From an optimization exercise on the open Yosys and OpenROAD flow, aimed at small area; shortcuts taken in it are not production practice. Where RTL was checked, it was by simulation tests only, not by an equivalence proof against the original. The series may have gaps, and a smaller design here may also do less where the tests do not look. No functional check of the RTL was part of runs 8 and 9. No driver is modelled on the clock port, so clocking that relies on it looks cheaper here than on a real chip. Power figures rest on the tool's default switching activity, not on a simulated workload.

run_1/met1.png
Supply wires on this layer in gray.
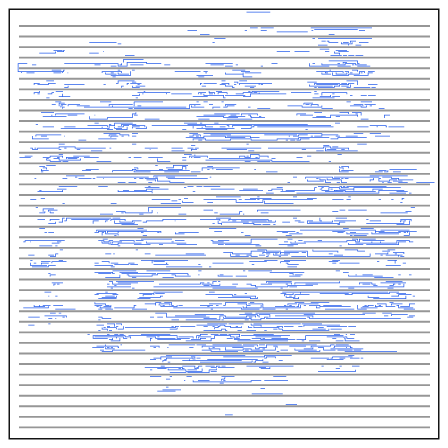
run_1/metal_stack.png
Two of the layers only.
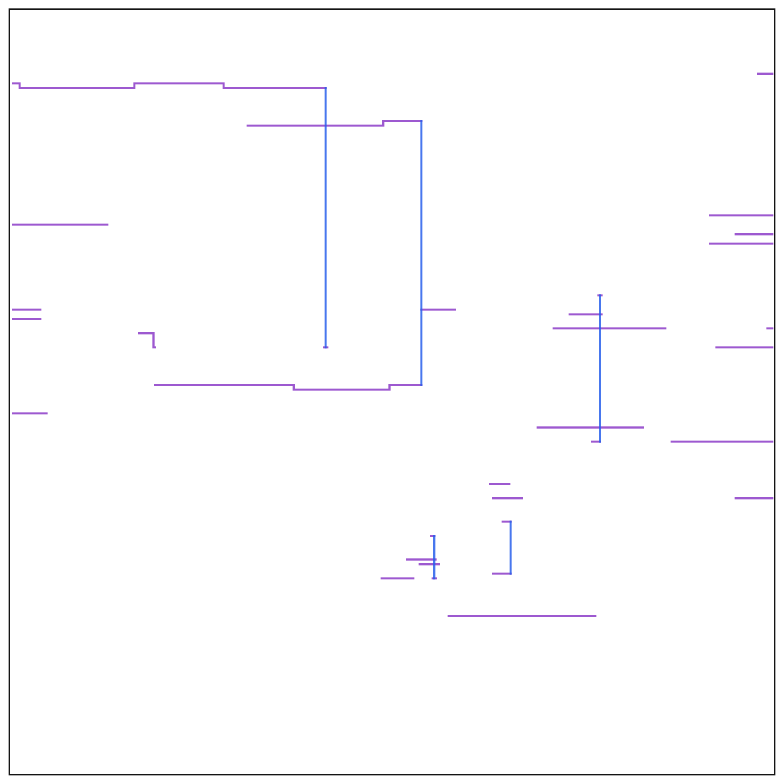
run_1/density.png
The die is cut into 11 by 11 equal tiles; dark blue is low, red is high, 0 to 100% covered.
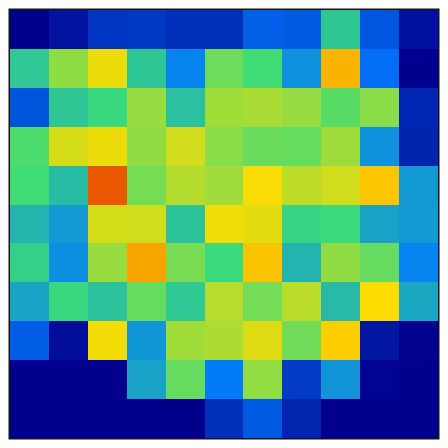
===== config.mk =====
export PLATFORM = sky130hd
export DESIGN_NAME = Top_module
export DESIGN_NICKNAME = Top_module
export VERILOG_FILES = /design/flow/design.v
export SDC_FILE = /design/flow/constraint.sdc
export NUM_CORES = 4
export LEC_CHECK = 0
export CAP_MARGIN = 20
export CORE_MARGIN = 2
export CORE_UTILIZATION = 40
export SLEW_MARGIN = 20

===== constraint.sdc =====
create_clock -name core_clock -period 10.0 [get_ports {clk}]
set_input_delay 2.0000 -clock core_clock [delete_from_list [all_inputs] [get_ports {clk}]]
set_output_delay 2.0000 -clock core_clock [all_outputs]
set_load 0.01 [all_outputs]

===== design.v =====
`timescale 1ns / 1ps
module Top_module(
input clk,
input rst,
input sw,
input btnC,
input btnU,
input btnR,
output [6:0] seg,
output [3:0] an,
output [7:0] led );
wire [3:0] s1, s2, m1, m2, h1, h2;
reg hrup, minup;
wire btnCclr, btnUclr, btnRclr;
reg btnCclr_prev, btnUclr_prev, btnRclr_prev;
debounce dbC(btnC,clk, rst, btnCclr);
debounce dbU(btnU,clk, rst, btnUclr);
debounce dbR(btnR,clk, rst, btnRclr);
sevenseg_driver seg7(clk, rst, h2, h1, m2, m1, seg, an);
digital_clock clock(
    .clk(clk),
    .reset(rst),
    .en(sw),
    .rst(btnCclr),
    .hrup(hrup),
    .minup(minup),
    .s1(s1),
    .s2(s2),
    .m1(m1),
    .m2(m2),
    .h1(h1),
    .h2(h2)
);
always @(posedge clk)
begin 
if(rst)
begin
btnUclr_prev<=1'b0;
btnRclr_prev<=1'b0;
hrup<=1'b0;
minup<=1'b0;
end
else
begin
btnUclr_prev<=btnUclr;
btnRclr_prev<=btnRclr;
if(btnUclr_prev==1'b0 && btnUclr==1'b1) hrup <=1'b1; else hrup<=1'b0;
if(btnRclr_prev==1'b0 && btnRclr==1'b1) minup <=1'b1; else minup<=1'b0;
end
end
assign led[7:0]={s2,s1};
endmodule
`timescale 1ns / 1ps
module digital_clock(
input clk,
input reset,
input en,
input rst,
input hrup,
input minup,
output[3:0] s1,
output[3:0] s2,
output[3:0] m1,
output[3:0] m2,
output[3:0] h1,
output[3:0] h2
);
reg[5:0] hour, min, sec; 
reg[6:0] clkc;
localparam onesec=99;  
always @ (posedge clk)
begin
if(reset==1'b1)
begin
{hour,min,sec}<=0;
clkc<=0;
end
else if(rst==1'b1)
{hour,min,sec}<=0;
else if (minup==1'b1)
begin
if(min==6'd59)
min<=0;
else min<=min+1'd1;
end
else if(hrup ==1'b1)
begin
if(hour==23)
hour<=0;
else hour<=hour+1'd1;
end 
else if(en==1'b1)
if(clkc==onesec)
begin
clkc<=0;
if(sec==6'd59)
begin
sec<=0;
if(min==6'd59)
begin min<=0;
if(hour==6'd23)
hour<=0;
else
hour<=hour+1'd1;
end
else 
min<=min+1'd1;
end
else
sec<=sec+1'd1;
end
else
clkc<=clkc+1;
end
binarytoBCD secs(.binary({6'd0,sec}), .thos(),.huns(),.tens(s2),. ones(s1));
binarytoBCD mins(.binary({6'd0,min}), .thos(),.huns(),.tens(m2),. ones(m1));
binarytoBCD hours(.binary({6'd0,hour}), .thos(),.huns(),.tens(h2),. ones(h1));
endmodule
`timescale 1ns / 1ps
module sevenseg_driver(
input clk,
input clr,
input [3:0] in1,
input [3:0] in2,
input [3:0] in3,
input [3:0] in4,
output reg [6:0] seg,
output reg [3:0]  an
);
wire [6:0] seg1, seg2, seg3, seg4;
reg [3:0] segclk;
wire segtick = (segclk==4'b0111);
localparam LEFT=2'b00, MIDLEFT=2'b01, MIDRIGHT =2'b10, RIGHT=2'b11;
reg [1:0] state;
always@(posedge clk)
if(clr==1)
segclk<=4'b0000;
else
segclk<=segclk+1'b1;
always@(posedge clk)
begin 
if(clr==1)
begin
seg<=7'b0000000;
an<=4'b0000;
state<=LEFT;
end
else if(segtick)
begin 
case(state)
            LEFT: begin
                seg <= seg1;
                an <= 4'b0111;
                state <= MIDLEFT;
            end
            MIDLEFT: begin
                seg <= seg2;
                an <= 4'b1011;
                state <= MIDRIGHT;
            end
            MIDRIGHT: begin
                seg <= seg3;
                an <= 4'b1101;
                state <= RIGHT;
            end
            RIGHT: begin
                seg <= seg4;
                an <= 4'b1110;
                state <= LEFT;
            end
        endcase
end 
end
Decoder_7_segment a(in1,seg1);
Decoder_7_segment b(in2,seg2);
Decoder_7_segment c(in3,seg3);
Decoder_7_segment d(in4,seg4);
endmodule
`timescale 1ns / 1ps
module debounce(
input pb, clk_in, rst,
output led);
wire clk_out, tick;
wire Q1, Q2, Q2_bar;
Slow_Clock_4Hz u1(clk_in, rst, clk_out, tick);
D_FF d1(clk_in, rst, tick, pb, Q1);
D_FF d2(clk_in, rst, tick, Q1, Q2);
assign Q2_bar=~Q2;
assign led= Q1 & Q2_bar;
endmodule
`timescale 1ns / 1ps
module Slow_Clock_4Hz(
input clk_in,
input rst,
output reg clk_out,
output tick);
localparam DIV = 9;  
reg [3:0] count;
assign tick = (count==DIV) && !clk_out;
always @(posedge clk_in)
begin
if(rst)
begin
count<=0;
clk_out<=1'b0;
end
else
begin
count<=count+1;
if(count==DIV)
begin
count<=0;
clk_out<=~clk_out;
end
end
end
endmodule
`timescale 1ns / 1ps
module D_FF(
input clk,
input rst,
input en,
input D,
output reg Q
);
always@(posedge clk)
begin
if(rst)
Q<=1'b0;
else if(en)
Q<=D;
end
endmodule
`timescale 1ns / 1ps
module binarytoBCD(
input [11:0] binary,
output reg[3:0] thos,  
output reg[3:0] huns,
output reg[3:0] tens,
output reg[3:0] ones
);
reg[11:0]bcd_data;
always @(binary)
begin
bcd_data=binary;
thos=bcd_data/1000;
bcd_data=bcd_data%1000;
huns=bcd_data/100;
bcd_data=bcd_data%100;
tens= bcd_data/10;
ones=bcd_data%10;
end
endmodule
`timescale 1ns / 1ps
module Decoder_7_segment(
input [3:0] in,  
output reg [6:0] seg);  
always @(in)
begin 
case(in)
0:seg =7'b0000001; 
1:seg =7'b1001111; 
2:seg =7'b0010010;
3:seg =7'b0000110;
4:seg =7'b1001100;
5:seg =7'b0100100;
6:seg =7'b0100000;
7:seg =7'b0001111;
8:seg =7'b0000000;
9:seg =7'b0010000;
default: seg=7'b0101010;
endcase
end
endmodule

===== run.sh =====
#!/bin/bash
# synth_recipe.tcl (not shown) runs the flow's synth.tcl, then flattens the netlist and writes it again
# the make line also repeats each setting of config.mk as NAME=value (left out here)
make -C /OpenROAD-flow-scripts/flow DESIGN_CONFIG=/design/flow/config.mk WORK_HOME=/design/flow/orfs CLKGATE_MAP_FILE= SYNTH_SCRIPT=/design/flow/synth_recipe.tcl finish

==> flow_metrics.py, run 1 <==
metrics = {
    "final_layout": {
        "clk_share": 0.0547,
        "layout_common_cells": "73 x nor2_1, 67 x dfxtp_1, 55 x ha_1",
        "instances_no_fill": 703,
        "multi_input_area_share": 0.575,
        "final_common_cell": "nor2_1",
        "top_area_cell_class": "multi-input combinational cells",
        "synthToLayoutAreaGrowth_pct": 13.0,
        "fill_cells": 1076,
        "nNonClkInverters": 36,
        "design_area_sq_um": 5100,
        "num-multi-input-gates": 420,
    },
    "die": {
        "dieArea_sq_um": 12100,
        "start_util": 0.412,
    },
    "setup_path": {
        "setup.worst_path.end_class": "output port",
        "reg2reg_to": "seg7.seg[3]",
        "crit_chain": "or2_2, ha_1, nand3b_1, a22oi_1, nor2_1, mux2_2, nor2_1, mux2i_1, clkdlybuf4s50_1",
        "cpMaxStageDelayCell": "clkdlybuf4s50_1",
        "cp.required_ns": 8.00,
        "path_common_cell": "nor2_1",
        "critPathMaxStageDelay_ns": 0.58,
        "r2r_slack_ns": 6.07,
        "worst_ep_arrival_time_ns": 3.32,
        "critPathMaxFanout": 7,
    },
    "power": {
        "irDropWorstVdd_uv": 108,
        "power.group.top": "clock",
        "power-per-cell-area_nw_per_um2": 115,
        "p_clk_mw": 0.288,
        "pg_seq_mw": 0.276,
    },
    "synth": {
        "syn_avg_cell_area_sq_um": 8.28,
        "synth_mux_area_frac": 0.0300,
        "synthTopCellsByArea": "dfxtp_1 30%, ha_1 15%, nor2_1 6.1%",
        "synth-seq-cells": 67,
        "yosys.area_share.simple": 0.207,
        "synth_cell_types": 71,
        "synthTopCellsByCount": "73 x nor2_1, 67 x dfxtp_1, 55 x ha_1",
        "yosys.area.top_type": "dfxtp_1",
        "synthAdderAreaFrac": 0.157,
        "synth_top_family_by_area": "simple AND/OR/NAND/NOR gates",
    },
    "sta": {
        "finalSetupViolations": 0,
        "tightest_slew_ns": 0.659,
        "finClkSkew_ns": 0.00693,
        "setup_ws_ns": 4.68,
        "totalNegativeSetupSlack_ns": 0,
    },
    "global_routing": {
        "grt_pass1_wl_um": 15700,
        "grt_max_degree": 34,
        "grt.busiest_layer": "met2",
    },
    "placement": {
        "place_ws_ns": 4.99,
        "dpl-instance-area_sq_um": 4820,
    },
    "detailed_routing": {
        "highest_layer": "met4",
        "drtAntennaViolNets": 0,
        "wl_per_cell_um": 13.0,
        "first_pass_iters": 4,
        "wirelength_met1_um": 4390,
    },
    "status": {
        "status": "complete, no violations",
    },
    "clock_tree": {
        "clk_latency_ns": 0.33,
        "cts_setup_buffers": 0,
        "cts_made_buffers": 9,
        "cts_resized": 0,
    },
    "hold_path": {
        "hold-path-cell-count": 1,
    },
    "job": {
        "drv_cap": 0,
    },
}
About met1.png:
longest straight run: 30.8 um
main direction: horizontal
nets with wire on the layer: 545
wire length on this layer: 4390 um

About metal_stack.png:
| color | layer | wire length |
|---|---|---|
| purple | met3 | 283 um |
| blue | met4 | 110 um |

About density.png:
fullest tile: 90%
densest ninth of the die: center
tiles over 75% full: 5.0%
mean over tiles: 41%

run_1/port_nets.png
Bar = 20 um.
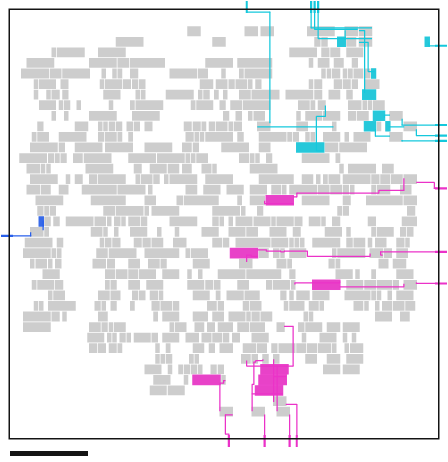

==> run 2: changes to the inputs <==
==> design.v (replaced) <==
`timescale 1ns / 1ps
module Top_module(
input clk,
input rst,
input sw,
input btnC,
input btnU,
input btnR,
output [6:0] seg,
output [3:0] an,
output [7:0] led );
reg [1:0] a;
reg [2:0] c;
reg [3:0] b;
wire a3    = a[1] & a[0];
wire c2    = ~c[2] & c[1] & ~c[0];
wire ph9   = ~a[1] & a[0] & c2;            
wire ph11  = a3 & c2;                      
wire stick = a3 & b[1] & b[0];             
always @(posedge clk)
if (rst) begin
  a <= 2'd0;
  c <= 3'd0;
  b <= 4'd2;
end else begin
  a <= a + 2'd1;
  if (a3) begin
    c <= c[2] ? 3'd0 : c + 3'd1;
    b <= b + 4'd1;
  end
end
localparam NONE = 2'd0, CLR = 2'd1, MIN = 2'd2, HR = 2'd3;
reg c1, u1, r1;
reg [1:0] act;
always @(posedge clk)
if (rst) begin
  c1 <= 1'b0; u1 <= 1'b0; r1 <= 1'b0;
  act <= NONE;
end else if (ph9) begin
  c1 <= btnC; u1 <= btnU; r1 <= btnR;
  if (btnC & ~c1)      act <= CLR;
  else if (btnR & ~r1) act <= MIN;
  else if (btnU & ~u1) act <= HR;
  else                 act <= NONE;
end
reg [6:0] pre;
reg [2:0] st; reg [3:0] so;
reg [2:0] mt; reg [3:0] mo;
reg [1:0] ht; reg [3:0] ho;
wire clr    = (act == CLR);
wire do_min = ph11 & (act == MIN);
wire do_hr  = ph11 & (act == HR);
wire run    = sw & ~clr & ~do_min & ~do_hr;
wire pre_top = pre[6] & pre[5] & pre[1] & pre[0];    
wire so9 = so[3] & so[0];
wire st5 = st[2] & st[0];
wire mo9 = mo[3] & mo[0];
wire mt5 = mt[2] & mt[0];
wire ho9 = ho[3] & ho[0];
wire h23 = ht[1] & ho[1] & ho[0];
wire s_inc = run & pre_top;
wire m_inc = do_min | (s_inc & so9 & st5);
wire h_inc = do_hr | (s_inc & so9 & st5 & mo9 & mt5);
always @(posedge clk)
if (rst) begin
  pre <= 7'd0;
  st <= 3'd0; so <= 4'd0; mt <= 3'd0; mo <= 4'd0; ht <= 2'd0; ho <= 4'd0;
end else if (clr) begin
  st <= 3'd0; so <= 4'd0; mt <= 3'd0; mo <= 4'd0; ht <= 2'd0; ho <= 4'd0;
end else begin
  if (run) pre <= pre_top ? 7'd0 : pre + 7'd1;
  if (s_inc) begin
    so <= so9 ? 4'd0 : so + 4'd1;
    if (so9) st <= st5 ? 3'd0 : st + 3'd1;
  end
  if (m_inc) begin
    mo <= mo9 ? 4'd0 : mo + 4'd1;
    if (mo9) mt <= mt5 ? 3'd0 : mt + 3'd1;
  end
  if (h_inc) begin
    if (h23) begin
      ht <= 2'd0; ho <= 4'd0;
    end else begin
      ho <= ho9 ? 4'd0 : ho + 4'd1;
      if (ho9) ht <= ht + 2'd1;
    end
  end
end
assign led = {1'b0, st, so};
reg [3:0] d;
wire [1:0] pos = b[3:2];
reg [3:0] dsel;
always @(*)
case (pos)
  2'd0: dsel = {2'b00, ht};
  2'd1: dsel = ho;
  2'd2: dsel = {1'b0, mt};
  default: dsel = mo;
endcase
always @(posedge clk)
if (rst) d <= 4'd15;
else if (stick) d <= dsel;
wire idle = d[3] & d[2];    
wire d3 = d[3], d2 = d[2], d1 = d[1], d0 = d[0];
assign seg[6] = ~(d3 | (~d2 & ~d0) | (d2 & d0) | d1);
assign seg[5] = ~(~d2 | (~d1 & ~d0) | (d1 & d0));
assign seg[4] = ~((~d3 & d0) | d2 | (~d1 & ~d0));
assign seg[3] = (~d3 & ~d2 & ~d1 & d0) | (~d3 & d2 & d1 & d0) | (d2 & ~d1 & ~d0);
assign seg[2] = (~d3 & d0) | (d2 & ~d1);
assign seg[1] = ~(d3 | (d2 & ~d1) | (d2 & ~d0) | (~d1 & ~d0));
assign seg[0] = ~(d3 | (~d2 & d1) | (d2 & ~d1) | (d2 & ~d0));
assign an = idle ? 4'b0000 :
            (pos == 2'd1) ? 4'b0111 :
            (pos == 2'd2) ? 4'b1011 :
            (pos == 2'd3) ? 4'b1101 : 4'b1110;
endmodule
run_2/port_nets.png
Bar = 20 um.
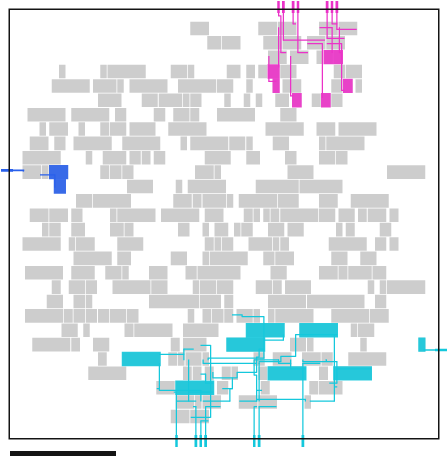
| color | port | direction | edge | end cells | buffers | wire |
|---|---|---|---|---|---|---|
| blue | `btnR` | input | left | 2 | 1 | 7.40 um |
| cyan | `led` | output | 7 bottom, 1 right | 8 | 7 | 292 um |
| magenta | `seg` | output | top | 7 | 7 | 111 um |

run_2/layout.png
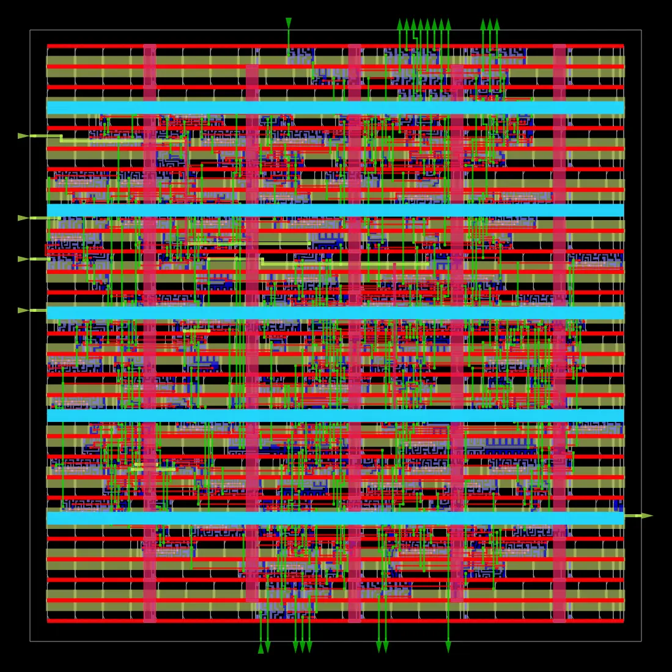
I/O pins: 25
Die Wd: 81.0 um
total wire length: 4380 um
fin area: 2740 sq um
die height: 81.0 um

run_2/met1.png
Supply wires on this layer in gray.
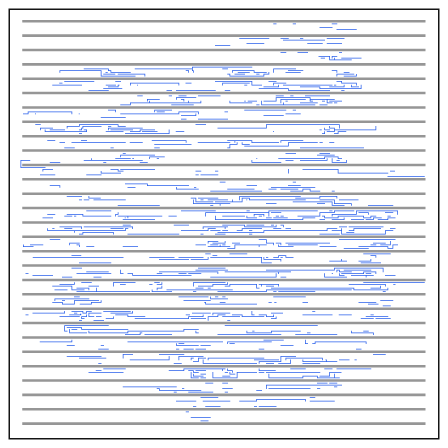
longest straight run: 17.9 um
main direction: horizontal

run_2/density.png
The die is cut into 8 by 8 equal tiles; dark blue is low, red is high, 0 to 100% covered.
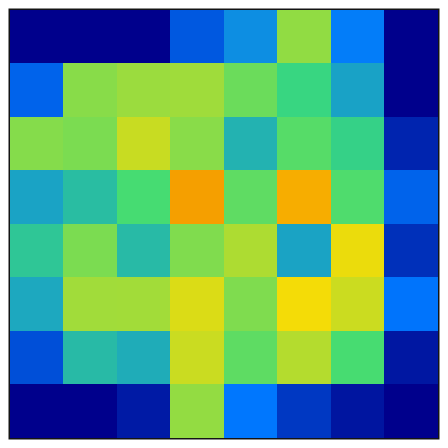
nearly empty tiles: 13%
tiles over 75% full: 3.1%
mean over tiles: 40%
fullest tile: 82%
densest ninth of the die: center

==> flow_metrics.py, run 2 <==
metrics = {
    "synth": {
        "yosys.area.top_type": "dfxtp_1",
        "syn_avg_cell_area_sq_um": 8.95,
        "synth_mux_area_frac": 0.0712,
        "synth-seq-cells": 45,
        "synth_xor_area_frac": 0.0554,
        "syn_inst": 265,
        "async_flop_share": 0,
        "synthTopCellsByArea": "dfxtp_1 38%, ha_1 5.3%, a21oi_1 4.0%",
        "synth_edf_count": 0,
        "synth_top_family_by_area": "simple AND/OR/NAND/NOR gates",
        "yosysSeqAreaShare": 0.380,
        "syn-num-nets": 281,
        "synthTopCellsByCount": "45 x dfxtp_1, 25 x nor2_1, 21 x nand2_1",
        "synth_cell_types": 53,
        "synthAdderAreaFrac": 0.0527,
        "ys_warn_count": 1,
        "yosys.area_share.simple": 0.259,
    },
    "global_routing": {
        "grt_pass1_wl_um": 7740,
        "grtUsageMet1": 0.205,
        "grt_overflow": 0,
        "grt.busiest_layer": "met2",
        "track_usage": 0.147,
        "met3_usage": 0.0333,
        "grt_pass1_vias": 1719,
        "grt_max_degree": 29,
    },
    "final_layout": {
        "clk_share": 0.0420,
        "instances_no_fill": 354,
        "layout_common_cells": "45 x dfxtp_1, 25 x nor2_1, 23 x clkdlybuf4s50_1",
        "synthToLayoutAreaGrowth_pct": 15.7,
        "num-multi-input-gates": 198,
        "multi_input_area_share": 0.503,
        "fill_cells": 579,
        "nNonClkInverters": 4,
        "top_area_cell_class": "multi-input combinational cells",
        "layout.nonclk_buf_frac": 0.0866,
        "design.seq.count": 45,
        "final_util": 0.472,
        "largest_reg_flops": 7,
        "clock_buffers": 5,
        "final_common_cell": "dfxtp_1",
        "final_nets": 294,
    },
    "placement": {
        "place_ws_ns": 6.13,
        "dpl-instance-area_sq_um": 2630,
        "dp.cells": 346,
        "numPortBuffers": 23,
    },
    "setup_path": {
        "crit_chain": "or2_2, a21oi_1, clkdlybuf4s50_1",
        "cp_top_family": "buffers and inverters",
        "path_depth": 3,
        "ff2ff_path_depth": 6,
        "startpoint": "d[2]",
        "setup.worst_path.end_class": "output port",
        "r2r_slack_ns": 7.93,
        "worstReg2RegStart": "a[0]",
        "cpMaxStageDelayCell": "clkdlybuf4s50_1",
        "cp.required_ns": 8.00,
        "worst_ep_arrival_time_ns": 1.75,
        "critPathMaxStageDelay_ns": 0.56,
        "critPathMaxFanout": 12,
        "reg2reg_to": "st[2]",
        "path_buf_inv": 1,
    },
    "sta": {
        "totalNegativeSetupSlack_ns": 0,
        "tightest_slew_ns": 0.577,
        "finClkSkew_ns": 0.00767,
        "hold_ws_ns": 0.462,
        "slew_violations": 0,
        "finalSetupViolations": 0,
        "timing.slew.headroom": 0.614,
        "setup_ws_ns": 6.25,
    },
    "detailed_routing": {
        "wirelength_met1_um": 2330,
        "wl_per_cell_um": 12.4,
        "vias": 1833,
        "wl_met3_um": 93,
        "drtAntennaViolNets": 0,
        "highest_layer": "met4",
        "first_iter_violations": 97,
        "first_pass_iters": 4,
    },
    "hold_path": {
        "hold-path-cell-count": 1,
        "hp-start": "a[0]",
        "hold_end": "a[0]",
    },
    "power": {
        "p_clk_mw": 0.139,
        "pg_seq_mw": 0.185,
        "irDropWorstVdd_uv": 78.3,
        "power-per-cell-area_nw_per_um2": 124,
        "clkPwrFrac": 0.408,
        "power.group.top": "registers",
        "p_comb_frac": 0.050,
        "p_leak_nw": 1.02,
    },
    "die": {
        "num_rows": 28,
        "start_util": 0.408,
        "dieArea_sq_um": 6560,
    },
    "clock_tree": {
        "hold_buffers": 0,
        "cts_made_buffers": 5,
        "h-tree-depth": 2,
        "clockRootBuffer": "clkbuf_8",
        "cts_resized": 0,
        "clkSinkCount": 45,
        "cts_setup_buffers": 0,
        "clkTransAtPathRegs_ns": 0.09,
        "clk_latency_ns": 0.30,
    },
    "job": {
        "drv_cap": 0,
    },
    "status": {
        "status": "complete, no violations",
    },
}
==> run 3: changes to the inputs <==
--- a/config.mk
+++ b/config.mk
@@ -6,4 +6,5 @@
 export NUM_CORES = 4
 export LEC_CHECK = 0
+export ABC_AREA = 1
 export CAP_MARGIN = 20
 export CORE_MARGIN = 2
run_3/port_nets.png
Bar = 20 um.
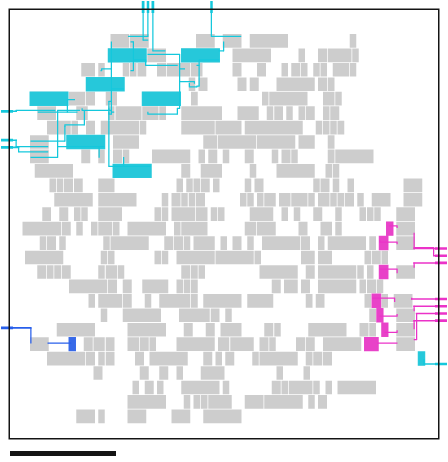
| color | port | direction | edge | end cells | buffers | wire |
|---|---|---|---|---|---|---|
| magenta | `seg` | output | right | 7 | 7 | 66.1 um |
| cyan | `led` | output | 4 top, 3 left, 1 right | 8 | 7 | 223 um |
| blue | `btnR` | input | left | 1 | 1 | 10.7 um |

run_3/met1.png
Supply wires on this layer in gray.
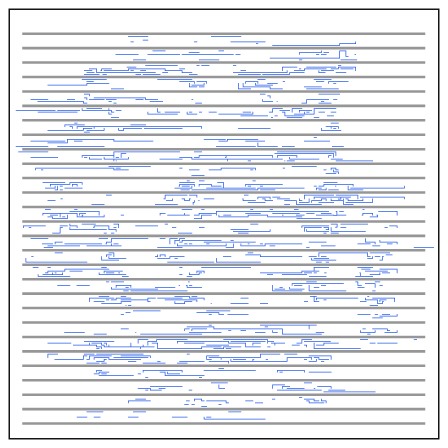
wire length on this layer: 2190 um
nets with wire on the layer: 333
main direction: horizontal
longest straight run: 23.5 um
share of all routed wire: 49%

run_3/layout.png
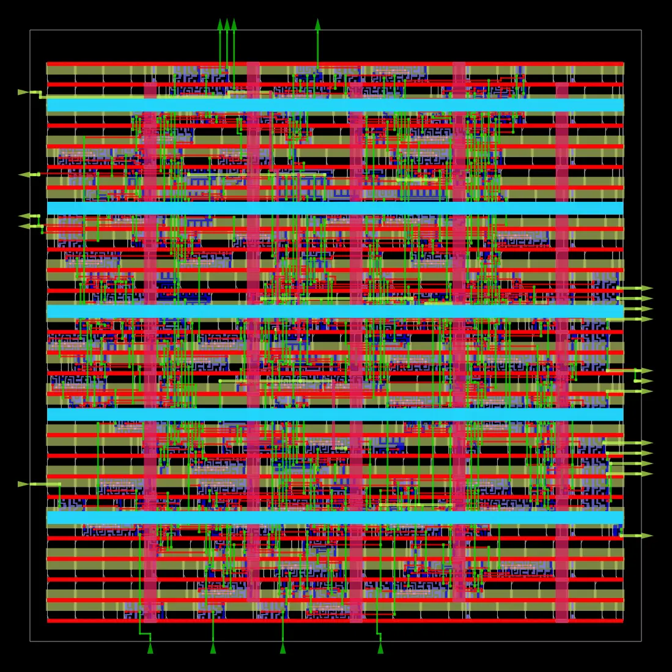
Final Util: 0.495
non-filler instance count after layout: 415

run_3/density.png
The die is cut into 8 by 8 equal tiles; dark blue is low, red is high, 0 to 100% covered.
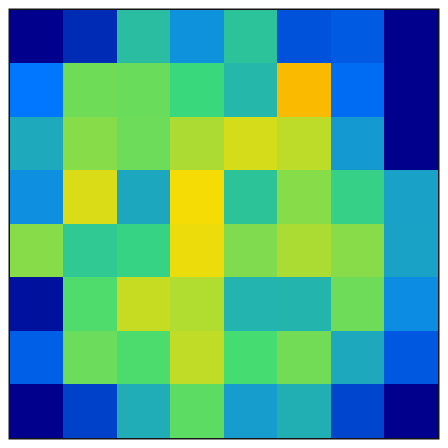
fullest tile: 79%
tiles over 75% full: 1.6%
emptiest ninth of the die: upper right
nearly empty tiles: 9.4%
densest ninth of the die: center
mean over tiles: 41%

==> flow_metrics.py, run 3 <==
metrics = {
    "synth": {
        "syn_avg_cell_area_sq_um": 7.41,
        "synth_mux_area_frac": 0,
        "synth_xor_area_frac": 0.0112,
        "syn-num-nets": 333,
        "yosys.area.top_type": "dfxtp_1",
        "synth_edf_count": 0,
        "synth-seq-cells": 45,
        "yosysSeqAreaShare": 0.384,
        "synthTopCellsByArea": "dfxtp_1 38%, nand2_1 8.8%, a21oi_1 7.7%",
        "synth_top_family_by_area": "simple AND/OR/NAND/NOR gates",
        "synth_cell_types": 39,
        "syn_inst": 317,
    },
    "global_routing": {
        "grtUsageMet1": 0.189,
        "grt_overflow": 0,
        "met3_usage": 0.0337,
        "track_usage": 0.152,
    },
    "hold_path": {
        "hold_end": "c1",
        "hold-path-cell-count": 2,
        "hp-start": "c1",
    },
    "die": {
        "die_h_um": 80.6,
        "die_x_um": 80.6,
        "start_util": 0.421,
        "pin_count": 25,
        "dieArea_sq_um": 6500,
    },
    "setup_path": {
        "ff2ff_path_depth": 9,
        "worstReg2RegStart": "a[0]",
        "path_buf_inv": 2,
        "crit_chain": "inv_1, o21ai_0, nand2_1, a21oi_1, clkdlybuf4s50_1",
        "setup.worst_path.end_class": "output port",
        "path_depth": 5,
        "critPathMaxFanout": 5,
        "critPathMaxStageDelay_ns": 0.54,
        "reg2reg_to": "pre[6]",
        "cpMaxStageDelayCell": "clkdlybuf4s50_1",
    },
    "final_layout": {
        "synthToLayoutAreaGrowth_pct": 17.4,
        "clk_share": 0.0422,
        "final_nets": 358,
        "clock_buffers": 7,
        "largest_reg_flops": 7,
        "layout_common_cells": "55 x nand2_1, 48 x inv_1, 45 x dfxtp_1",
        "multi_input_area_share": 0.443,
        "top_area_cell_class": "multi-input combinational cells",
        "final_common_cell": "nand2_1",
        "design_area_sq_um": 2760,
        "fill_cells": 586,
        "num-multi-input-gates": 216,
        "design.seq.count": 45,
    },
    "placement": {
        "numPortBuffers": 23,
        "dpl-instance-area_sq_um": 2640,
        "dp.cells": 407,
        "place_ws_ns": 6.18,
    },
    "power": {
        "p_leak_nw": 1.19,
        "pg_seq_mw": 0.184,
        "p_comb_frac": 0.048,
        "power.group.top": "registers",
        "irDropWorstVdd_uv": 70.0,
    },
    "clock_tree": {
        "cts_setup_buffers": 0,
        "clkSinkCount": 45,
        "clkTransAtPathRegs_ns": 0.09,
        "clockRootBuffer": "clkbuf_8",
        "cts_made_buffers": 5,
        "h-tree-depth": 2,
        "hold_buffers": 0,
        "clk_latency_ns": 0.30,
    },
    "detailed_routing": {
        "drt_wl_total_um": 4460,
        "wl_per_cell_um": 10.7,
        "first_pass_iters": 4,
        "highest_layer": "met4",
        "drtAntennaViolNets": 0,
        "first_iter_violations": 50,
        "vias": 2027,
        "wl_met3_um": 158,
        "wirelength_met1_um": 2190,
    },
    "sta": {
        "hold_ws_ns": 0.457,
        "totalNegativeSetupSlack_ns": 0,
        "finalSetupViolations": 0,
        "slew_violations": 0,
        "finClkSkew_ns": 0.00903,
    },
    "status": {
        "status": "complete, no violations",
    },
}
==> run 4: changes to the inputs <==
==> flow/run.sh (new file) <==
#!/bin/bash
# Own layout flow: the standard synthesis, then its combinational logic re-mapped
# by ABC for area (registers, their names and cells untouched), then the standard
# ORFS layout with small port buffers and a small clock tree.
set -euo pipefail
WORK=$(pwd)
F=$WORK/flow
R=$WORK/orfs/results/$FLOW_PLATFORM/Top_module/base
YOSYS=${YOSYS_EXE:-$FLOW_HOME/../tools/install/yosys/bin/yosys}
LIB=$FLOW_HOME/platforms/$FLOW_PLATFORM/lib/sky130_fd_sc_hd__tt_025C_1v80.lib

bash standard.sh synth > $WORK/1_standard_synth.log 2>&1

cp $R/1_2_yosys.v $WORK/std_synth.v
DU=$(sed -n '/DONT_USE_CELLS += /,/^$/p' $FLOW_HOME/platforms/$FLOW_PLATFORM/config.mk | tr -d '\\' \
     | grep -o 'sky130_fd_sc_hd__[a-z0-9_]*' | sed 's/^/-dont_use /' | tr '\n' ' ')

best=""; best_area=""
for s in $F/a*.abc; do
  n=$(basename $s .abc)
  cat > $WORK/remap_$n.ys <<YS
read_liberty -ignore_miss_func $LIB
read_verilog $WORK/std_synth.v
hierarchy -top $FLOW_TOP
setattr -mod -set keep_hierarchy 1 sky130_fd_sc_hd__dfxtp_1 sky130_fd_sc_hd__dfxtp_2 sky130_fd_sc_hd__dfxtp_4 sky130_fd_sc_hd__conb_1
flatten
opt_clean
select $FLOW_TOP
abc -liberty $LIB $DU -script $s
opt_clean -purge
splitnets
opt_clean -purge
hilomap -singleton -hicell sky130_fd_sc_hd__conb_1 HI -locell sky130_fd_sc_hd__conb_1 LO
insbuf -buf sky130_fd_sc_hd__buf_4 A X
opt_clean -purge
select -clear
select $FLOW_TOP
write_verilog -noattr -nohex -nodec -selected $WORK/remap_$n.v
YS
  if $YOSYS -s $WORK/remap_$n.ys > $WORK/2_remap_$n.log 2>&1; then
    a=$(python3 $F/area.py $LIB $WORK/remap_$n.v)
    echo "$n $a" >> $WORK/remap_areas.txt
    if [[ -z "$best" ]] || python3 -c "import sys; sys.exit(0 if $a < $best_area else 1)"; then
      best=$n; best_area=$a
    fi
  fi
done
std_area=$(python3 $F/area.py $LIB $WORK/std_synth.v)
echo "standard $std_area; best $best $best_area" >> $WORK/remap_areas.txt
if [[ -n "$best" ]] && python3 -c "import sys; sys.exit(0 if $best_area < $std_area else 1)"; then
  cp $WORK/remap_$best.v $R/1_2_yosys.v
  rm -f $R/1_synth.odb $R/1_synth.sdc
fi

bash standard.sh \
  "BUFFER_PORTS_ARGS=-buffer_cell sky130_fd_sc_hd__buf_1" \
  "CTS_ARGS=${CTS_ARGS_OVERRIDE:--sink_clustering_enable -repair_clock_nets -dont_use_dummy_load}" \
  finish > $WORK/3_standard_layout.log 2>&1
==> flow/a1.abc (new file) <==
strash
&get -n
&st
&dch -f
&nf -R 1000
&put
==> flow/a2.abc (new file) <==
strash
&get -n
&st
&dch -f
&nf -R 1000
&put
strash
&get -n
&st
&dch -f
&nf -R 1000
&put
==> flow/a3.abc (new file) <==
strash
&get -n
&st
&syn2
&dch -f
&nf -a -R 1000
&put
==> flow/a4.abc (new file) <==
strash
&get -n
&st
&synch2
&dch -f
&nf -R 1000
&put
==> flow/a5.abc (new file) <==
strash
dch -f
map -a
strash
dch -f
map -a
==> flow/area.py (new file) <==
# Sum the liberty cell areas of a flat netlist: area.py LIB NETLIST
import re, sys
lib = open(sys.argv[1]).read()
areas = {m.group(1): float(m.group(2)) for m in
         re.finditer(r'cell\s*\(\s*"?(\w+)"?\s*\)\s*\{[^{}]*?area\s*:\s*([\d.]+)', lib, re.S)}
net = open(sys.argv[2]).read()
print("%.3f" % sum(areas.get(c, 1e6) for c in re.findall(r'^\s*(sky130_fd_sc_hd__\w+)\s', net, re.M)))
==> standard.sh (new file) <==
#!/bin/bash
# synth_recipe.tcl (not shown) runs the flow's synth.tcl, then flattens the netlist and writes it again
# the make line also repeats each setting of config.mk as NAME=value (left out here)
make -C /OpenROAD-flow-scripts/flow DESIGN_CONFIG=/design/flow/config.mk WORK_HOME=/design/flow/orfs CLKGATE_MAP_FILE= SYNTH_SCRIPT=/design/flow/synth_recipe.tcl "${@:-finish}"
--- a/config.mk
+++ b/config.mk
@@ -6,5 +6,4 @@
 export NUM_CORES = 4
 export LEC_CHECK = 0
-export ABC_AREA = 1
 export CAP_MARGIN = 20
 export CORE_MARGIN = 2
removed: run.sh
run_4/density.png
The die is cut into 7 by 7 equal tiles; dark blue is low, red is high, 0 to 100% covered.
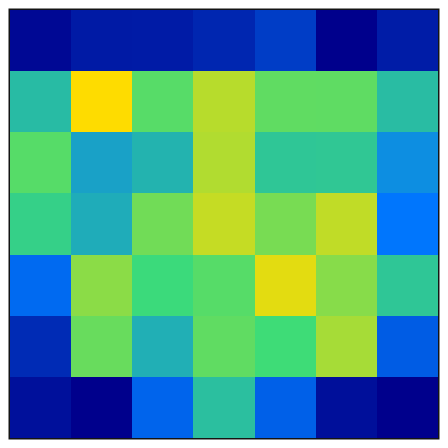
densest ninth of the die: center
mean over tiles: 38%
nearly empty tiles: 8.2%
emptiest ninth of the die: lower left

run_4/layout.png
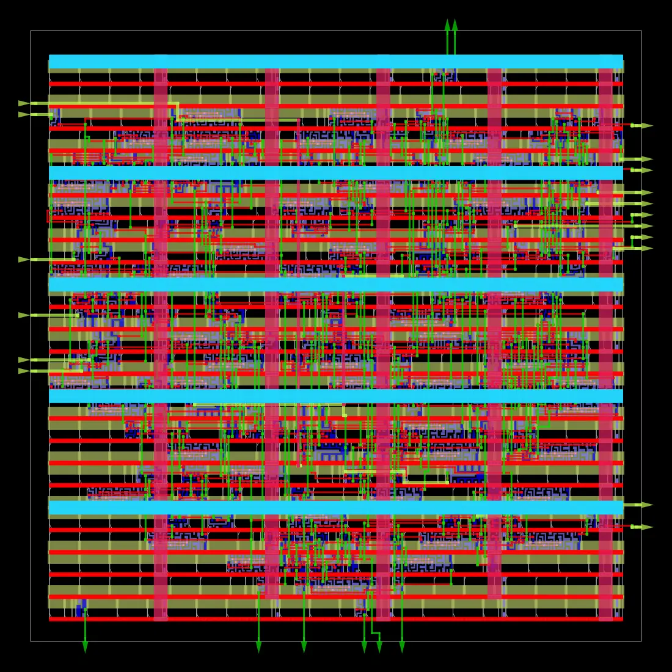
Die Wd: 74.5 um
Final Util: 0.456
total wire length: 3670 um

run_4/metal_stack.png
Two of the layers only.
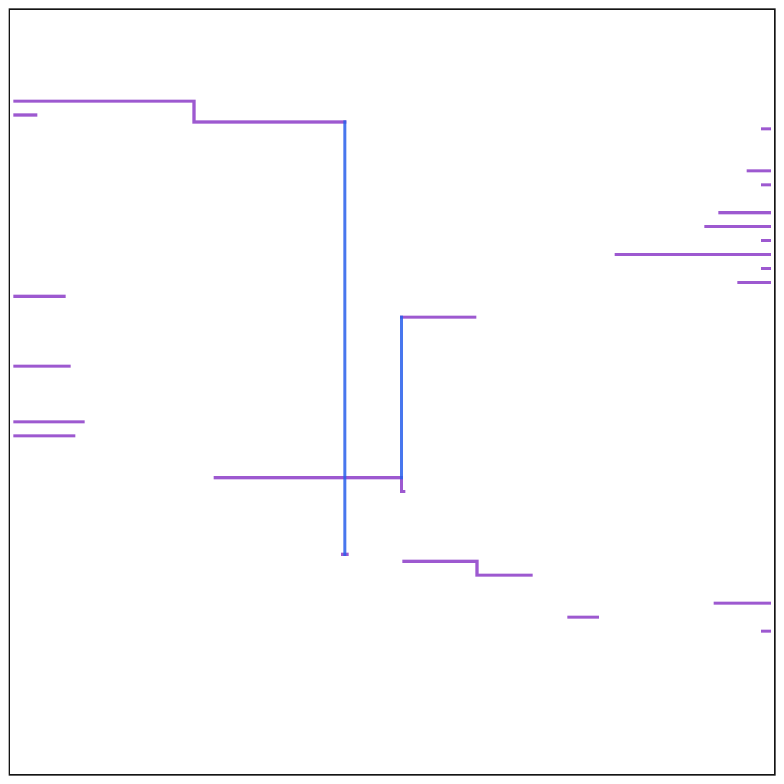
| color | layer | wire length |
|---|---|---|
| blue | met4 | 57.8 um |
| purple | met3 | 142 um |

run_4/port_nets.png
Bar = 20 um.
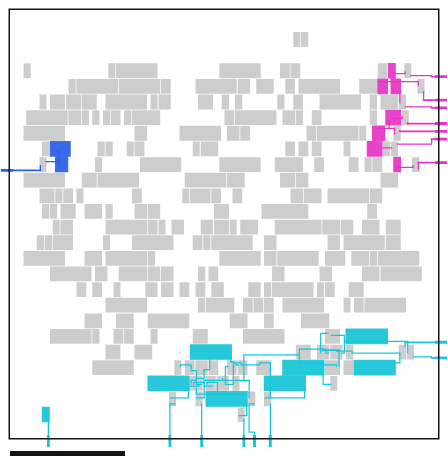
| color | port | direction | edge | end cells | buffers | wire |
|---|---|---|---|---|---|---|
| magenta | `seg` | output | right | 7 | 7 | 62.9 um |
| cyan | `led` | output | 6 bottom, 2 right | 8 | 7 | 215 um |
| blue | `btnR` | input | left | 2 | 1 | 10.8 um |

==> flow_metrics.py, run 4 <==
metrics = {
    "clock_tree": {
        "clkTransAtPathRegs_ns": 0.08,
        "cts_made_buffers": 5,
    },
    "final_layout": {
        "final_nets": 255,
        "design_area_sq_um": 2170,
        "layout.nonclk_buf_frac": 0.0398,
        "multi_input_area_share": 0.462,
        "largest_reg_flops": 7,
        "synthToLayoutAreaGrowth_pct": 9.00,
        "instances_no_fill": 314,
        "top_area_cell_class": "multi-input combinational cells",
    },
    "detailed_routing": {
        "wirelength_met1_um": 1900,
        "vias": 1618,
        "wl_per_cell_um": 11.7,
        "drtAntennaViolNets": 0,
        "first_iter_violations": 31,
    },
    "global_routing": {
        "grt_overflow": 0,
        "met3_usage": 0.0515,
        "grt.busiest_layer": "met2",
        "track_usage": 0.148,
        "grtUsageMet1": 0.192,
    },
    "power": {
        "p_leak_nw": 0.740,
        "irDropWorstVdd_uv": 71.4,
    },
    "setup_path": {
        "worstReg2RegStart": "a[0]",
        "critPathMaxStageDelay_ns": 0.69,
        "setup.worst_path.end_class": "flop",
        "path_depth": 4,
        "cpMaxStageDelayCell": "nand2b_1",
        "reg2reg_to": "mo[2]",
        "cp_top_family": "simple AND/OR/NAND/NOR gates",
        "critPathMaxFanout": 22,
        "worst_ep_arrival_time_ns": 3.76,
    },
    "die": {
        "start_util": 0.418,
        "num_rows": 25,
        "pin_count": 25,
    },
    "sta": {
        "finalSetupViolations": 0,
        "timing.slew.headroom": 0.406,
        "slew_violations": 0,
        "tightest_slew_ns": 0.891,
    },
    "synth": {
        "syn_avg_cell_area_sq_um": 8.76,
        "syn-num-nets": 233,
    },
    "status": {
        "status": "complete, no violations",
    },
    "hold_path": {
        "hp-start": "pre[6]",
    },
    "placement": {
        "dpl-instance-area_sq_um": 2100,
    },
}
run_4/met1.png
Supply wires on this layer in gray.
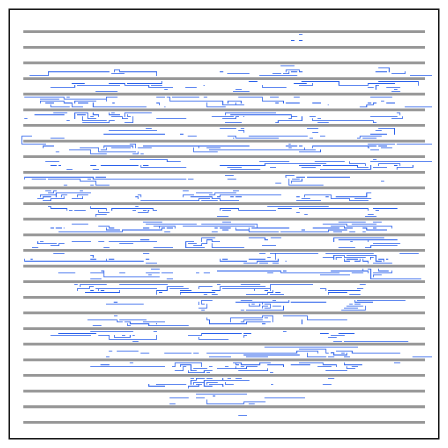

==> run 5: changes to the inputs <==
--- a/flow/run.sh
+++ b/flow/run.sh
@@ -24,7 +24,8 @@
 hierarchy -top $FLOW_TOP
 setattr -mod -set keep_hierarchy 1 sky130_fd_sc_hd__dfxtp_1 sky130_fd_sc_hd__dfxtp_2 sky130_fd_sc_hd__dfxtp_4 sky130_fd_sc_hd__conb_1
-flatten
-opt_clean
+flatten -noscopeinfo
 select $FLOW_TOP
+rename -hide w:*.*
+opt_clean -purge
 abc -liberty $LIB $DU -script $s
 opt_clean -purge
@@ -32,5 +33,5 @@
 opt_clean -purge
 hilomap -singleton -hicell sky130_fd_sc_hd__conb_1 HI -locell sky130_fd_sc_hd__conb_1 LO
-insbuf -buf sky130_fd_sc_hd__buf_4 A X
+insbuf -buf sky130_fd_sc_hd__buf_1 A X
 opt_clean -purge
 select -clear
@@ -55,4 +56,4 @@
 bash standard.sh \
   "BUFFER_PORTS_ARGS=-buffer_cell sky130_fd_sc_hd__buf_1" \
-  "CTS_ARGS=${CTS_ARGS_OVERRIDE:--sink_clustering_enable -repair_clock_nets -dont_use_dummy_load}" \
+  "CTS_ARGS=$(cat $F/cts_args.txt)" \
   finish > $WORK/3_standard_layout.log 2>&1
==> flow/a4.abc (replaced) <==
strash
&get -n
&fraig -x
&st
&dc2
&syn2
&dch -f
&nf -R 1000
&put
strash
&get -n
&st
&dch -f
&nf -R 1000
&put
==> flow/a5.abc (replaced) <==
strash
&get -n
&st
&syn3
&dch -f
&nf -R 1000
&put
strash
&get -n
&st
&dch -f
&nf -R 1000
&put
==> flow/area.py (replaced) <==
# Sum the liberty cell areas of a flat netlist: area.py LIB NETLIST
import re, sys
lib = open(sys.argv[1]).read()
areas = {m.group(1): float(m.group(2)) for m in
         re.finditer(r'cell\s*\(\s*"?(sky130_fd_sc_hd__\w+)"?\s*\)\s*\{(?:.*?)area\s*:\s*([\d.]+)', lib, re.S)}
net = open(sys.argv[2]).read()
print("%.3f" % sum(areas.get(c, 1e6) for c in re.findall(r'^\s*(sky130_fd_sc_hd__\w+)\s', net, re.M)))
==> flow/cts_args.txt (new file) <==
-sink_clustering_enable -repair_clock_nets -dont_use_dummy_load -sink_clustering_size 50 -sink_clustering_max_diameter 500 -buf_list sky130_fd_sc_hd__clkbuf_8
run_5/met1.png
Supply wires on this layer in gray.
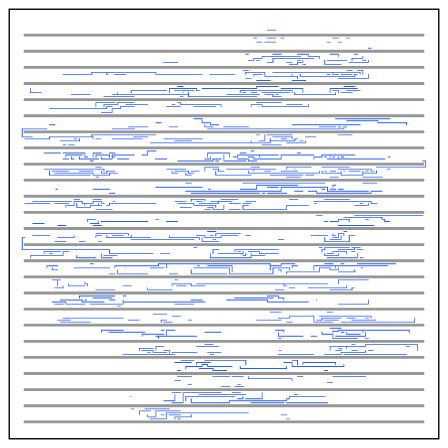
longest straight run: 23.0 um
share of all routed wire: 53%
main direction: horizontal
wire length on this layer: 1880 um
nets with wire on the layer: 232

run_5/density.png
The die is cut into 7 by 7 equal tiles; dark blue is low, red is high, 0 to 100% covered.
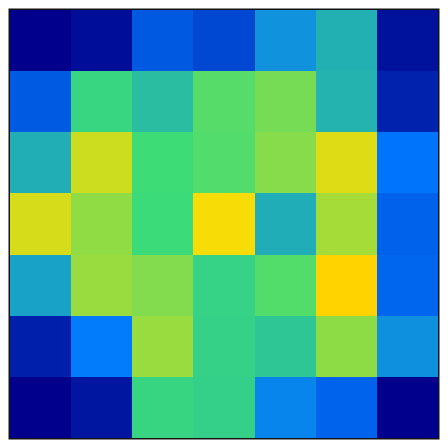
emptiest ninth of the die: lower left
tiles over 75% full: 2.0%
mean over tiles: 39%
fullest tile: 76%

run_5/metal_stack.png
Two of the layers only.
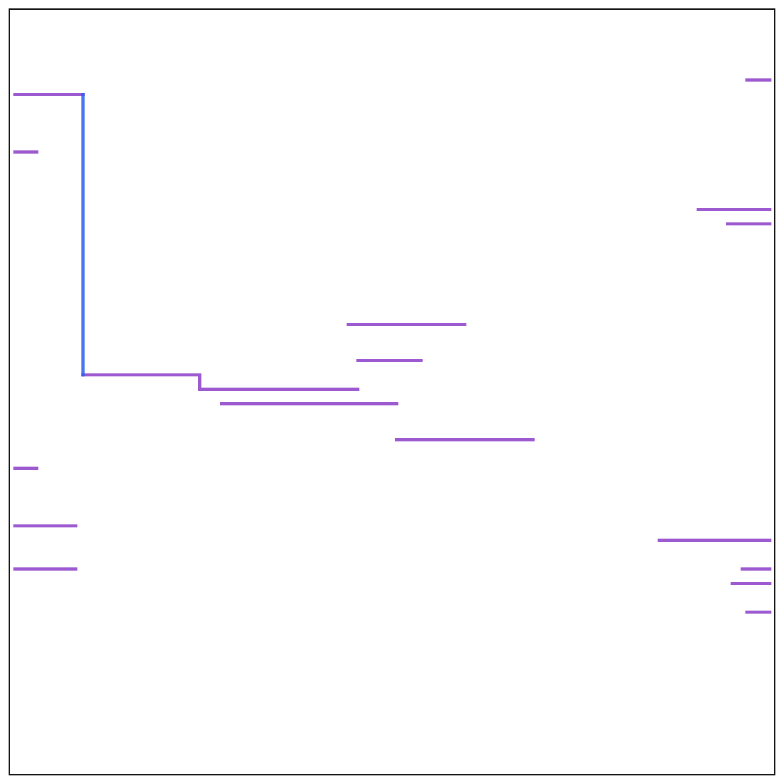
| color | layer | wire length |
|---|---|---|
| blue | met4 | 26.5 um |
| purple | met3 | 128 um |

run_5/layout.png
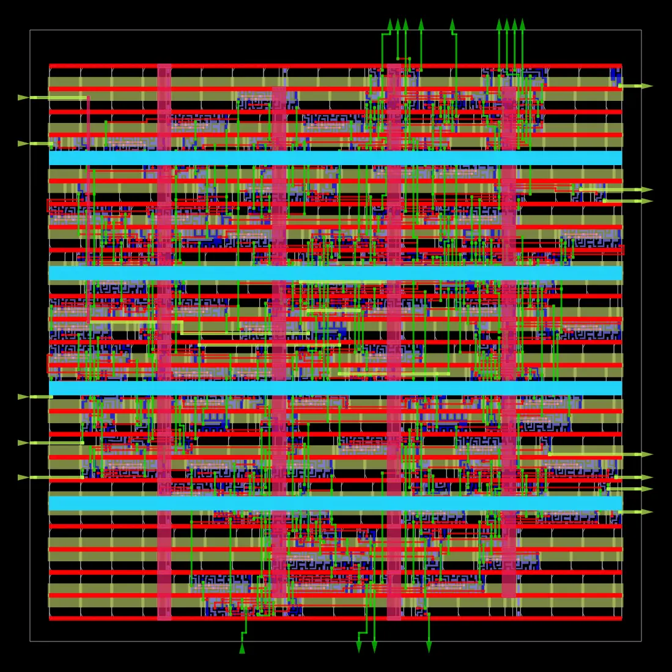
Die Wd: 72.2 um
row count: 24
non-filler instance count after layout: 297

==> flow_metrics.py, run 5 <==
metrics = {
    "status": {
        "status": "complete, no violations",
    },
    "clock_tree": {
        "clk_latency_ns": 0.29,
        "clockRootBuffer": "clkbuf_8",
        "clkTransAtPathRegs_ns": 0.08,
        "hold_buffers": 0,
        "cts_made_buffers": 5,
        "cts_resized": 0,
        "h-tree-depth": 2,
        "cts_setup_buffers": 0,
    },
    "setup_path": {
        "critPathMaxFanout": 8,
        "path_depth": 12,
        "crit_chain": "buf_1, and3_1, and3_1, and2_0, and3_1, nand2_1, o22ai_1, and2_0, o21ai_0, nand2_1, o21ai_0, a32o_1",
        "cp_top_family": "simple AND/OR/NAND/NOR gates",
        "critPathMaxStageDelay_ns": 0.31,
        "path_common_cell": "and3_1",
        "startpoint": "sw",
        "worstReg2RegStart": "a[0]",
        "reg2reg_to": "mt[1]",
        "path_buf_inv": 1,
    },
    "sta": {
        "totalNegativeSetupSlack_ns": 0,
        "finalSetupViolations": 0,
        "setup_ws_ns": 5.92,
        "hold_ws_ns": 0.480,
    },
    "final_layout": {
        "layout.nonclk_buf_frac": 0.0450,
        "layout_common_cells": "45 x dfxtp_1, 37 x nor2_1, 26 x a21oi_1",
        "clock_buffers": 5,
        "multi_input_area_share": 0.454,
        "fill_cells": 440,
        "design.seq.count": 45,
        "clk_share": 0.0330,
        "final_nets": 253,
        "top_area_cell_class": "multi-input combinational cells",
        "synthToLayoutAreaGrowth_pct": 12.0,
        "final_common_cell": "dfxtp_1",
        "largest_reg_flops": 7,
    },
    "hold_path": {
        "hp-start": "mt[1]",
        "hold-path-cell-count": 1,
        "hold_end": "mt[1]",
    },
    "detailed_routing": {
        "first_pass_iters": 4,
        "drtAntennaViolNets": 0,
        "vias": 1548,
        "highest_layer": "met4",
        "wirelength_met1_um": 1880,
        "wl_met3_um": 127,
    },
    "placement": {
        "place_ws_ns": 5.63,
        "dpl-instance-area_sq_um": 2020,
    },
    "die": {
        "pin_count": 25,
        "dieArea_sq_um": 5220,
        "start_util": 0.422,
    },
    "global_routing": {
        "grtUsageMet1": 0.214,
        "grt_overflow": 0,
        "grt_pass1_vias": 1369,
        "track_usage": 0.149,
        "met3_usage": 0.0514,
        "grt_max_degree": 24,
        "grt_pass1_wl_um": 6140,
    },
    "power": {
        "p_leak_nw": 0.748,
        "power.group.top": "registers",
        "irDropWorstVdd_uv": 85.6,
        "clkPwrFrac": 0.337,
        "power-per-cell-area_nw_per_um2": 140,
    },
    "job": {
        "drv_cap": 0,
    },
    "synth": {
        "syn_avg_cell_area_sq_um": 8.59,
        "syn-num-nets": 223,
        "ys_warn_count": 1,
    },
}
run_5/port_nets.png
Bar = 20 um.
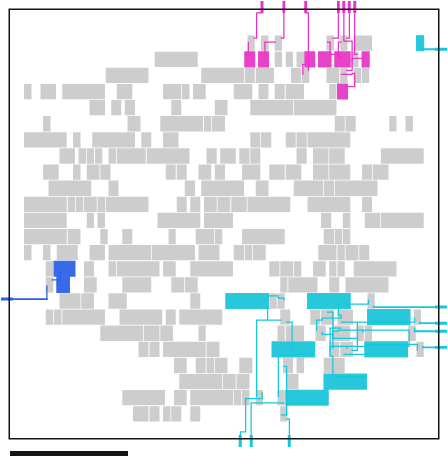

==> run 6: changes to the inputs <==
==> flow/cts_args.txt (replaced) <==
-sink_clustering_enable -repair_clock_nets -dont_use_dummy_load -sink_clustering_size 50 -sink_clustering_max_diameter 1000 -buf_list sky130_fd_sc_hd__clkbuf_16
run_6/port_nets.png
Bar = 20 um.
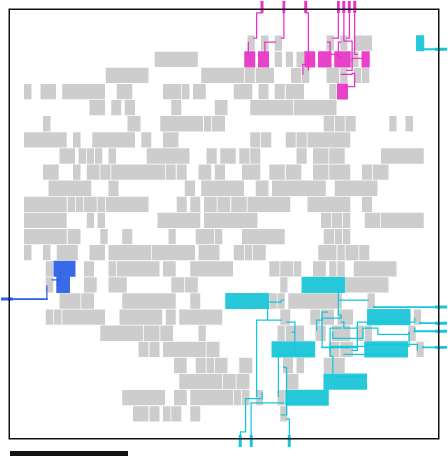
| color | port | direction | edge | end cells | buffers | wire |
|---|---|---|---|---|---|---|
| magenta | `seg` | output | top | 7 | 7 | 77.0 um |
| cyan | `led` | output | 5 right, 3 bottom | 8 | 7 | 221 um |
| blue | `btnR` | input | left | 2 | 1 | 11.7 um |

run_6/density.png
The die is cut into 7 by 7 equal tiles; dark blue is low, red is high, 0 to 100% covered.
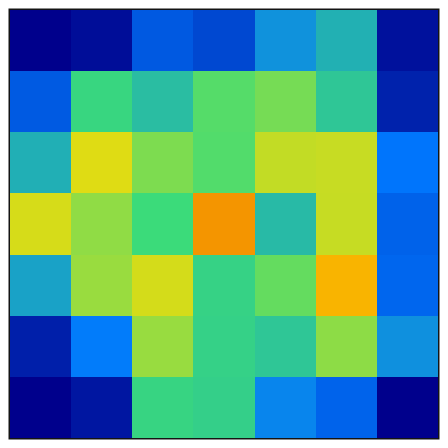
nearly empty tiles: 6.1%
mean over tiles: 40%
tiles over 75% full: 4.1%
fullest tile: 83%
emptiest ninth of the die: lower left

==> flow_metrics.py, run 6 <==
metrics = {
    "setup_path": {
        "path_depth": 12,
        "ff2ff_path_depth": 13,
        "setup.worst_path.end_class": "flop",
        "worstReg2RegStart": "a[0]",
        "cp_top_family": "simple AND/OR/NAND/NOR gates",
        "worst_ep_arrival_time_ns": 4.28,
        "startpoint": "sw",
        "crit_chain": "buf_1, and3_1, and3_1, and2_0, and3_1, nand2_1, o22ai_1, and2_0, o21ai_0, nand2_1, o21ai_0, a32o_1",
        "reg2reg_to": "mt[1]",
        "r2r_slack_ns": 6.80,
        "path_buf_inv": 1,
        "cpMaxStageDelayCell": "and2_0",
        "cp.required_ns": 10.16,
    },
    "final_layout": {
        "multi_input_area_share": 0.442,
        "clk_share": 0.0584,
        "final_common_cell": "dfxtp_1",
        "instances_no_fill": 297,
        "fill_cells": 433,
        "layout_common_cells": "45 x dfxtp_1, 37 x nor2_1, 26 x a21oi_1",
        "layout.nonclk_buf_frac": 0.0438,
        "design_area_sq_um": 2140,
        "synthToLayoutAreaGrowth_pct": 15.0,
        "clock_buffers": 5,
        "final_util": 0.486,
        "nNonClkInverters": 3,
        "num-multi-input-gates": 168,
        "design.seq.count": 45,
        "top_area_cell_class": "multi-input combinational cells",
        "final_nets": 253,
    },
    "global_routing": {
        "grtUsageMet1": 0.213,
        "grt_pass1_vias": 1382,
        "met3_usage": 0.0514,
        "grt_max_degree": 24,
        "track_usage": 0.150,
        "grt_overflow": 0,
    },
    "sta": {
        "hold_ws_ns": 0.473,
        "totalNegativeSetupSlack_ns": 0,
        "setup_ws_ns": 5.88,
        "tightest_slew_ns": 0.510,
        "finClkSkew_ns": 0.0119,
        "finalSetupViolations": 0,
        "timing.slew.headroom": 0.659,
        "rsz0062_at_grt": "no",
    },
    "status": {
        "status": "complete, no violations",
    },
    "clock_tree": {
        "cts_made_buffers": 5,
        "clkSinkCount": 45,
        "cts_resized": 0,
        "clk_latency_ns": 0.28,
        "h-tree-depth": 2,
        "hold_buffers": 0,
        "clockRootBuffer": "clkbuf_16",
        "clkTransAtPathRegs_ns": 0.06,
        "cts_setup_buffers": 0,
    },
    "power": {
        "clkPwrFrac": 0.430,
        "p_clk_mw": 0.147,
        "pg_seq_mw": 0.183,
        "irDropWorstVdd_uv": 103,
        "p_leak_nw": 0.773,
        "p_comb_frac": 0.033,
    },
    "synth": {
        "syn-num-nets": 223,
        "syn_avg_cell_area_sq_um": 8.59,
        "ys_warn_count": 1,
        "syn_inst": 217,
    },
    "die": {
        "pin_count": 25,
        "start_util": 0.422,
        "dieArea_sq_um": 5220,
        "die_h_um": 72.2,
        "die_x_um": 72.2,
    },
    "detailed_routing": {
        "wl_per_cell_um": 12.2,
        "drtAntennaViolNets": 0,
        "wl_met3_um": 144,
        "first_iter_violations": 74,
        "highest_layer": "met4",
        "drt_wl_total_um": 3630,
        "wirelength_met1_um": 1900,
        "vias": 1568,
    },
    "job": {
        "drv_cap": 0,
    },
    "placement": {
        "numPortBuffers": 23,
        "place_ws_ns": 5.63,
        "dpl-instance-area_sq_um": 2020,
    },
    "hold_path": {
        "hold-path-cell-count": 1,
        "hp-start": "a[0]",
    },
}
run_6/met1.png
Supply wires on this layer in gray.
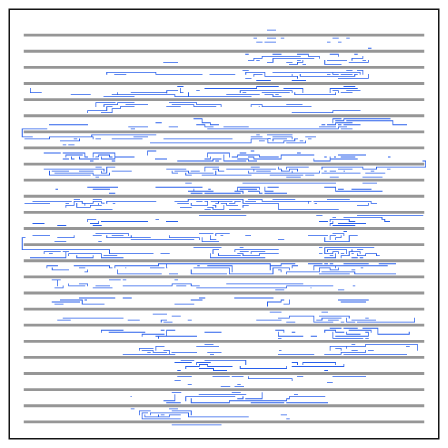
nets with wire on the layer: 231
main direction: horizontal

run_6/metal_stack.png
Two of the layers only.
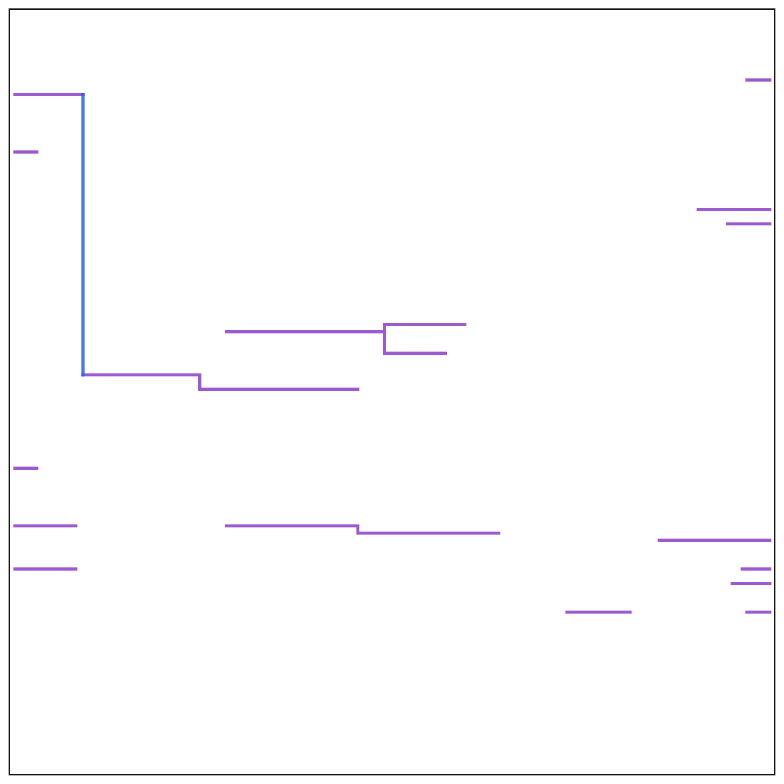
| color | layer | wire length |
|---|---|---|
| blue | met4 | 26.5 um |
| purple | met3 | 145 um |

==> run 7: changes to the inputs <==
==> flow/cts_args.txt (replaced) <==
-repair_clock_nets -dont_use_dummy_load -buf_list sky130_fd_sc_hd__clkbuf_16 -root_buf sky130_fd_sc_hd__clkbuf_16
run_7/layout.png
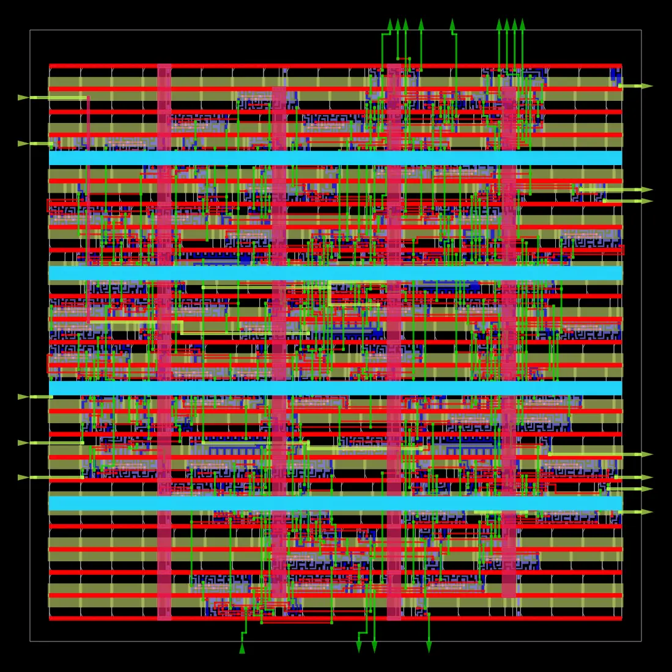
total wire length: 3630 um
Final Util: 0.486

==> flow_metrics.py, run 7 <==
metrics = {
    "detailed_routing": {
        "wl_met3_um": 144,
        "drtAntennaViolNets": 0,
        "wirelength_met1_um": 1900,
        "highest_layer": "met4",
        "vias": 1568,
        "first_pass_iters": 4,
        "wl_per_cell_um": 12.2,
    },
    "setup_path": {
        "critPathMaxStageDelay_ns": 0.31,
        "critPathMaxFanout": 8,
        "worstReg2RegStart": "a[0]",
        "cpMaxStageDelayCell": "and2_0",
        "path_depth": 12,
        "path_common_cell": "and3_1",
        "crit_chain": "buf_1, and3_1, and3_1, and2_0, and3_1, nand2_1, o22ai_1, and2_0, o21ai_0, nand2_1, o21ai_0, a32o_1",
        "worst_ep_arrival_time_ns": 4.28,
        "r2r_slack_ns": 6.80,
        "startpoint": "sw",
        "ff2ff_path_depth": 13,
    },
    "power": {
        "irDropWorstVdd_uv": 103,
        "clkPwrFrac": 0.430,
        "p_clk_mw": 0.147,
        "power.group.top": "registers",
        "pg_seq_mw": 0.183,
        "p_leak_nw": 0.773,
    },
    "global_routing": {
        "grt.busiest_layer": "met2",
        "track_usage": 0.150,
        "grt_pass1_wl_um": 6210,
        "met3_usage": 0.0514,
        "grt_pass1_vias": 1382,
        "grt_overflow": 0,
    },
    "synth": {
        "syn-num-nets": 223,
        "ys_warn_count": 1,
        "syn_inst": 217,
        "syn_avg_cell_area_sq_um": 8.59,
    },
    "placement": {
        "place_ws_ns": 5.63,
        "dpl-instance-area_sq_um": 2020,
        "dp.cells": 292,
    },
    "status": {
        "status": "complete, no violations",
    },
    "final_layout": {
        "design.seq.count": 45,
        "design_area_sq_um": 2140,
        "nNonClkInverters": 3,
        "final_nets": 253,
        "fill_cells": 433,
        "final_common_cell": "dfxtp_1",
        "clk_share": 0.0584,
        "largest_reg_flops": 7,
        "layout.nonclk_buf_frac": 0.0438,
    },
    "sta": {
        "timing.slew.headroom": 0.659,
        "slew_violations": 0,
        "finClkSkew_ns": 0.0119,
        "finalSetupViolations": 0,
        "rsz0062_at_grt": "no",
        "hold_ws_ns": 0.473,
        "setup_ws_ns": 5.88,
        "tightest_slew_ns": 0.510,
        "totalNegativeSetupSlack_ns": 0,
    },
    "clock_tree": {
        "clkTransAtPathRegs_ns": 0.06,
        "cts_made_buffers": 5,
        "cts_setup_buffers": 0,
        "clockRootBuffer": "clkbuf_16",
        "h-tree-depth": 2,
        "cts_resized": 0,
        "clk_latency_ns": 0.28,
    },
    "die": {
        "num_rows": 24,
        "pin_count": 25,
        "die_h_um": 72.2,
        "die_x_um": 72.2,
        "start_util": 0.422,
    },
    "job": {
        "drv_cap": 0,
    },
    "hold_path": {
        "hold-path-cell-count": 1,
        "hold_end": "a[0]",
    },
}
==> run 8: changes to the inputs <==
==> design.v (replaced) <==
`timescale 1ns / 1ps
module Top_module(
input clk,
input rst,
input sw,
input btnC,
input btnU,
input btnR,
output [6:0] seg,
output [3:0] an,
output [7:0] led );
localparam C0 = 3'b000, C1 = 3'b001, C3 = 3'b010, C4 = 3'b011;
localparam C2 = 3'b100, C2M = 3'b101, C2H = 3'b110, C2C = 3'b111;
reg [1:0] a;
reg [2:0] c;
reg [3:0] b;
wire a3    = a[1] & ~a[0];                
wire ph9   = ~a[1] & a[0] & c[2];          
wire stick = a3 & b[1] & b[0];             
reg c1, u1, r1;
wire [1:0] pick = (btnC & ~c1) ? 2'b11 :
                  (btnR & ~r1) ? 2'b01 :
                  (btnU & ~u1) ? 2'b10 : 2'b00;
always @(posedge clk)
if (rst) begin
  a <= 2'd0;
  c <= C0;
  b <= 4'd2;
end else begin
  a <= {a[0], ~a[1]};
  if (ph9)
    c <= {1'b1, pick};
  else if (a3) begin
    case (c)
      C0: c <= C1;
      C1: c <= C2;
      C3: c <= C4;
      C4: c <= C0;
      default: c <= C3;
    endcase
  end
  if (a3) b <= b + 4'd1;
end
always @(posedge clk)
if (rst) begin
  c1 <= 1'b0; u1 <= 1'b0; r1 <= 1'b0;
end else if (ph9) begin
  c1 <= btnC; u1 <= btnU; r1 <= btnR;
end
reg [6:0] pre;
reg [2:0] st; reg [3:0] so;
reg [2:0] mt; reg [3:0] mo;
reg hx; reg [3:0] ho;
wire clr_now = (c == C2C);
wire clr_on  = ~hx & ho[3] & ho[2];
wire do_min = a3 & (c == C2M);
wire do_hr  = a3 & (c == C2H);
wire run    = sw & ~clr_now & ~clr_on & ~do_min & ~do_hr;
wire pre_top = pre[6] & pre[5] & pre[1] & pre[0];    
wire so9 = so[3] & so[0];
wire st5 = st[2] & st[0];
wire mo9 = mo[3] & mo[0];
wire mt5 = mt[2] & mt[0];
wire ho9 = ho[3] & ~ho[2] & ho[0];
wire h23 = hx & ho[3] & ho[2] & ho[1] & ho[0];
wire s_inc = run & pre_top;
wire m_inc = do_min | (s_inc & so9 & st5);
wire h_inc = do_hr | (s_inc & so9 & st5 & mo9 & mt5);
always @(posedge clk)
if (rst) begin
  pre <= 7'd0;
  st <= 3'd0; so <= 4'd0; mt <= 3'd0; mo <= 4'd0; hx <= 1'b0; ho <= 4'd0;
end else if (clr_now) begin
  st <= 3'd0; so <= 4'd0; mt <= 3'd0; mo <= 4'd0; hx <= 1'b0; ho <= 4'd12;
end else if (clr_on) begin
  if (ph9) ho <= 4'd0;
end else begin
  if (run) pre <= pre_top ? 7'd0 : pre + 7'd1;
  if (s_inc) begin
    so <= so9 ? 4'd0 : so + 4'd1;
    if (so9) st <= st5 ? 3'd0 : st + 3'd1;
  end
  if (m_inc) begin
    mo <= mo9 ? 4'd0 : mo + 4'd1;
    if (mo9) mt <= mt5 ? 3'd0 : mt + 3'd1;
  end
  if (h_inc) begin
    if (ho9) begin
      hx <= 1'b1; ho <= {hx, hx, 2'b00};
    end else begin
      if (h23) hx <= 1'b0;
      ho <= ho + 4'd1;
    end
  end
end
assign led = {1'b0, st, so};
reg [3:0] d;
wire [1:0] pos = b[3:2];
reg [3:0] dsel;
always @(*)
case (pos)
  2'd0: dsel = {2'b00, hx & ho[3] & ho[2], hx & ~(ho[3] & ho[2])};
  2'd1: dsel = {ho[3] & ~ho[2], ho[2] & ~ho[3], ho[1], ho[0]};
  2'd2: dsel = {1'b0, mt};
  default: dsel = mo;
endcase
always @(posedge clk)
if (rst) d <= 4'd15;
else if (stick) d <= dsel;
wire d3 = d[3], d2 = d[2], d1 = d[1], d0 = d[0];
assign seg[6] = ~(d3 | (~d2 & ~d0) | (d2 & d0) | d1);
assign seg[5] = ~(~d2 | (~d1 & ~d0) | (d1 & d0));
assign seg[4] = ~((~d3 & d0) | d2 | (~d1 & ~d0));
assign seg[3] = (~d3 & ~d2 & ~d1 & d0) | (~d3 & d2 & d1 & d0) | (d2 & ~d1 & ~d0);
assign seg[2] = (~d3 & d0) | (d2 & ~d1);
assign seg[1] = ~(d3 | (d2 & ~d1) | (d2 & ~d0) | (~d1 & ~d0));
assign seg[0] = ~(d3 | (~d2 & d1) | (d2 & ~d1) | (d2 & ~d0));
wire idle = d3 & d2;    
assign an = idle ? 4'b0000 :
            (pos == 2'd1) ? 4'b0111 :
            (pos == 2'd2) ? 4'b1011 :
            (pos == 2'd3) ? 4'b1101 : 4'b1110;
endmodule
--- a/flow/run.sh
+++ b/flow/run.sh
@@ -17,5 +17,5 @@
 
 best=""; best_area=""
-for s in $F/a*.abc; do
+for s in $F/*.abc; do
   n=$(basename $s .abc)
   cat > $WORK/remap_$n.ys <<YS
@@ -54,5 +54,7 @@
 fi
 
-bash standard.sh \
+HOOKS=()
+if [[ -f $F/post_cts.tcl ]]; then HOOKS+=("POST_CTS_TCL=$F/post_cts.tcl"); fi
+bash standard.sh "${HOOKS[@]}" \
   "BUFFER_PORTS_ARGS=-buffer_cell sky130_fd_sc_hd__buf_1" \
   "CTS_ARGS=$(cat $F/cts_args.txt)" \
==> flow/cts_args.txt (replaced) <==
-sink_clustering_enable -repair_clock_nets -dont_use_dummy_load -buf_list sky130_fd_sc_hd__clkbuf_4
==> flow/x17.abc (new file) <==
strash
&get -n
&st
&dch -f
&nf -p -R 1000
&put
strash
&get -n
&st
&dch -f
&nf -p -R 1000
&put
==> flow/x89.abc (new file) <==
strash
&get -n
&st
&dc2
&dch -f
&nf -p -R 1000
&put
strash
&get -n
&st
&dc2
&dch -f
&nf -p -R 1000
&put
==> flow/x9.abc (new file) <==
strash
&get -n
&st
&dch
&nf -p -R 1000
&put
strash
&get -n
&st
&dch
&nf -p -R 1000
&put
strash
&get -n
&st
&dch
&nf -p -R 1000
&put
--- a/config.mk
+++ b/config.mk
@@ -8,4 +8,5 @@
 export CAP_MARGIN = 20
 export CORE_MARGIN = 2
-export CORE_UTILIZATION = 40
+export CORE_UTILIZATION = 70
+export PLACE_DENSITY = 0.85
 export SLEW_MARGIN = 20
removed: flow/a1.abc
removed: flow/a3.abc
removed: flow/a5.abc
run_8/metal_stack.png
Two of the layers only.
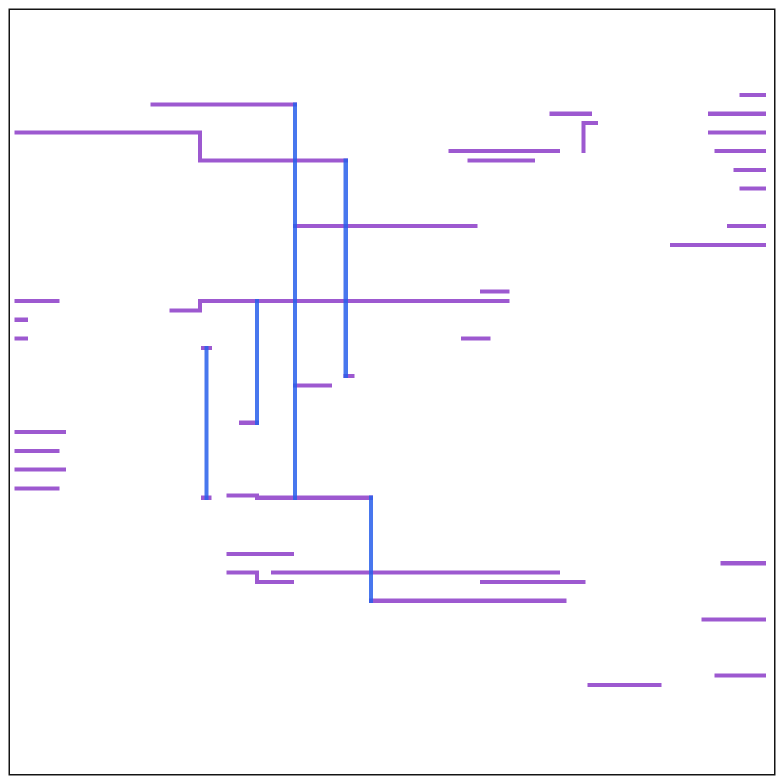
| color | layer | wire length |
|---|---|---|
| blue | met4 | 71.4 um |
| purple | met3 | 222 um |

run_8/layout.png
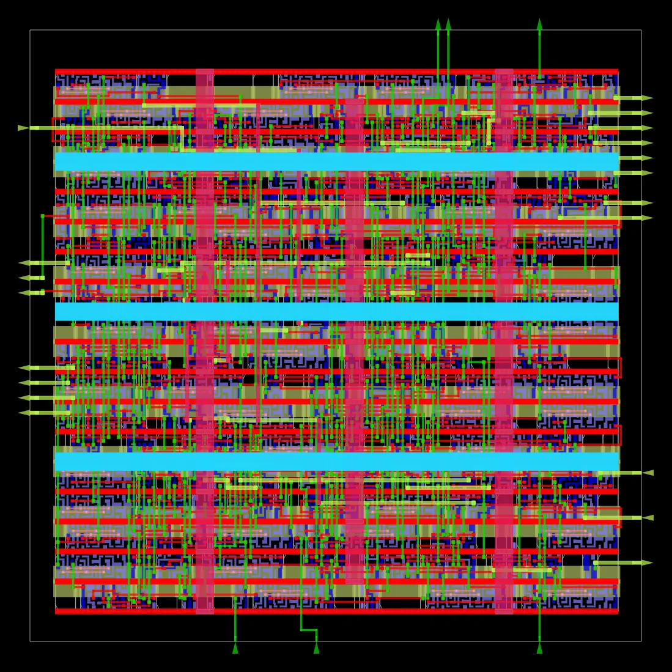
Die Wd: 55.5 um
total wire length: 3620 um
non-filler instance count after layout: 287
Final Util: 0.805

==> flow_metrics.py, run 8 <==
metrics = {
    "sta": {
        "timing.slew.headroom": 0.398,
        "finClkSkew_ns": 0.0245,
        "totalNegativeSetupSlack_ns": 0,
    },
    "global_routing": {
        "track_usage": 0.255,
        "grt_overflow": 0,
        "grt_pass1_wl_um": 6370,
        "grtUsageMet1": 0.347,
    },
    "clock_tree": {
        "clk_latency_ns": 0.36,
        "clkSinkCount": 42,
    },
    "die": {
        "pin_count": 25,
        "start_util": 0.742,
        "dieArea_sq_um": 3080,
    },
    "setup_path": {
        "critPathMaxFanout": 5,
        "r2r_slack_ns": 7.28,
        "critPathMaxStageDelay_ns": 0.30,
        "reg2reg_to": "mt[1]",
        "path_depth": 10,
        "cpMaxStageDelayCell": "o21ai_0",
        "setup.worst_path.end_class": "flop",
    },
    "job": {
        "drv_cap": 0,
    },
    "power": {
        "p_comb_frac": 0.045,
        "irDropWorstVdd_uv": 138,
        "p_leak_nw": 0.705,
        "clkPwrFrac": 0.279,
        "power.group.top": "registers",
    },
    "status": {
        "status": "complete, no violations",
    },
    "detailed_routing": {
        "first_iter_violations": 83,
        "wirelength_met1_um": 1740,
        "drtAntennaViolNets": 0,
        "first_pass_iters": 4,
    },
    "final_layout": {
        "num-multi-input-gates": 181,
        "design_area_sq_um": 2010,
        "fill_cells": 181,
        "design.seq.count": 42,
        "layout_common_cells": "42 x dfxtp_1, 35 x a21oi_1, 34 x nor2_1",
        "clock_buffers": 5,
        "nNonClkInverters": 6,
        "synthToLayoutAreaGrowth_pct": 8.50,
        "layout.nonclk_buf_frac": 0.0429,
    },
    "synth": {
        "ys_warn_count": 1,
        "syn-num-nets": 236,
        "syn_avg_cell_area_sq_um": 8.06,
    },
    "placement": {
        "numPortBuffers": 23,
        "dpl-instance-area_sq_um": 1970,
        "dp.cells": 282,
    },
    "hold_path": {
        "hold-path-cell-count": 1,
    },
}
run_8/met1.png
Supply wires on this layer in gray.
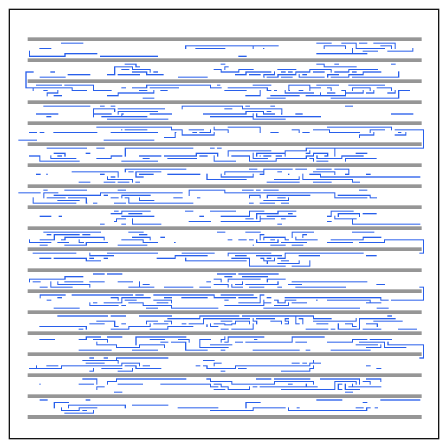
main direction: horizontal
longest straight run: 15.2 um
nets with wire on the layer: 241
share of all routed wire: 48%

run_8/density.png
The die is cut into 11 by 11 equal tiles; dark blue is low, red is high, 0 to 100% covered.
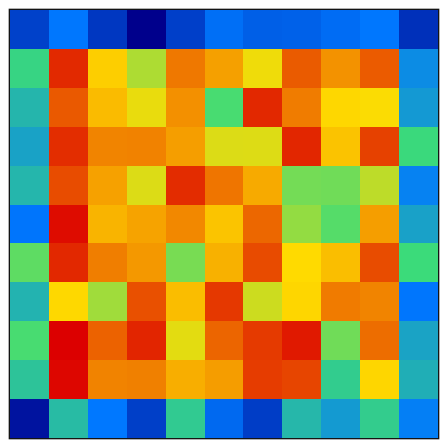
densest ninth of the die: center
fullest tile: 100%
mean over tiles: 64%
tiles over 75% full: 51%

==> run 9: changes to the inputs <==
==> flow/cts_args.txt (replaced) <==
-sink_clustering_enable -repair_clock_nets -dont_use_dummy_load -buf_list sky130_fd_sc_hd__clkbuf_8 -root_buf sky130_fd_sc_hd__clkbuf_4
run_9/port_nets.png
Bar = 20 um.
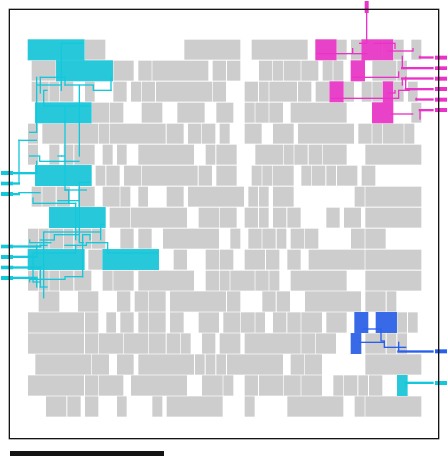
| color | port | direction | edge | end cells | buffers | wire |
|---|---|---|---|---|---|---|
| blue | `btnR` | input | right | 3 | 1 | 16.7 um |
| cyan | `led` | output | 7 left, 1 right | 8 | 7 | 207 um |
| magenta | `seg` | output | 6 right, 1 top | 7 | 7 | 62.9 um |

==> flow_metrics.py, run 9 <==
metrics = {
    "sta": {
        "timing.slew.headroom": 0.398,
        "setup_ws_ns": 6.34,
        "tightest_slew_ns": 0.902,
        "rsz0062_at_grt": "no",
        "slew_violations": 0,
        "finClkSkew_ns": 0.0245,
        "finalSetupViolations": 0,
        "totalNegativeSetupSlack_ns": 0,
        "hold_ws_ns": 0.447,
    },
    "detailed_routing": {
        "highest_layer": "met4",
        "vias": 1734,
        "first_iter_violations": 83,
        "wl_met2_um": 1590,
        "wirelength_met1_um": 1740,
        "wl_per_cell_um": 12.6,
        "first_pass_iters": 4,
        "wl_met3_um": 222,
        "drt_wl_total_um": 3620,
        "drtAntennaViolNets": 0,
    },
    "die": {
        "num_rows": 18,
        "die_x_um": 55.5,
        "start_util": 0.742,
        "pin_count": 25,
        "dieArea_sq_um": 3080,
        "die_h_um": 55.5,
    },
    "global_routing": {
        "grt_pass1_wl_um": 6370,
        "grt_overflow": 0,
        "met3_usage": 0.0749,
        "grt.busiest_layer": "met2",
        "grtUsageMet1": 0.347,
        "grt_max_degree": 23,
        "grt_pass1_vias": 1440,
        "track_usage": 0.255,
    },
    "final_layout": {
        "fill_cells": 181,
        "instances_no_fill": 287,
        "clk_share": 0.0187,
        "design_area_sq_um": 2010,
        "final_nets": 265,
        "final_common_cell": "dfxtp_1",
        "layout.nonclk_buf_frac": 0.0429,
        "top_area_cell_class": "multi-input combinational cells",
        "nNonClkInverters": 6,
        "layout_common_cells": "42 x dfxtp_1, 35 x a21oi_1, 34 x nor2_1",
        "synthToLayoutAreaGrowth_pct": 8.50,
        "num-multi-input-gates": 181,
        "final_util": 0.805,
        "largest_reg_flops": 7,
        "design.seq.count": 42,
        "multi_input_area_share": 0.491,
        "clock_buffers": 5,
    },
    "power": {
        "pg_seq_mw": 0.172,
        "p_leak_nw": 0.705,
        "intPower_mw": 0.197,
        "power-per-cell-area_nw_per_um2": 127,
        "p_clk_mw": 0.0710,
        "clkPwrFrac": 0.279,
        "irDropWorstVdd_uv": 138,
        "power.group.top": "registers",
        "p_comb_frac": 0.045,
    },
    "setup_path": {
        "path_depth": 10,
        "startpoint": "sw",
        "crit_chain": "buf_1, nand3_1, nor2_1, and3_1, nand3_1, o21ai_0, and2_0, and3_1, a21oi_1, a211oi_1",
        "worstReg2RegStart": "a[1]",
        "reg2reg_to": "mt[1]",
        "critPathMaxFanout": 5,
        "setup.worst_path.end_class": "flop",
        "cp_top_family": "simple AND/OR/NAND/NOR gates",
        "critPathMaxStageDelay_ns": 0.30,
        "cp.required_ns": 10.28,
        "cpMaxStageDelayCell": "o21ai_0",
        "path_buf_inv": 1,
        "worst_ep_arrival_time_ns": 3.94,
        "ff2ff_path_depth": 11,
    },
    "synth": {
        "syn_inst": 230,
        "syn-num-nets": 236,
        "syn_avg_cell_area_sq_um": 8.06,
        "syn_area_sq_um": 1850,
        "ys_warn_count": 1,
    },
    "hold_path": {
        "hp-start": "a[1]",
        "hold_end": "a[0]",
        "hold_class": "reg2reg",
        "hold-path-cell-count": 1,
    },
    "clock_tree": {
        "clkSinkCount": 42,
        "clkTransAtPathRegs_ns": 0.12,
        "clk_latency_ns": 0.36,
    },
    "status": {
        "status": "complete, no violations",
    },
    "placement": {
        "place_ws_ns": 6.03,
        "dpl-instance-area_sq_um": 1970,
        "dp.cells": 282,
        "dp_hpwl_um": 2610,
        "numPortBuffers": 23,
    },
    "job": {
        "drv_cap": 0,
    },
}
## Run 10: files that changed since run 9, shown whole
removed: flow/a2.abc
removed: flow/a4.abc
==> design.v <==
`timescale 1ns / 1ps
module Top_module(
input clk,
input rst,
input sw,
input btnC,
input btnU,
input btnR,
output [6:0] seg,
output [3:0] an,
output [7:0] led );
localparam C0 = 3'b000, C1 = 3'b001, C3 = 3'b010, C4 = 3'b011;
localparam C2 = 3'b100, C2M = 3'b101, C2H = 3'b110, C2C = 3'b111;
reg [1:0] a;
reg [2:0] c;
reg [3:0] b;
wire a3    = a[1] & ~a[0];                
wire ph9   = ~a[1] & a[0] & c[2];          
wire stick = a3 & b[1] & b[0];             
reg c1, u1, r1;
wire [1:0] pick = (btnC & ~c1) ? 2'b11 :
                  (btnR & ~r1) ? 2'b01 :
                  (btnU & ~u1) ? 2'b10 : 2'b00;
always @(posedge clk)
if (rst) begin
  a <= 2'd0;
  c <= C0;
  b <= 4'd2;
end else begin
  a <= {a[0], ~a[1]};
  if (ph9)
    c <= {1'b1, pick};
  else if (a3) begin
    case (c)
      C0: c <= C1;
      C1: c <= C2;
      C3: c <= C4;
      C4: c <= C0;
      default: c <= C3;
    endcase
  end
  if (a3) b <= b + 4'd1;
end
always @(posedge clk)
if (rst) begin
  c1 <= 1'b0; u1 <= 1'b0; r1 <= 1'b0;
end else if (ph9) begin
  c1 <= btnC; u1 <= btnU; r1 <= btnR;
end
reg [6:0] pre;
reg [2:0] st; reg [3:0] so;
reg [2:0] mt; reg [3:0] mo;
reg hx; reg [3:0] ho;
wire clr_now = (c == C2C);
wire clr_on  = ~hx & ho[3] & ho[2];
wire do_min = a3 & (c == C2M);
wire do_hr  = a3 & (c == C2H);
wire run    = sw & ~clr_now & ~clr_on & ~do_min & ~do_hr;
wire pre_top = pre[6] & pre[5] & pre[1] & pre[0];    
wire so9 = so[3] & so[0];
wire st5 = st[2] & st[0];
wire mo9 = mo[3] & mo[0];
wire mt5 = mt[2] & mt[0];
wire ho9 = ho[3] & ~ho[2] & ho[0];
wire h23 = hx & ho[3] & ho[2] & ho[1] & ho[0];
wire s_inc = run & pre_top;
wire m_inc = do_min | (s_inc & so9 & st5);
wire h_inc = do_hr | (s_inc & so9 & st5 & mo9 & mt5);
always @(posedge clk)
if (rst) begin
  pre <= 7'd0;
  st <= 3'd0; so <= 4'd0; mt <= 3'd0; mo <= 4'd0; hx <= 1'b0; ho <= 4'd0;
end else if (clr_now) begin
  st <= 3'd0; so <= 4'd0; mt <= 3'd0; mo <= 4'd0; hx <= 1'b0; ho <= 4'd12;
end else if (clr_on) begin
  if (ph9) ho <= 4'd0;
end else begin
  if (run) pre <= pre_top ? 7'd0 : pre + 7'd1;
  if (s_inc) begin
    so <= so9 ? 4'd0 : so + 4'd1;
    if (so9) st <= st5 ? 3'd0 : st + 3'd1;
  end
  if (m_inc) begin
    mo <= mo9 ? 4'd0 : mo + 4'd1;
    if (mo9) mt <= mt5 ? 3'd0 : mt + 3'd1;
  end
  if (h_inc) begin
    if (ho9) begin
      hx <= 1'b1; ho <= {hx, hx, 2'b00};
    end else begin
      if (h23) hx <= 1'b0;
      ho <= ho + 4'd1;
    end
  end
end
assign led = {1'b0, st, so};
reg [3:0] d;
wire [1:0] pos = b[3:2];
reg [3:0] dsel;
always @(*)
case (pos)
  2'd0: dsel = {2'b00, hx & ho[3] & ho[2], hx & ~(ho[3] & ho[2])};
  2'd1: dsel = {ho[3] & ~ho[2], ho[2] & ~ho[3], ho[1], ho[0]};
  2'd2: dsel = {1'b0, mt};
  default: dsel = mo;
endcase
always @(posedge clk)
if (rst) d <= 4'd15;
else if (stick) d <= dsel;
wire d3 = d[3], d2 = d[2], d1 = d[1], d0 = d[0];
assign seg[6] = ~((d3) | (~d2 & ~d0) | (d2 & d0) | (d1));
assign seg[5] = ~((~d2) | (~d1 & ~d0) | (d1 & d0));
assign seg[4] = ~((~d3 & d0) | (d2) | (~d1 & ~d0));
assign seg[3] = ~((d3) | (~d2 & d1) | (~d2 & ~d0) | (d2 & ~d1 & d0) | (d1 & ~d0));
assign seg[2] = (~d3 & d0) | (d2 & ~d1);
assign seg[1] = ~((d3) | (d2 & ~d1) | (d2 & ~d0) | (~d1 & ~d0));
assign seg[0] = (~d3 & ~d2 & ~d1) | (~d3 & d2 & d1 & d0);
wire idle = (d3 & d2);
assign an = idle ? 4'b0000 :
            (pos == 2'd1) ? 4'b0111 :
            (pos == 2'd2) ? 4'b1011 :
            (pos == 2'd3) ? 4'b1101 : 4'b1110;
endmodule
==> flow/run.sh <==
#!/bin/bash
# Own layout flow: the standard synthesis; then the smallest of several
# netlists with the standard synthesis's registers (its combinational logic
# re-mapped by ABC for area, or design.v synthesized with the same options
# and registers named as the standard synthesis names them); then the
# standard ORFS layout with small port buffers and a small clock tree.
set -euo pipefail
export WORK=$(pwd)
export F=$WORK/flow
R=$WORK/orfs/results/$FLOW_PLATFORM/Top_module/base
export YOSYS=${YOSYS_EXE:-$FLOW_HOME/../tools/install/yosys/bin/yosys}
export LIB=$FLOW_HOME/platforms/$FLOW_PLATFORM/lib/sky130_fd_sc_hd__tt_025C_1v80.lib
export DU=$(sed -n '/DONT_USE_CELLS += /,/^$/p' $FLOW_HOME/platforms/$FLOW_PLATFORM/config.mk | tr -d '\\' \
     | grep -o 'sky130_fd_sc_hd__[a-z0-9_]*' | sed 's/^/-dont_use /' | tr '\n' ' ')

bash standard.sh synth > $WORK/1_standard_synth.log 2>&1
cp $R/1_2_yosys.v $WORK/std_synth.v

for k in std rtl; do for s in $F/*.abc; do echo "$k $s"; done; done \
  | xargs -P ${NUM_CORES:-4} -n 2 bash $F/map_one.sh > $WORK/candidates.txt 2> $WORK/candidates_rejected.txt || true
echo "$(python3 $F/area.py $LIB $WORK/std_synth.v) standard" >> $WORK/candidates.txt
best=$(sort -n $WORK/candidates.txt | head -1 | awk '{print $2}')
echo "chosen: $best" >> $WORK/candidates.txt
if [[ $best != standard ]]; then
  cp $WORK/cand_$best.v $R/1_2_yosys.v
  rm -f $R/1_synth.odb $R/1_synth.sdc
fi

bash standard.sh \
  "BUFFER_PORTS_ARGS=-buffer_cell sky130_fd_sc_hd__buf_1" \
  "CTS_ARGS=$(cat $F/cts_args.txt)" \
  finish > $WORK/2_standard_layout.log 2>&1
==> flow/cts_args.txt <==
-sink_clustering_enable -repair_clock_nets -dont_use_dummy_load -buf_list sky130_fd_sc_hd__clkbuf_4
==> flow/map_one.sh <==
#!/bin/bash
# map_one.sh KIND SCRIPT: one candidate netlist. KIND "std" re-maps the
# combinational logic of the standard synthesis netlist; KIND "rtl"
# synthesizes design.v directly (same yosys synth options as the standard
# synthesis: -flatten -nofsm -noshare) and names each register as the
# standard synthesis does. Writes cand_KIND_NAME.v and its log.
set -uo pipefail
KIND=$1; S=$2; N=$(basename $S .abc)
OUT=$WORK/cand_${KIND}_$N
if [[ $KIND == std ]]; then
  READ="read_liberty -ignore_miss_func $LIB
read_verilog $WORK/std_synth.v
hierarchy -top $FLOW_TOP
setattr -mod -set keep_hierarchy 1 sky130_fd_sc_hd__dfxtp_1 sky130_fd_sc_hd__dfxtp_2 sky130_fd_sc_hd__dfxtp_4 sky130_fd_sc_hd__conb_1
flatten -noscopeinfo
select $FLOW_TOP
rename -hide w:*.*
opt_clean -purge"
else
  READ="read_verilog -sv $WORK/design.v
hierarchy -check -top $FLOW_TOP
synth -top $FLOW_TOP -flatten -nofsm -noshare
rename -wire
opt -purge
dfflibmap -liberty $LIB $DU
opt
rename -hide w:*\$func\$*"
fi
cat > $OUT.ys <<YS
$READ
abc -liberty $LIB $DU -script $S
opt_clean -purge
splitnets
opt_clean -purge
hilomap -singleton -hicell sky130_fd_sc_hd__conb_1 HI -locell sky130_fd_sc_hd__conb_1 LO
insbuf -buf sky130_fd_sc_hd__buf_1 A X
opt_clean -purge
select -clear
select $FLOW_TOP
write_verilog -noattr -nohex -nodec -selected $OUT.v
YS
if $YOSYS -s $OUT.ys > $OUT.log 2>&1; then
  if [[ "$(grep -oE '^\s*sky130_fd_sc_hd__df\S+ \S+' $OUT.v | sort)" == "$(grep -oE '^\s*sky130_fd_sc_hd__df\S+ \S+' $WORK/std_synth.v | sort)" ]]; then
    echo "$(python3 $F/area.py $LIB $OUT.v) ${KIND}_$N"
  else
    echo "registers differ: ${KIND}_$N" >&2
  fi
fi
==> flow/s9.abc <==
strash
&get -n
&st
&dch -f
&nf -R 1000
&put
strash
&get -n
&st
&dch -f
&nf -R 1000
&put
==> flow/t4.abc <==
strash
&get -n
&fraig -x
&st
&dc2
&syn2
&dch -f
&nf -R 1000
&put
strash
&get -n
&st
&dch -f
&nf -R 1000
&put
==> flow/x11.abc <==
strash
&get -n
&st
&dch -f
&nf -R 1000
&put
strash
&get -n
&st
&dch -f
&nf -R 1000
&put
==> flow/x12.abc <==
strash
&get -n
&st
&dch -f
&nf -R 1000
&put
strash
&get -n
&st
&dch -f
&nf -R 1000
&put
strash
&get -n
&st
&dch -f
&nf -R 1000
&put
==> flow/x18.abc <==
strash
&get -n
&st
&dch -f
&nf -p -R 1000
&put
strash
&get -n
&st
&dch -f
&nf -p -R 1000
&put
strash
&get -n
&st
&dch -f
&nf -p -R 1000
&put
==> flow/x2.abc <==
strash
&get -n
&st
&dch
&nf -R 1000
&put
strash
&get -n
&st
&dch
&nf -R 1000
&put
==> flow/x3.abc <==
strash
&get -n
&st
&dch
&nf -R 1000
&put
strash
&get -n
&st
&dch
&nf -R 1000
&put
strash
&get -n
&st
&dch
&nf -R 1000
&put
==> flow/x74.abc <==
strash
&get -n
&st
&dc2
&dch
&nf -R 1000
&put
strash
&get -n
&st
&dc2
&dch
&nf -R 1000
&put
==> flow/x75.abc <==
strash
&get -n
&st
&dc2
&dch
&nf -R 1000
&put
strash
&get -n
&st
&dc2
&dch
&nf -R 1000
&put
strash
&get -n
&st
&dc2
&dch
&nf -R 1000
&put
==> flow/x8.abc <==
strash
&get -n
&st
&dch
&nf -p -R 1000
&put
strash
&get -n
&st
&dch
&nf -p -R 1000
&put
==> flow/x80.abc <==
strash
&get -n
&st
&dc2
&dch
&nf -p -R 1000
&put
strash
&get -n
&st
&dc2
&dch
&nf -p -R 1000
&put
==> flow/x81.abc <==
strash
&get -n
&st
&dc2
&dch
&nf -p -R 1000
&put
strash
&get -n
&st
&dc2
&dch
&nf -p -R 1000
&put
strash
&get -n
&st
&dc2
&dch
&nf -p -R 1000
&put
==> flow/x83.abc <==
strash
&get -n
&st
&dc2
&dch -f
&nf -R 1000
&put
strash
&get -n
&st
&dc2
&dch -f
&nf -R 1000
&put
==> flow/x84.abc <==
strash
&get -n
&st
&dc2
&dch -f
&nf -R 1000
&put
strash
&get -n
&st
&dc2
&dch -f
&nf -R 1000
&put
strash
&get -n
&st
&dc2
&dch -f
&nf -R 1000
&put
==> flow/x90.abc <==
strash
&get -n
&st
&dc2
&dch -f
&nf -p -R 1000
&put
strash
&get -n
&st
&dc2
&dch -f
&nf -p -R 1000
&put
strash
&get -n
&st
&dc2
&dch -f
&nf -p -R 1000
&put
==> config.mk <==
export PLATFORM = sky130hd
export DESIGN_NAME = Top_module
export DESIGN_NICKNAME = Top_module
export VERILOG_FILES = /design/flow/design.v
export SDC_FILE = /design/flow/constraint.sdc
export NUM_CORES = 4
export LEC_CHECK = 0
export CAP_MARGIN = 20
export CORE_MARGIN = 2
export CORE_UTILIZATION = 45
export PLACE_DENSITY = 0.85
export SLEW_MARGIN = 20
run_10/metal_stack.png
Two of the layers only.
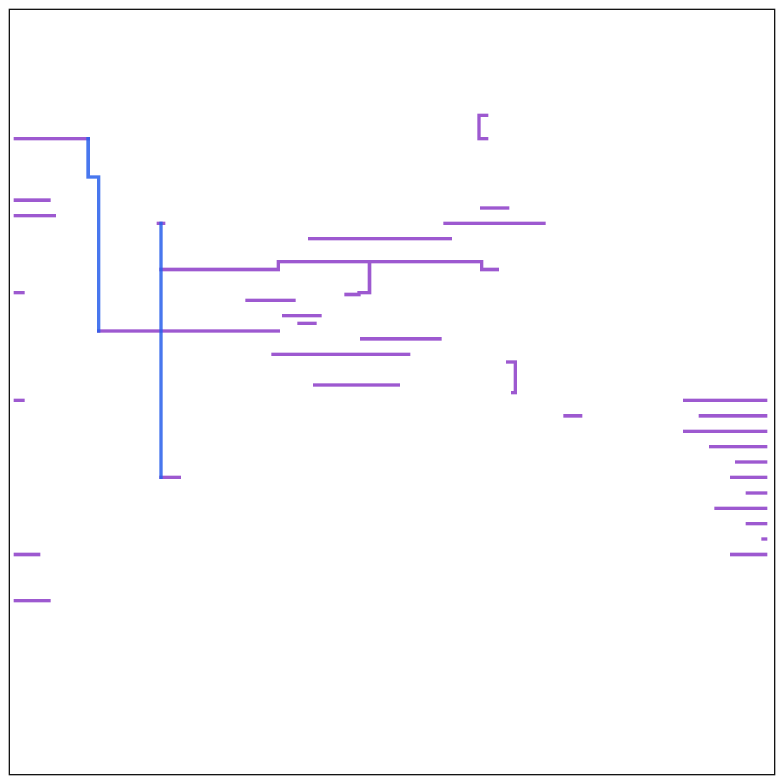
| color | layer | wire length |
|---|---|---|
| blue | met4 | 40.4 um |
| purple | met3 | 181 um |

run_10/layout.png
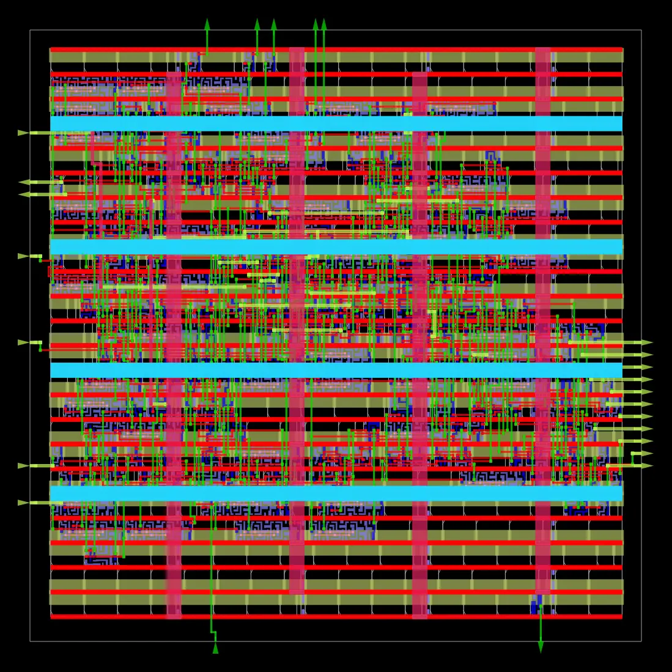
DIE AREA: 4550 sq um
fin area: 1990 sq um
total wire length: 3630 um
Die Wd: 67.5 um

==> flow_metrics.py, run 10 <==
metrics = {
    "status": {
        "status": "complete, no violations",
    },
    "clock_tree": {
        "cts_resized": 0,
        "clockRootBuffer": "clkbuf_4",
        "clkTransAtPathRegs_ns": 0.11,
        "h-tree-depth": 2,
        "clock_path_buffers": 2,
        "clkSinkCount": 42,
        "clk_latency_ns": 0.35,
        "cts_made_buffers": 5,
    },
    "global_routing": {
        "track_usage": 0.178,
        "grtUsageMet1": 0.216,
        "met3_usage": 0.0600,
        "grt_max_degree": 24,
        "grt_overflow": 0,
        "grt_pass1_vias": 1470,
        "grt.busiest_layer": "met2",
    },
    "final_layout": {
        "top_area_cell_class": "multi-input combinational cells",
        "layout.nonclk_buf_frac": 0.0433,
        "largest_reg_flops": 7,
        "final_util": 0.506,
        "num-multi-input-gates": 176,
        "nNonClkInverters": 2,
        "clk_share": 0.0188,
        "instances_no_fill": 298,
        "final_nets": 256,
        "final_common_cell": "dfxtp_1",
        "multi_input_area_share": 0.481,
        "clock_buffers": 5,
        "synthToLayoutAreaGrowth_pct": 10.1,
        "design.seq.count": 42,
        "fill_cells": 384,
    },
    "setup_path": {
        "path_depth": 13,
        "ff2ff_path_depth": 15,
        "setup.worst_path.end_class": "flop",
        "start_kind": "input port",
        "cpMaxStageDelayCell": "nor3_1",
        "cp.required_ns": 10.26,
        "startpoint": "sw",
        "r2r_slack_ns": 6.61,
        "path_buf_inv": 1,
        "critPathMaxFanout": 7,
        "critPathMaxStageDelay_ns": 0.34,
        "cp_top_family": "simple AND/OR/NAND/NOR gates",
        "worstReg2RegStart": "a[1]",
        "worst_ep_arrival_time_ns": 4.55,
        "reg2reg_to": "ho[2]",
    },
    "hold_path": {
        "hp-start": "a[1]",
        "hold-path-cell-count": 1,
        "hold_class": "reg2reg",
        "hold_end": "a[0]",
    },
    "detailed_routing": {
        "drtAntennaViolNets": 0,
        "first_iter_violations": 98,
        "wl_met2_um": 1710,
        "wl_met3_um": 181,
        "vias": 1653,
        "wl_per_cell_um": 12.2,
        "highest_layer": "met4",
        "first_pass_iters": 4,
        "wirelength_met1_um": 1700,
    },
    "synth": {
        "syn-num-nets": 227,
        "syn_inst": 221,
        "syn_avg_cell_area_sq_um": 8.20,
        "ys_warn_count": 1,
        "syn_area_sq_um": 1810,
    },
    "placement": {
        "dpl-instance-area_sq_um": 1960,
        "numPortBuffers": 23,
        "dp.cells": 293,
        "gp_congestion": 0.899,
        "place_ws_ns": 5.40,
        "dp_hpwl_um": 2650,
    },
    "sta": {
        "finClkSkew_ns": 0.0144,
        "slew_violations": 0,
        "setup_ws_ns": 5.70,
        "hold_ws_ns": 0.439,
        "tightest_slew_ns": 0.986,
        "fin_crit_sh": 0.430,
        "finalSetupViolations": 0,
        "totalNegativeSetupSlack_ns": 0,
        "rsz0062_at_grt": "no",
        "timing.slew.headroom": 0.342,
    },
    "power": {
        "power-per-cell-area_nw_per_um2": 128,
        "p_comb_frac": 0.048,
        "clkPwrFrac": 0.279,
        "irDropWorstVdd_uv": 99.7,
        "p_leak_nw": 0.753,
        "pg_seq_mw": 0.172,
        "p_clk_mw": 0.0714,
        "power.group.top": "registers",
        "switching_share": 0.226,
    },
    "die": {
        "start_util": 0.460,
        "pin_count": 25,
    },
}
run_10/met1.png
Supply wires on this layer in gray.
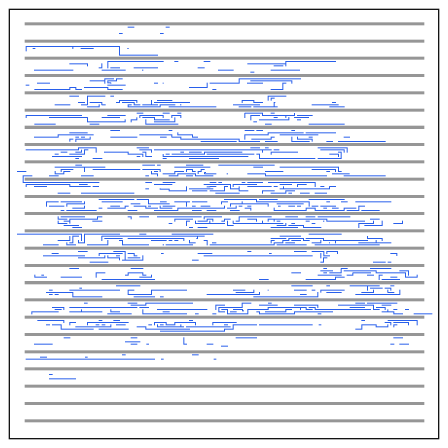
nets with wire on the layer: 233
share of all routed wire: 47%
wire length on this layer: 1700 um
longest straight run: 20.2 um
main direction: horizontal

run_10/port_nets.png
Bar = 20 um.
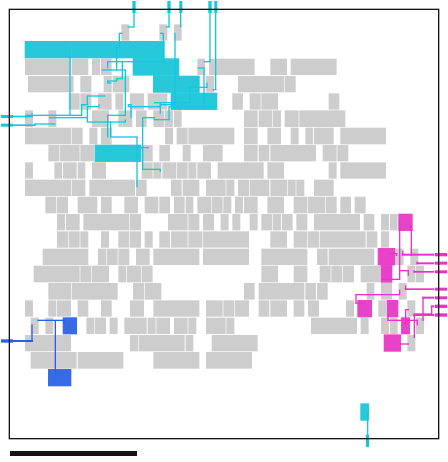
| color | port | direction | edge | end cells | buffers | wire |
|---|---|---|---|---|---|---|
| cyan | `led` | output | 5 top, 2 left, 1 bottom | 8 | 7 | 214 um |
| magenta | `seg` | output | right | 7 | 7 | 72.9 um |
| blue | `btnR` | input | left | 2 | 1 | 18.5 um |

run_10/density.png
The die is cut into 7 by 7 equal tiles; dark blue is low, red is high, 0 to 100% covered.
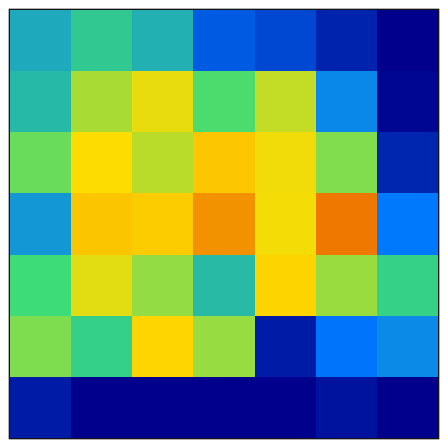

==> run 11: changes to the inputs <==
==> flow/ds0A.abc (new file) <==
strash
&get -n
&deepsyn -T 30 -S 0
&put
strash
&get -n
&st
&dch
&nf -R 1000
&put
==> flow/ds0B.abc (new file) <==
strash
&get -n
&deepsyn -T 30 -S 0
&put
strash
&get -n
&st
&dch
&nf -p -R 1000
&put
==> flow/ds0C.abc (new file) <==
strash
&get -n
&deepsyn -T 30 -S 0
&put
strash
&get -n
&st
&dch
&nf -R 1000
&put
strash
&get -n
&st
&dch
&nf -p -R 1000
&put
==> flow/ds1A.abc (new file) <==
strash
&get -n
&deepsyn -T 30 -S 1
&put
strash
&get -n
&st
&dch
&nf -R 1000
&put
==> flow/ds2A.abc (new file) <==
strash
&get -n
&deepsyn -T 30 -S 2
&put
strash
&get -n
&st
&dch
&nf -R 1000
&put
==> flow/ds2B.abc (new file) <==
strash
&get -n
&deepsyn -T 30 -S 2
&put
strash
&get -n
&st
&dch
&nf -p -R 1000
&put
==> flow/ds3A.abc (new file) <==
strash
&get -n
&deepsyn -T 30 -S 3
&put
strash
&get -n
&st
&dch
&nf -R 1000
&put
==> flow/ds3C.abc (new file) <==
strash
&get -n
&deepsyn -T 30 -S 3
&put
strash
&get -n
&st
&dch
&nf -R 1000
&put
strash
&get -n
&st
&dch
&nf -p -R 1000
&put
==> flow/ds4A.abc (new file) <==
strash
&get -n
&deepsyn -T 30 -S 4
&put
strash
&get -n
&st
&dch
&nf -R 1000
&put
==> flow/ds5A.abc (new file) <==
strash
&get -n
&deepsyn -T 30 -S 5
&put
strash
&get -n
&st
&dch
&nf -R 1000
&put
==> flow/ds6A.abc (new file) <==
strash
&get -n
&deepsyn -T 30 -S 6
&put
strash
&get -n
&st
&dch
&nf -R 1000
&put
==> flow/ds7A.abc (new file) <==
strash
&get -n
&deepsyn -T 30 -S 7
&put
strash
&get -n
&st
&dch
&nf -R 1000
&put
removed: flow/s9.abc
removed: flow/x11.abc
removed: flow/x12.abc
removed: flow/x17.abc
removed: flow/x18.abc
removed: flow/x3.abc
removed: flow/x74.abc
removed: flow/x75.abc
removed: flow/x80.abc
removed: flow/x81.abc
removed: flow/x83.abc
removed: flow/x89.abc
removed: flow/x9.abc
removed: flow/x90.abc
run_11/density.png
The die is cut into 7 by 7 equal tiles; dark blue is low, red is high, 0 to 100% covered.
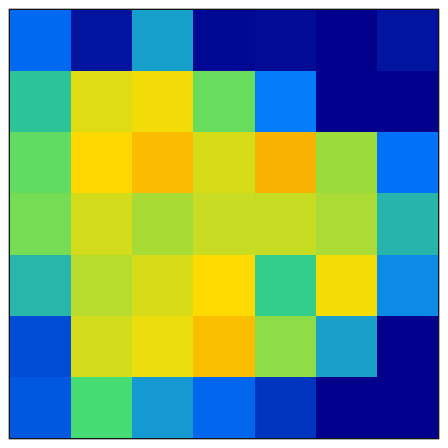
emptiest ninth of the die: upper right
fullest tile: 80%
mean over tiles: 43%
nearly empty tiles: 14%
tiles over 75% full: 10%

run_11/metal_stack.png
Two of the layers only.
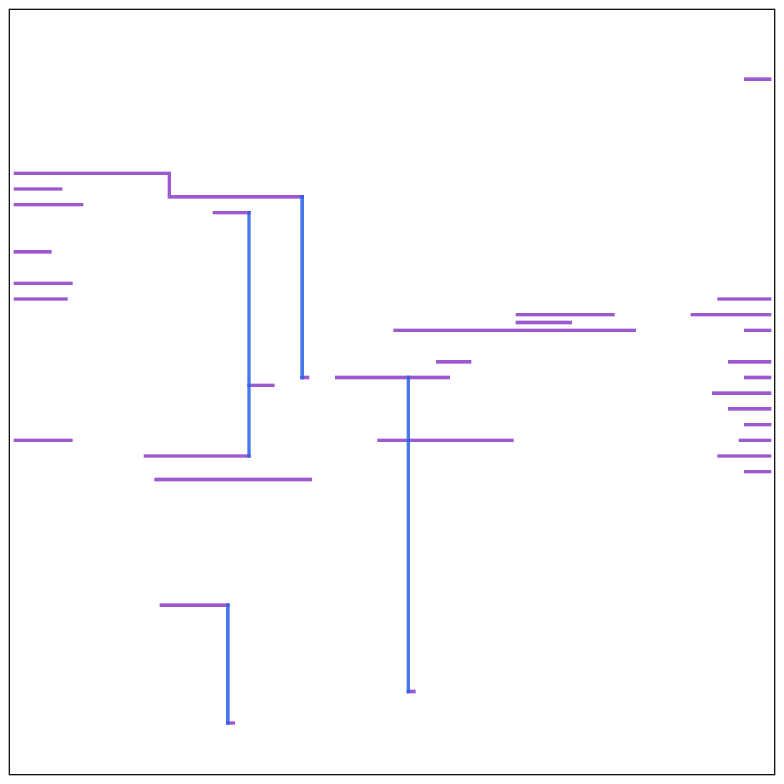
| color | layer | wire length |
|---|---|---|
| blue | met4 | 74.1 um |
| purple | met3 | 185 um |

==> flow_metrics.py, run 11 <==
metrics = {
    "sta": {
        "rsz0062_at_grt": "no",
        "totalNegativeSetupSlack_ns": 0,
        "finClkSkew_ns": 0.0331,
        "finalSetupViolations": 0,
        "timing.slew.headroom": 0.432,
        "slew_violations": 0,
        "hold_ws_ns": 0.457,
    },
    "detailed_routing": {
        "highest_layer": "met4",
        "wirelength_met1_um": 1570,
        "first_pass_iters": 4,
        "drt_wl_total_um": 3360,
        "wl_met2_um": 1530,
    },
    "setup_path": {
        "start_kind": "input port",
        "setup.worst_path.end_class": "flop",
        "r2r_slack_ns": 5.74,
        "path_buf_inv": 1,
        "critPathMaxFanout": 6,
        "cp_top_family": "simple AND/OR/NAND/NOR gates",
        "path_depth": 17,
        "worstReg2RegStart": "a[1]",
    },
    "hold_path": {
        "hp-start": "a[1]",
        "hold_end": "a[0]",
    },
    "power": {
        "p_comb_frac": 0.071,
        "p_clk_mw": 0.0701,
        "clkPwrFrac": 0.263,
        "power.group.top": "registers",
        "intPower_mw": 0.203,
        "switching_share": 0.237,
    },
    "placement": {
        "place_ws_ns": 4.76,
        "gp_congestion": 0.821,
    },
    "final_layout": {
        "num-multi-input-gates": 169,
        "clock_buffers": 5,
        "nNonClkInverters": 2,
        "layout_common_cells": "42 x dfxtp_1, 41 x nor2_1, 28 x a21oi_1",
        "design_area_sq_um": 1920,
    },
    "die": {
        "die_h_um": 66.2,
        "pin_count": 25,
        "dieArea_sq_um": 4380,
    },
    "clock_tree": {
        "cts_setup_buffers": 0,
    },
    "status": {
        "status": "complete, no violations",
    },
    "global_routing": {
        "grt.busiest_layer": "met2",
        "grt_pass1_vias": 1413,
    },
    "synth": {
        "ys_warn_count": 1,
    },
}
run_11/layout.png
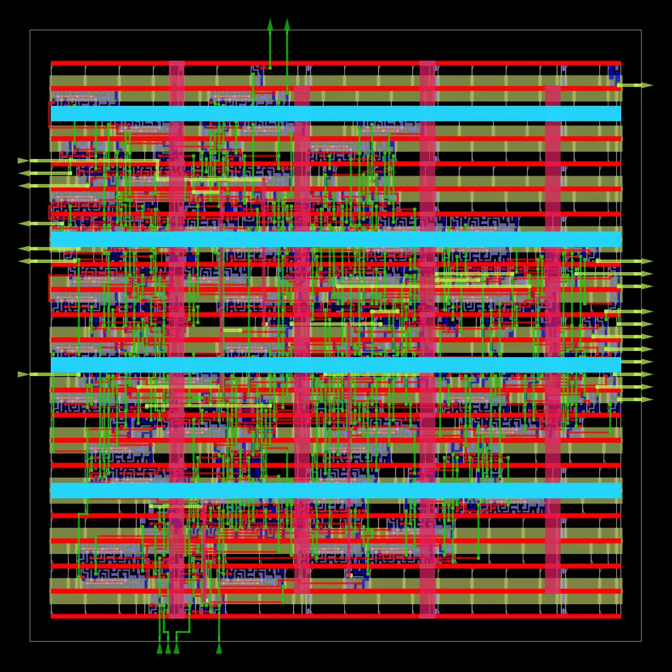
Final Util: 0.520
non-filler instance count after layout: 289

run_11/met1.png
Supply wires on this layer in gray.
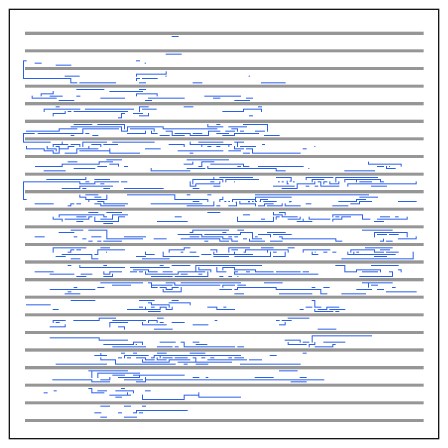
longest straight run: 27.6 um
nets with wire on the layer: 222

run_11/port_nets.png
Bar = 20 um.
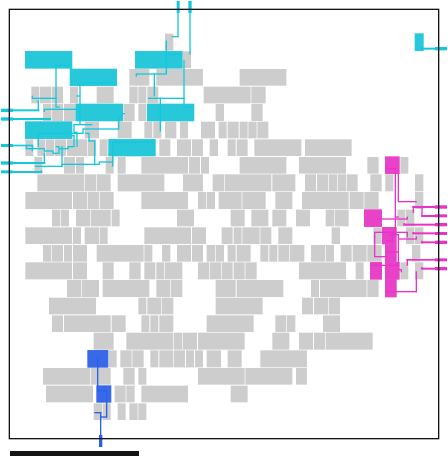

==> run 12: changes to the inputs <==
--- a/flow/run.sh
+++ b/flow/run.sh
@@ -28,4 +28,5 @@
 
 bash standard.sh \
+  "POST_CTS_TCL=$F/post_cts.tcl" \
   "BUFFER_PORTS_ARGS=-buffer_cell sky130_fd_sc_hd__buf_1" \
   "CTS_ARGS=$(cat $F/cts_args.txt)" \
==> flow/post_cts.tcl (new file) <==
estimate_parasitics -placement
set db [ord::get_db]
set block [ord::get_db_block]
set big [$db findMaster sky130_fd_sc_hd__clkbuf_8]
set changed 0
foreach inst [$block getInsts] {
  if {[[$inst getMaster] getName] ne "sky130_fd_sc_hd__clkbuf_4"} continue
  set out [[$inst findITerm X] getNet]
  set worst 0.0
  foreach pin [get_pins -of_objects [get_nets [$out getName]]] {
    set s [get_property $pin slew_max]
    if {$s > $worst} { set worst $s }
  }
  puts "post_cts: [$inst getName] drives [$out getName], worst slew [format %.1f [expr {$worst * 1000}]] ps"
  if {$worst > 0.108} {
    $inst swapMaster $big
    incr changed
    puts "post_cts: upsized [$inst getName] to clkbuf_8"
  }
}
if {$changed > 0} {
  detailed_placement
  estimate_parasitics -placement
}
run_12/port_nets.png
Bar = 20 um.
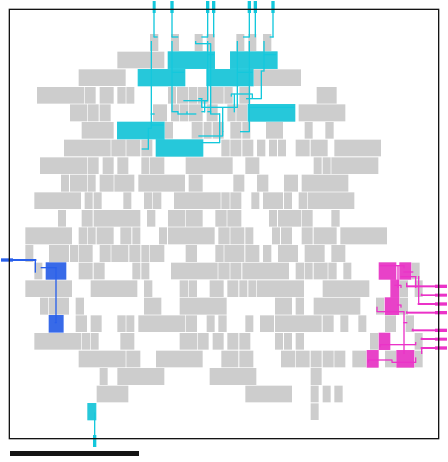
| color | port | direction | edge | end cells | buffers | wire |
|---|---|---|---|---|---|---|
| cyan | `led` | output | 7 top, 1 bottom | 8 | 7 | 182 um |
| magenta | `seg` | output | right | 7 | 7 | 68.7 um |
| blue | `btnR` | input | left | 2 | 1 | 16.3 um |

run_12/density.png
The die is cut into 7 by 7 equal tiles; dark blue is low, red is high, 0 to 100% covered.
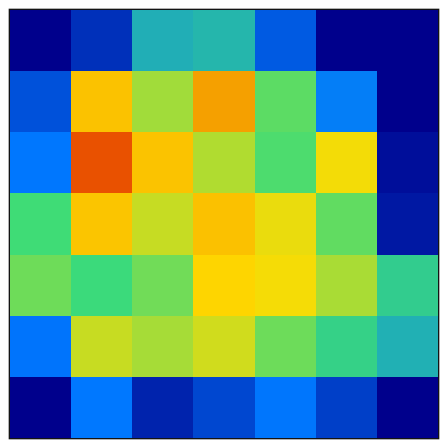
nearly empty tiles: 12%
densest ninth of the die: center
emptiest ninth of the die: upper right
fullest tile: 91%

==> flow_metrics.py, run 12 <==
metrics = {
    "setup_path": {
        "setup.worst_path.end_class": "flop",
        "worstReg2RegStart": "ho[3]",
        "reg2reg_to": "ho[2]",
        "start_kind": "input port",
        "worst_ep_arrival_time_ns": 5.35,
        "cp.required_ns": 10.21,
        "crit_chain": "buf_1, nand2_1, nor2_1, o21ai_0, nor2_1, and2_0, and3_1, and2_0, nand3_1, o21ai_0, and2_0, and3_1, nand2_1, o21ai_0, and2_0, nand2_1, o21ai_0, o22ai_1",
        "path_buf_inv": 1,
        "path_depth": 18,
        "critPathMaxFanout": 7,
    },
    "detailed_routing": {
        "wirelength_met1_um": 1550,
        "drtAntennaViolNets": 0,
        "drt_wl_total_um": 3260,
        "wl_met3_um": 172,
        "wl_per_cell_um": 11.1,
        "highest_layer": "met4",
    },
    "placement": {
        "dpl-instance-area_sq_um": 1890,
        "numPortBuffers": 23,
        "place_ws_ns": 4.53,
    },
    "hold_path": {
        "hp-start": "b[1]",
    },
    "sta": {
        "slew_violations": 0,
        "totalNegativeSetupSlack_ns": 0,
        "hold_ws_ns": 0.444,
        "setup_ws_ns": 4.86,
    },
    "final_layout": {
        "largest_reg_flops": 7,
        "design_area_sq_um": 1940,
        "layout.nonclk_buf_frac": 0.0446,
        "fill_cells": 380,
        "synthToLayoutAreaGrowth_pct": 11.1,
        "layout_common_cells": "42 x dfxtp_1, 40 x nor2_1, 26 x a21oi_1",
        "design.seq.count": 42,
        "final_util": 0.525,
        "clk_share": 0.0259,
    },
    "global_routing": {
        "grt_pass1_vias": 1300,
        "grt.busiest_layer": "met2",
        "grt_overflow": 0,
        "grt_pass1_wl_um": 5500,
    },
    "power": {
        "p_clk_mw": 0.0810,
        "pg_seq_mw": 0.173,
        "p_comb_frac": 0.049,
        "p_leak_nw": 0.697,
    },
    "die": {
        "num_rows": 22,
        "start_util": 0.473,
    },
    "status": {
        "status": "complete, no violations",
    },
    "synth": {
        "ys_warn_count": 1,
    },
}
run_12/layout.png
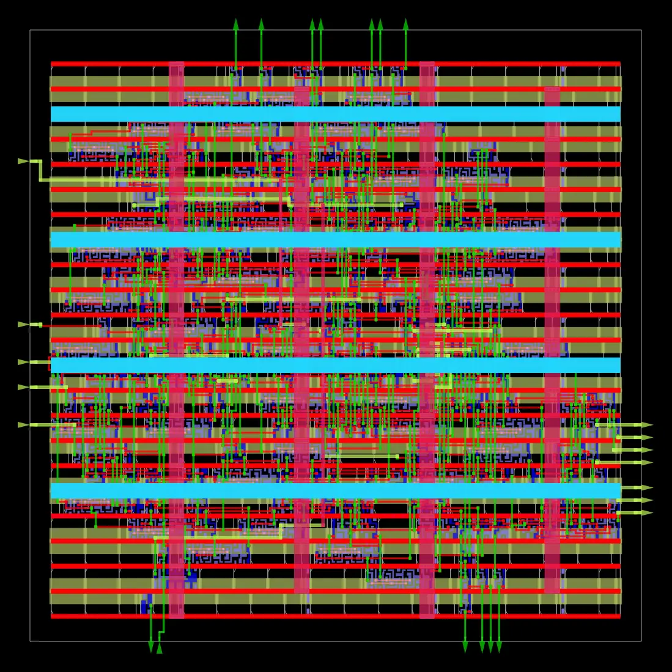
DIE AREA: 4390 sq um
Die Wd: 66.2 um
non-filler instance count after layout: 294

run_12/metal_stack.png
Two of the layers only.
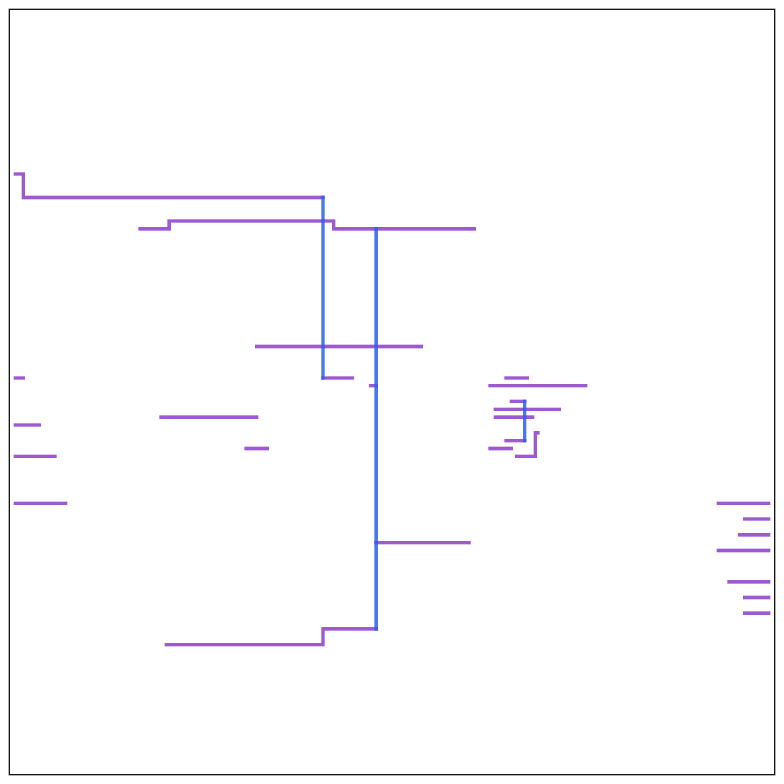
| color | layer | wire length |
|---|---|---|
| blue | met4 | 53.7 um |
| purple | met3 | 173 um |

## afterwards: timing with drivers on the ports
The flow's constraints put no driver on any port. The routed layouts listed below were extracted and timed again, unchanged, in two steps.
Step 1 assumes that a clkbuf_16 drives the clock port and a buf_2 every other input.
Step 2 moves the port delays by t, midway between the first and last clock arrival at a register: inputs arrive t later, outputs are due t later. That takes back most of the time a late clock gives input paths.
Three values: ideal ports, drivers, drivers and shift; two values: the first two.
run	shift t [ns]	setup WS [ns]	pins driven straight from the clock port
run 1	0.358	4.683 / 4.647 / 5.006	1
run 2	0.319	6.248 / 6.224 / 6.128	1
run 3	0.320	6.241 / 6.213 / 6.217	1
run 4	0.320	6.441 / 6.446 / 6.126	1
run 5	0.308	5.916 / 5.920 / 5.612	1
run 6	0.304	5.879 / 5.887 / 5.583	1
run 7	0.304	5.879 / 5.887 / 5.583	1
run 8	0.365	6.343 / 6.339 / 5.973	1
run 9	0.365	6.343 / 6.339 / 5.973	1
run 10	0.360	5.705 / 5.696 / 5.336	1
run 11	0.360	5.093 / 5.092 / 4.732	1
run 12	0.362	4.860 / 4.858 / 4.496	1
After both steps setup and hold are still met in every run listed.
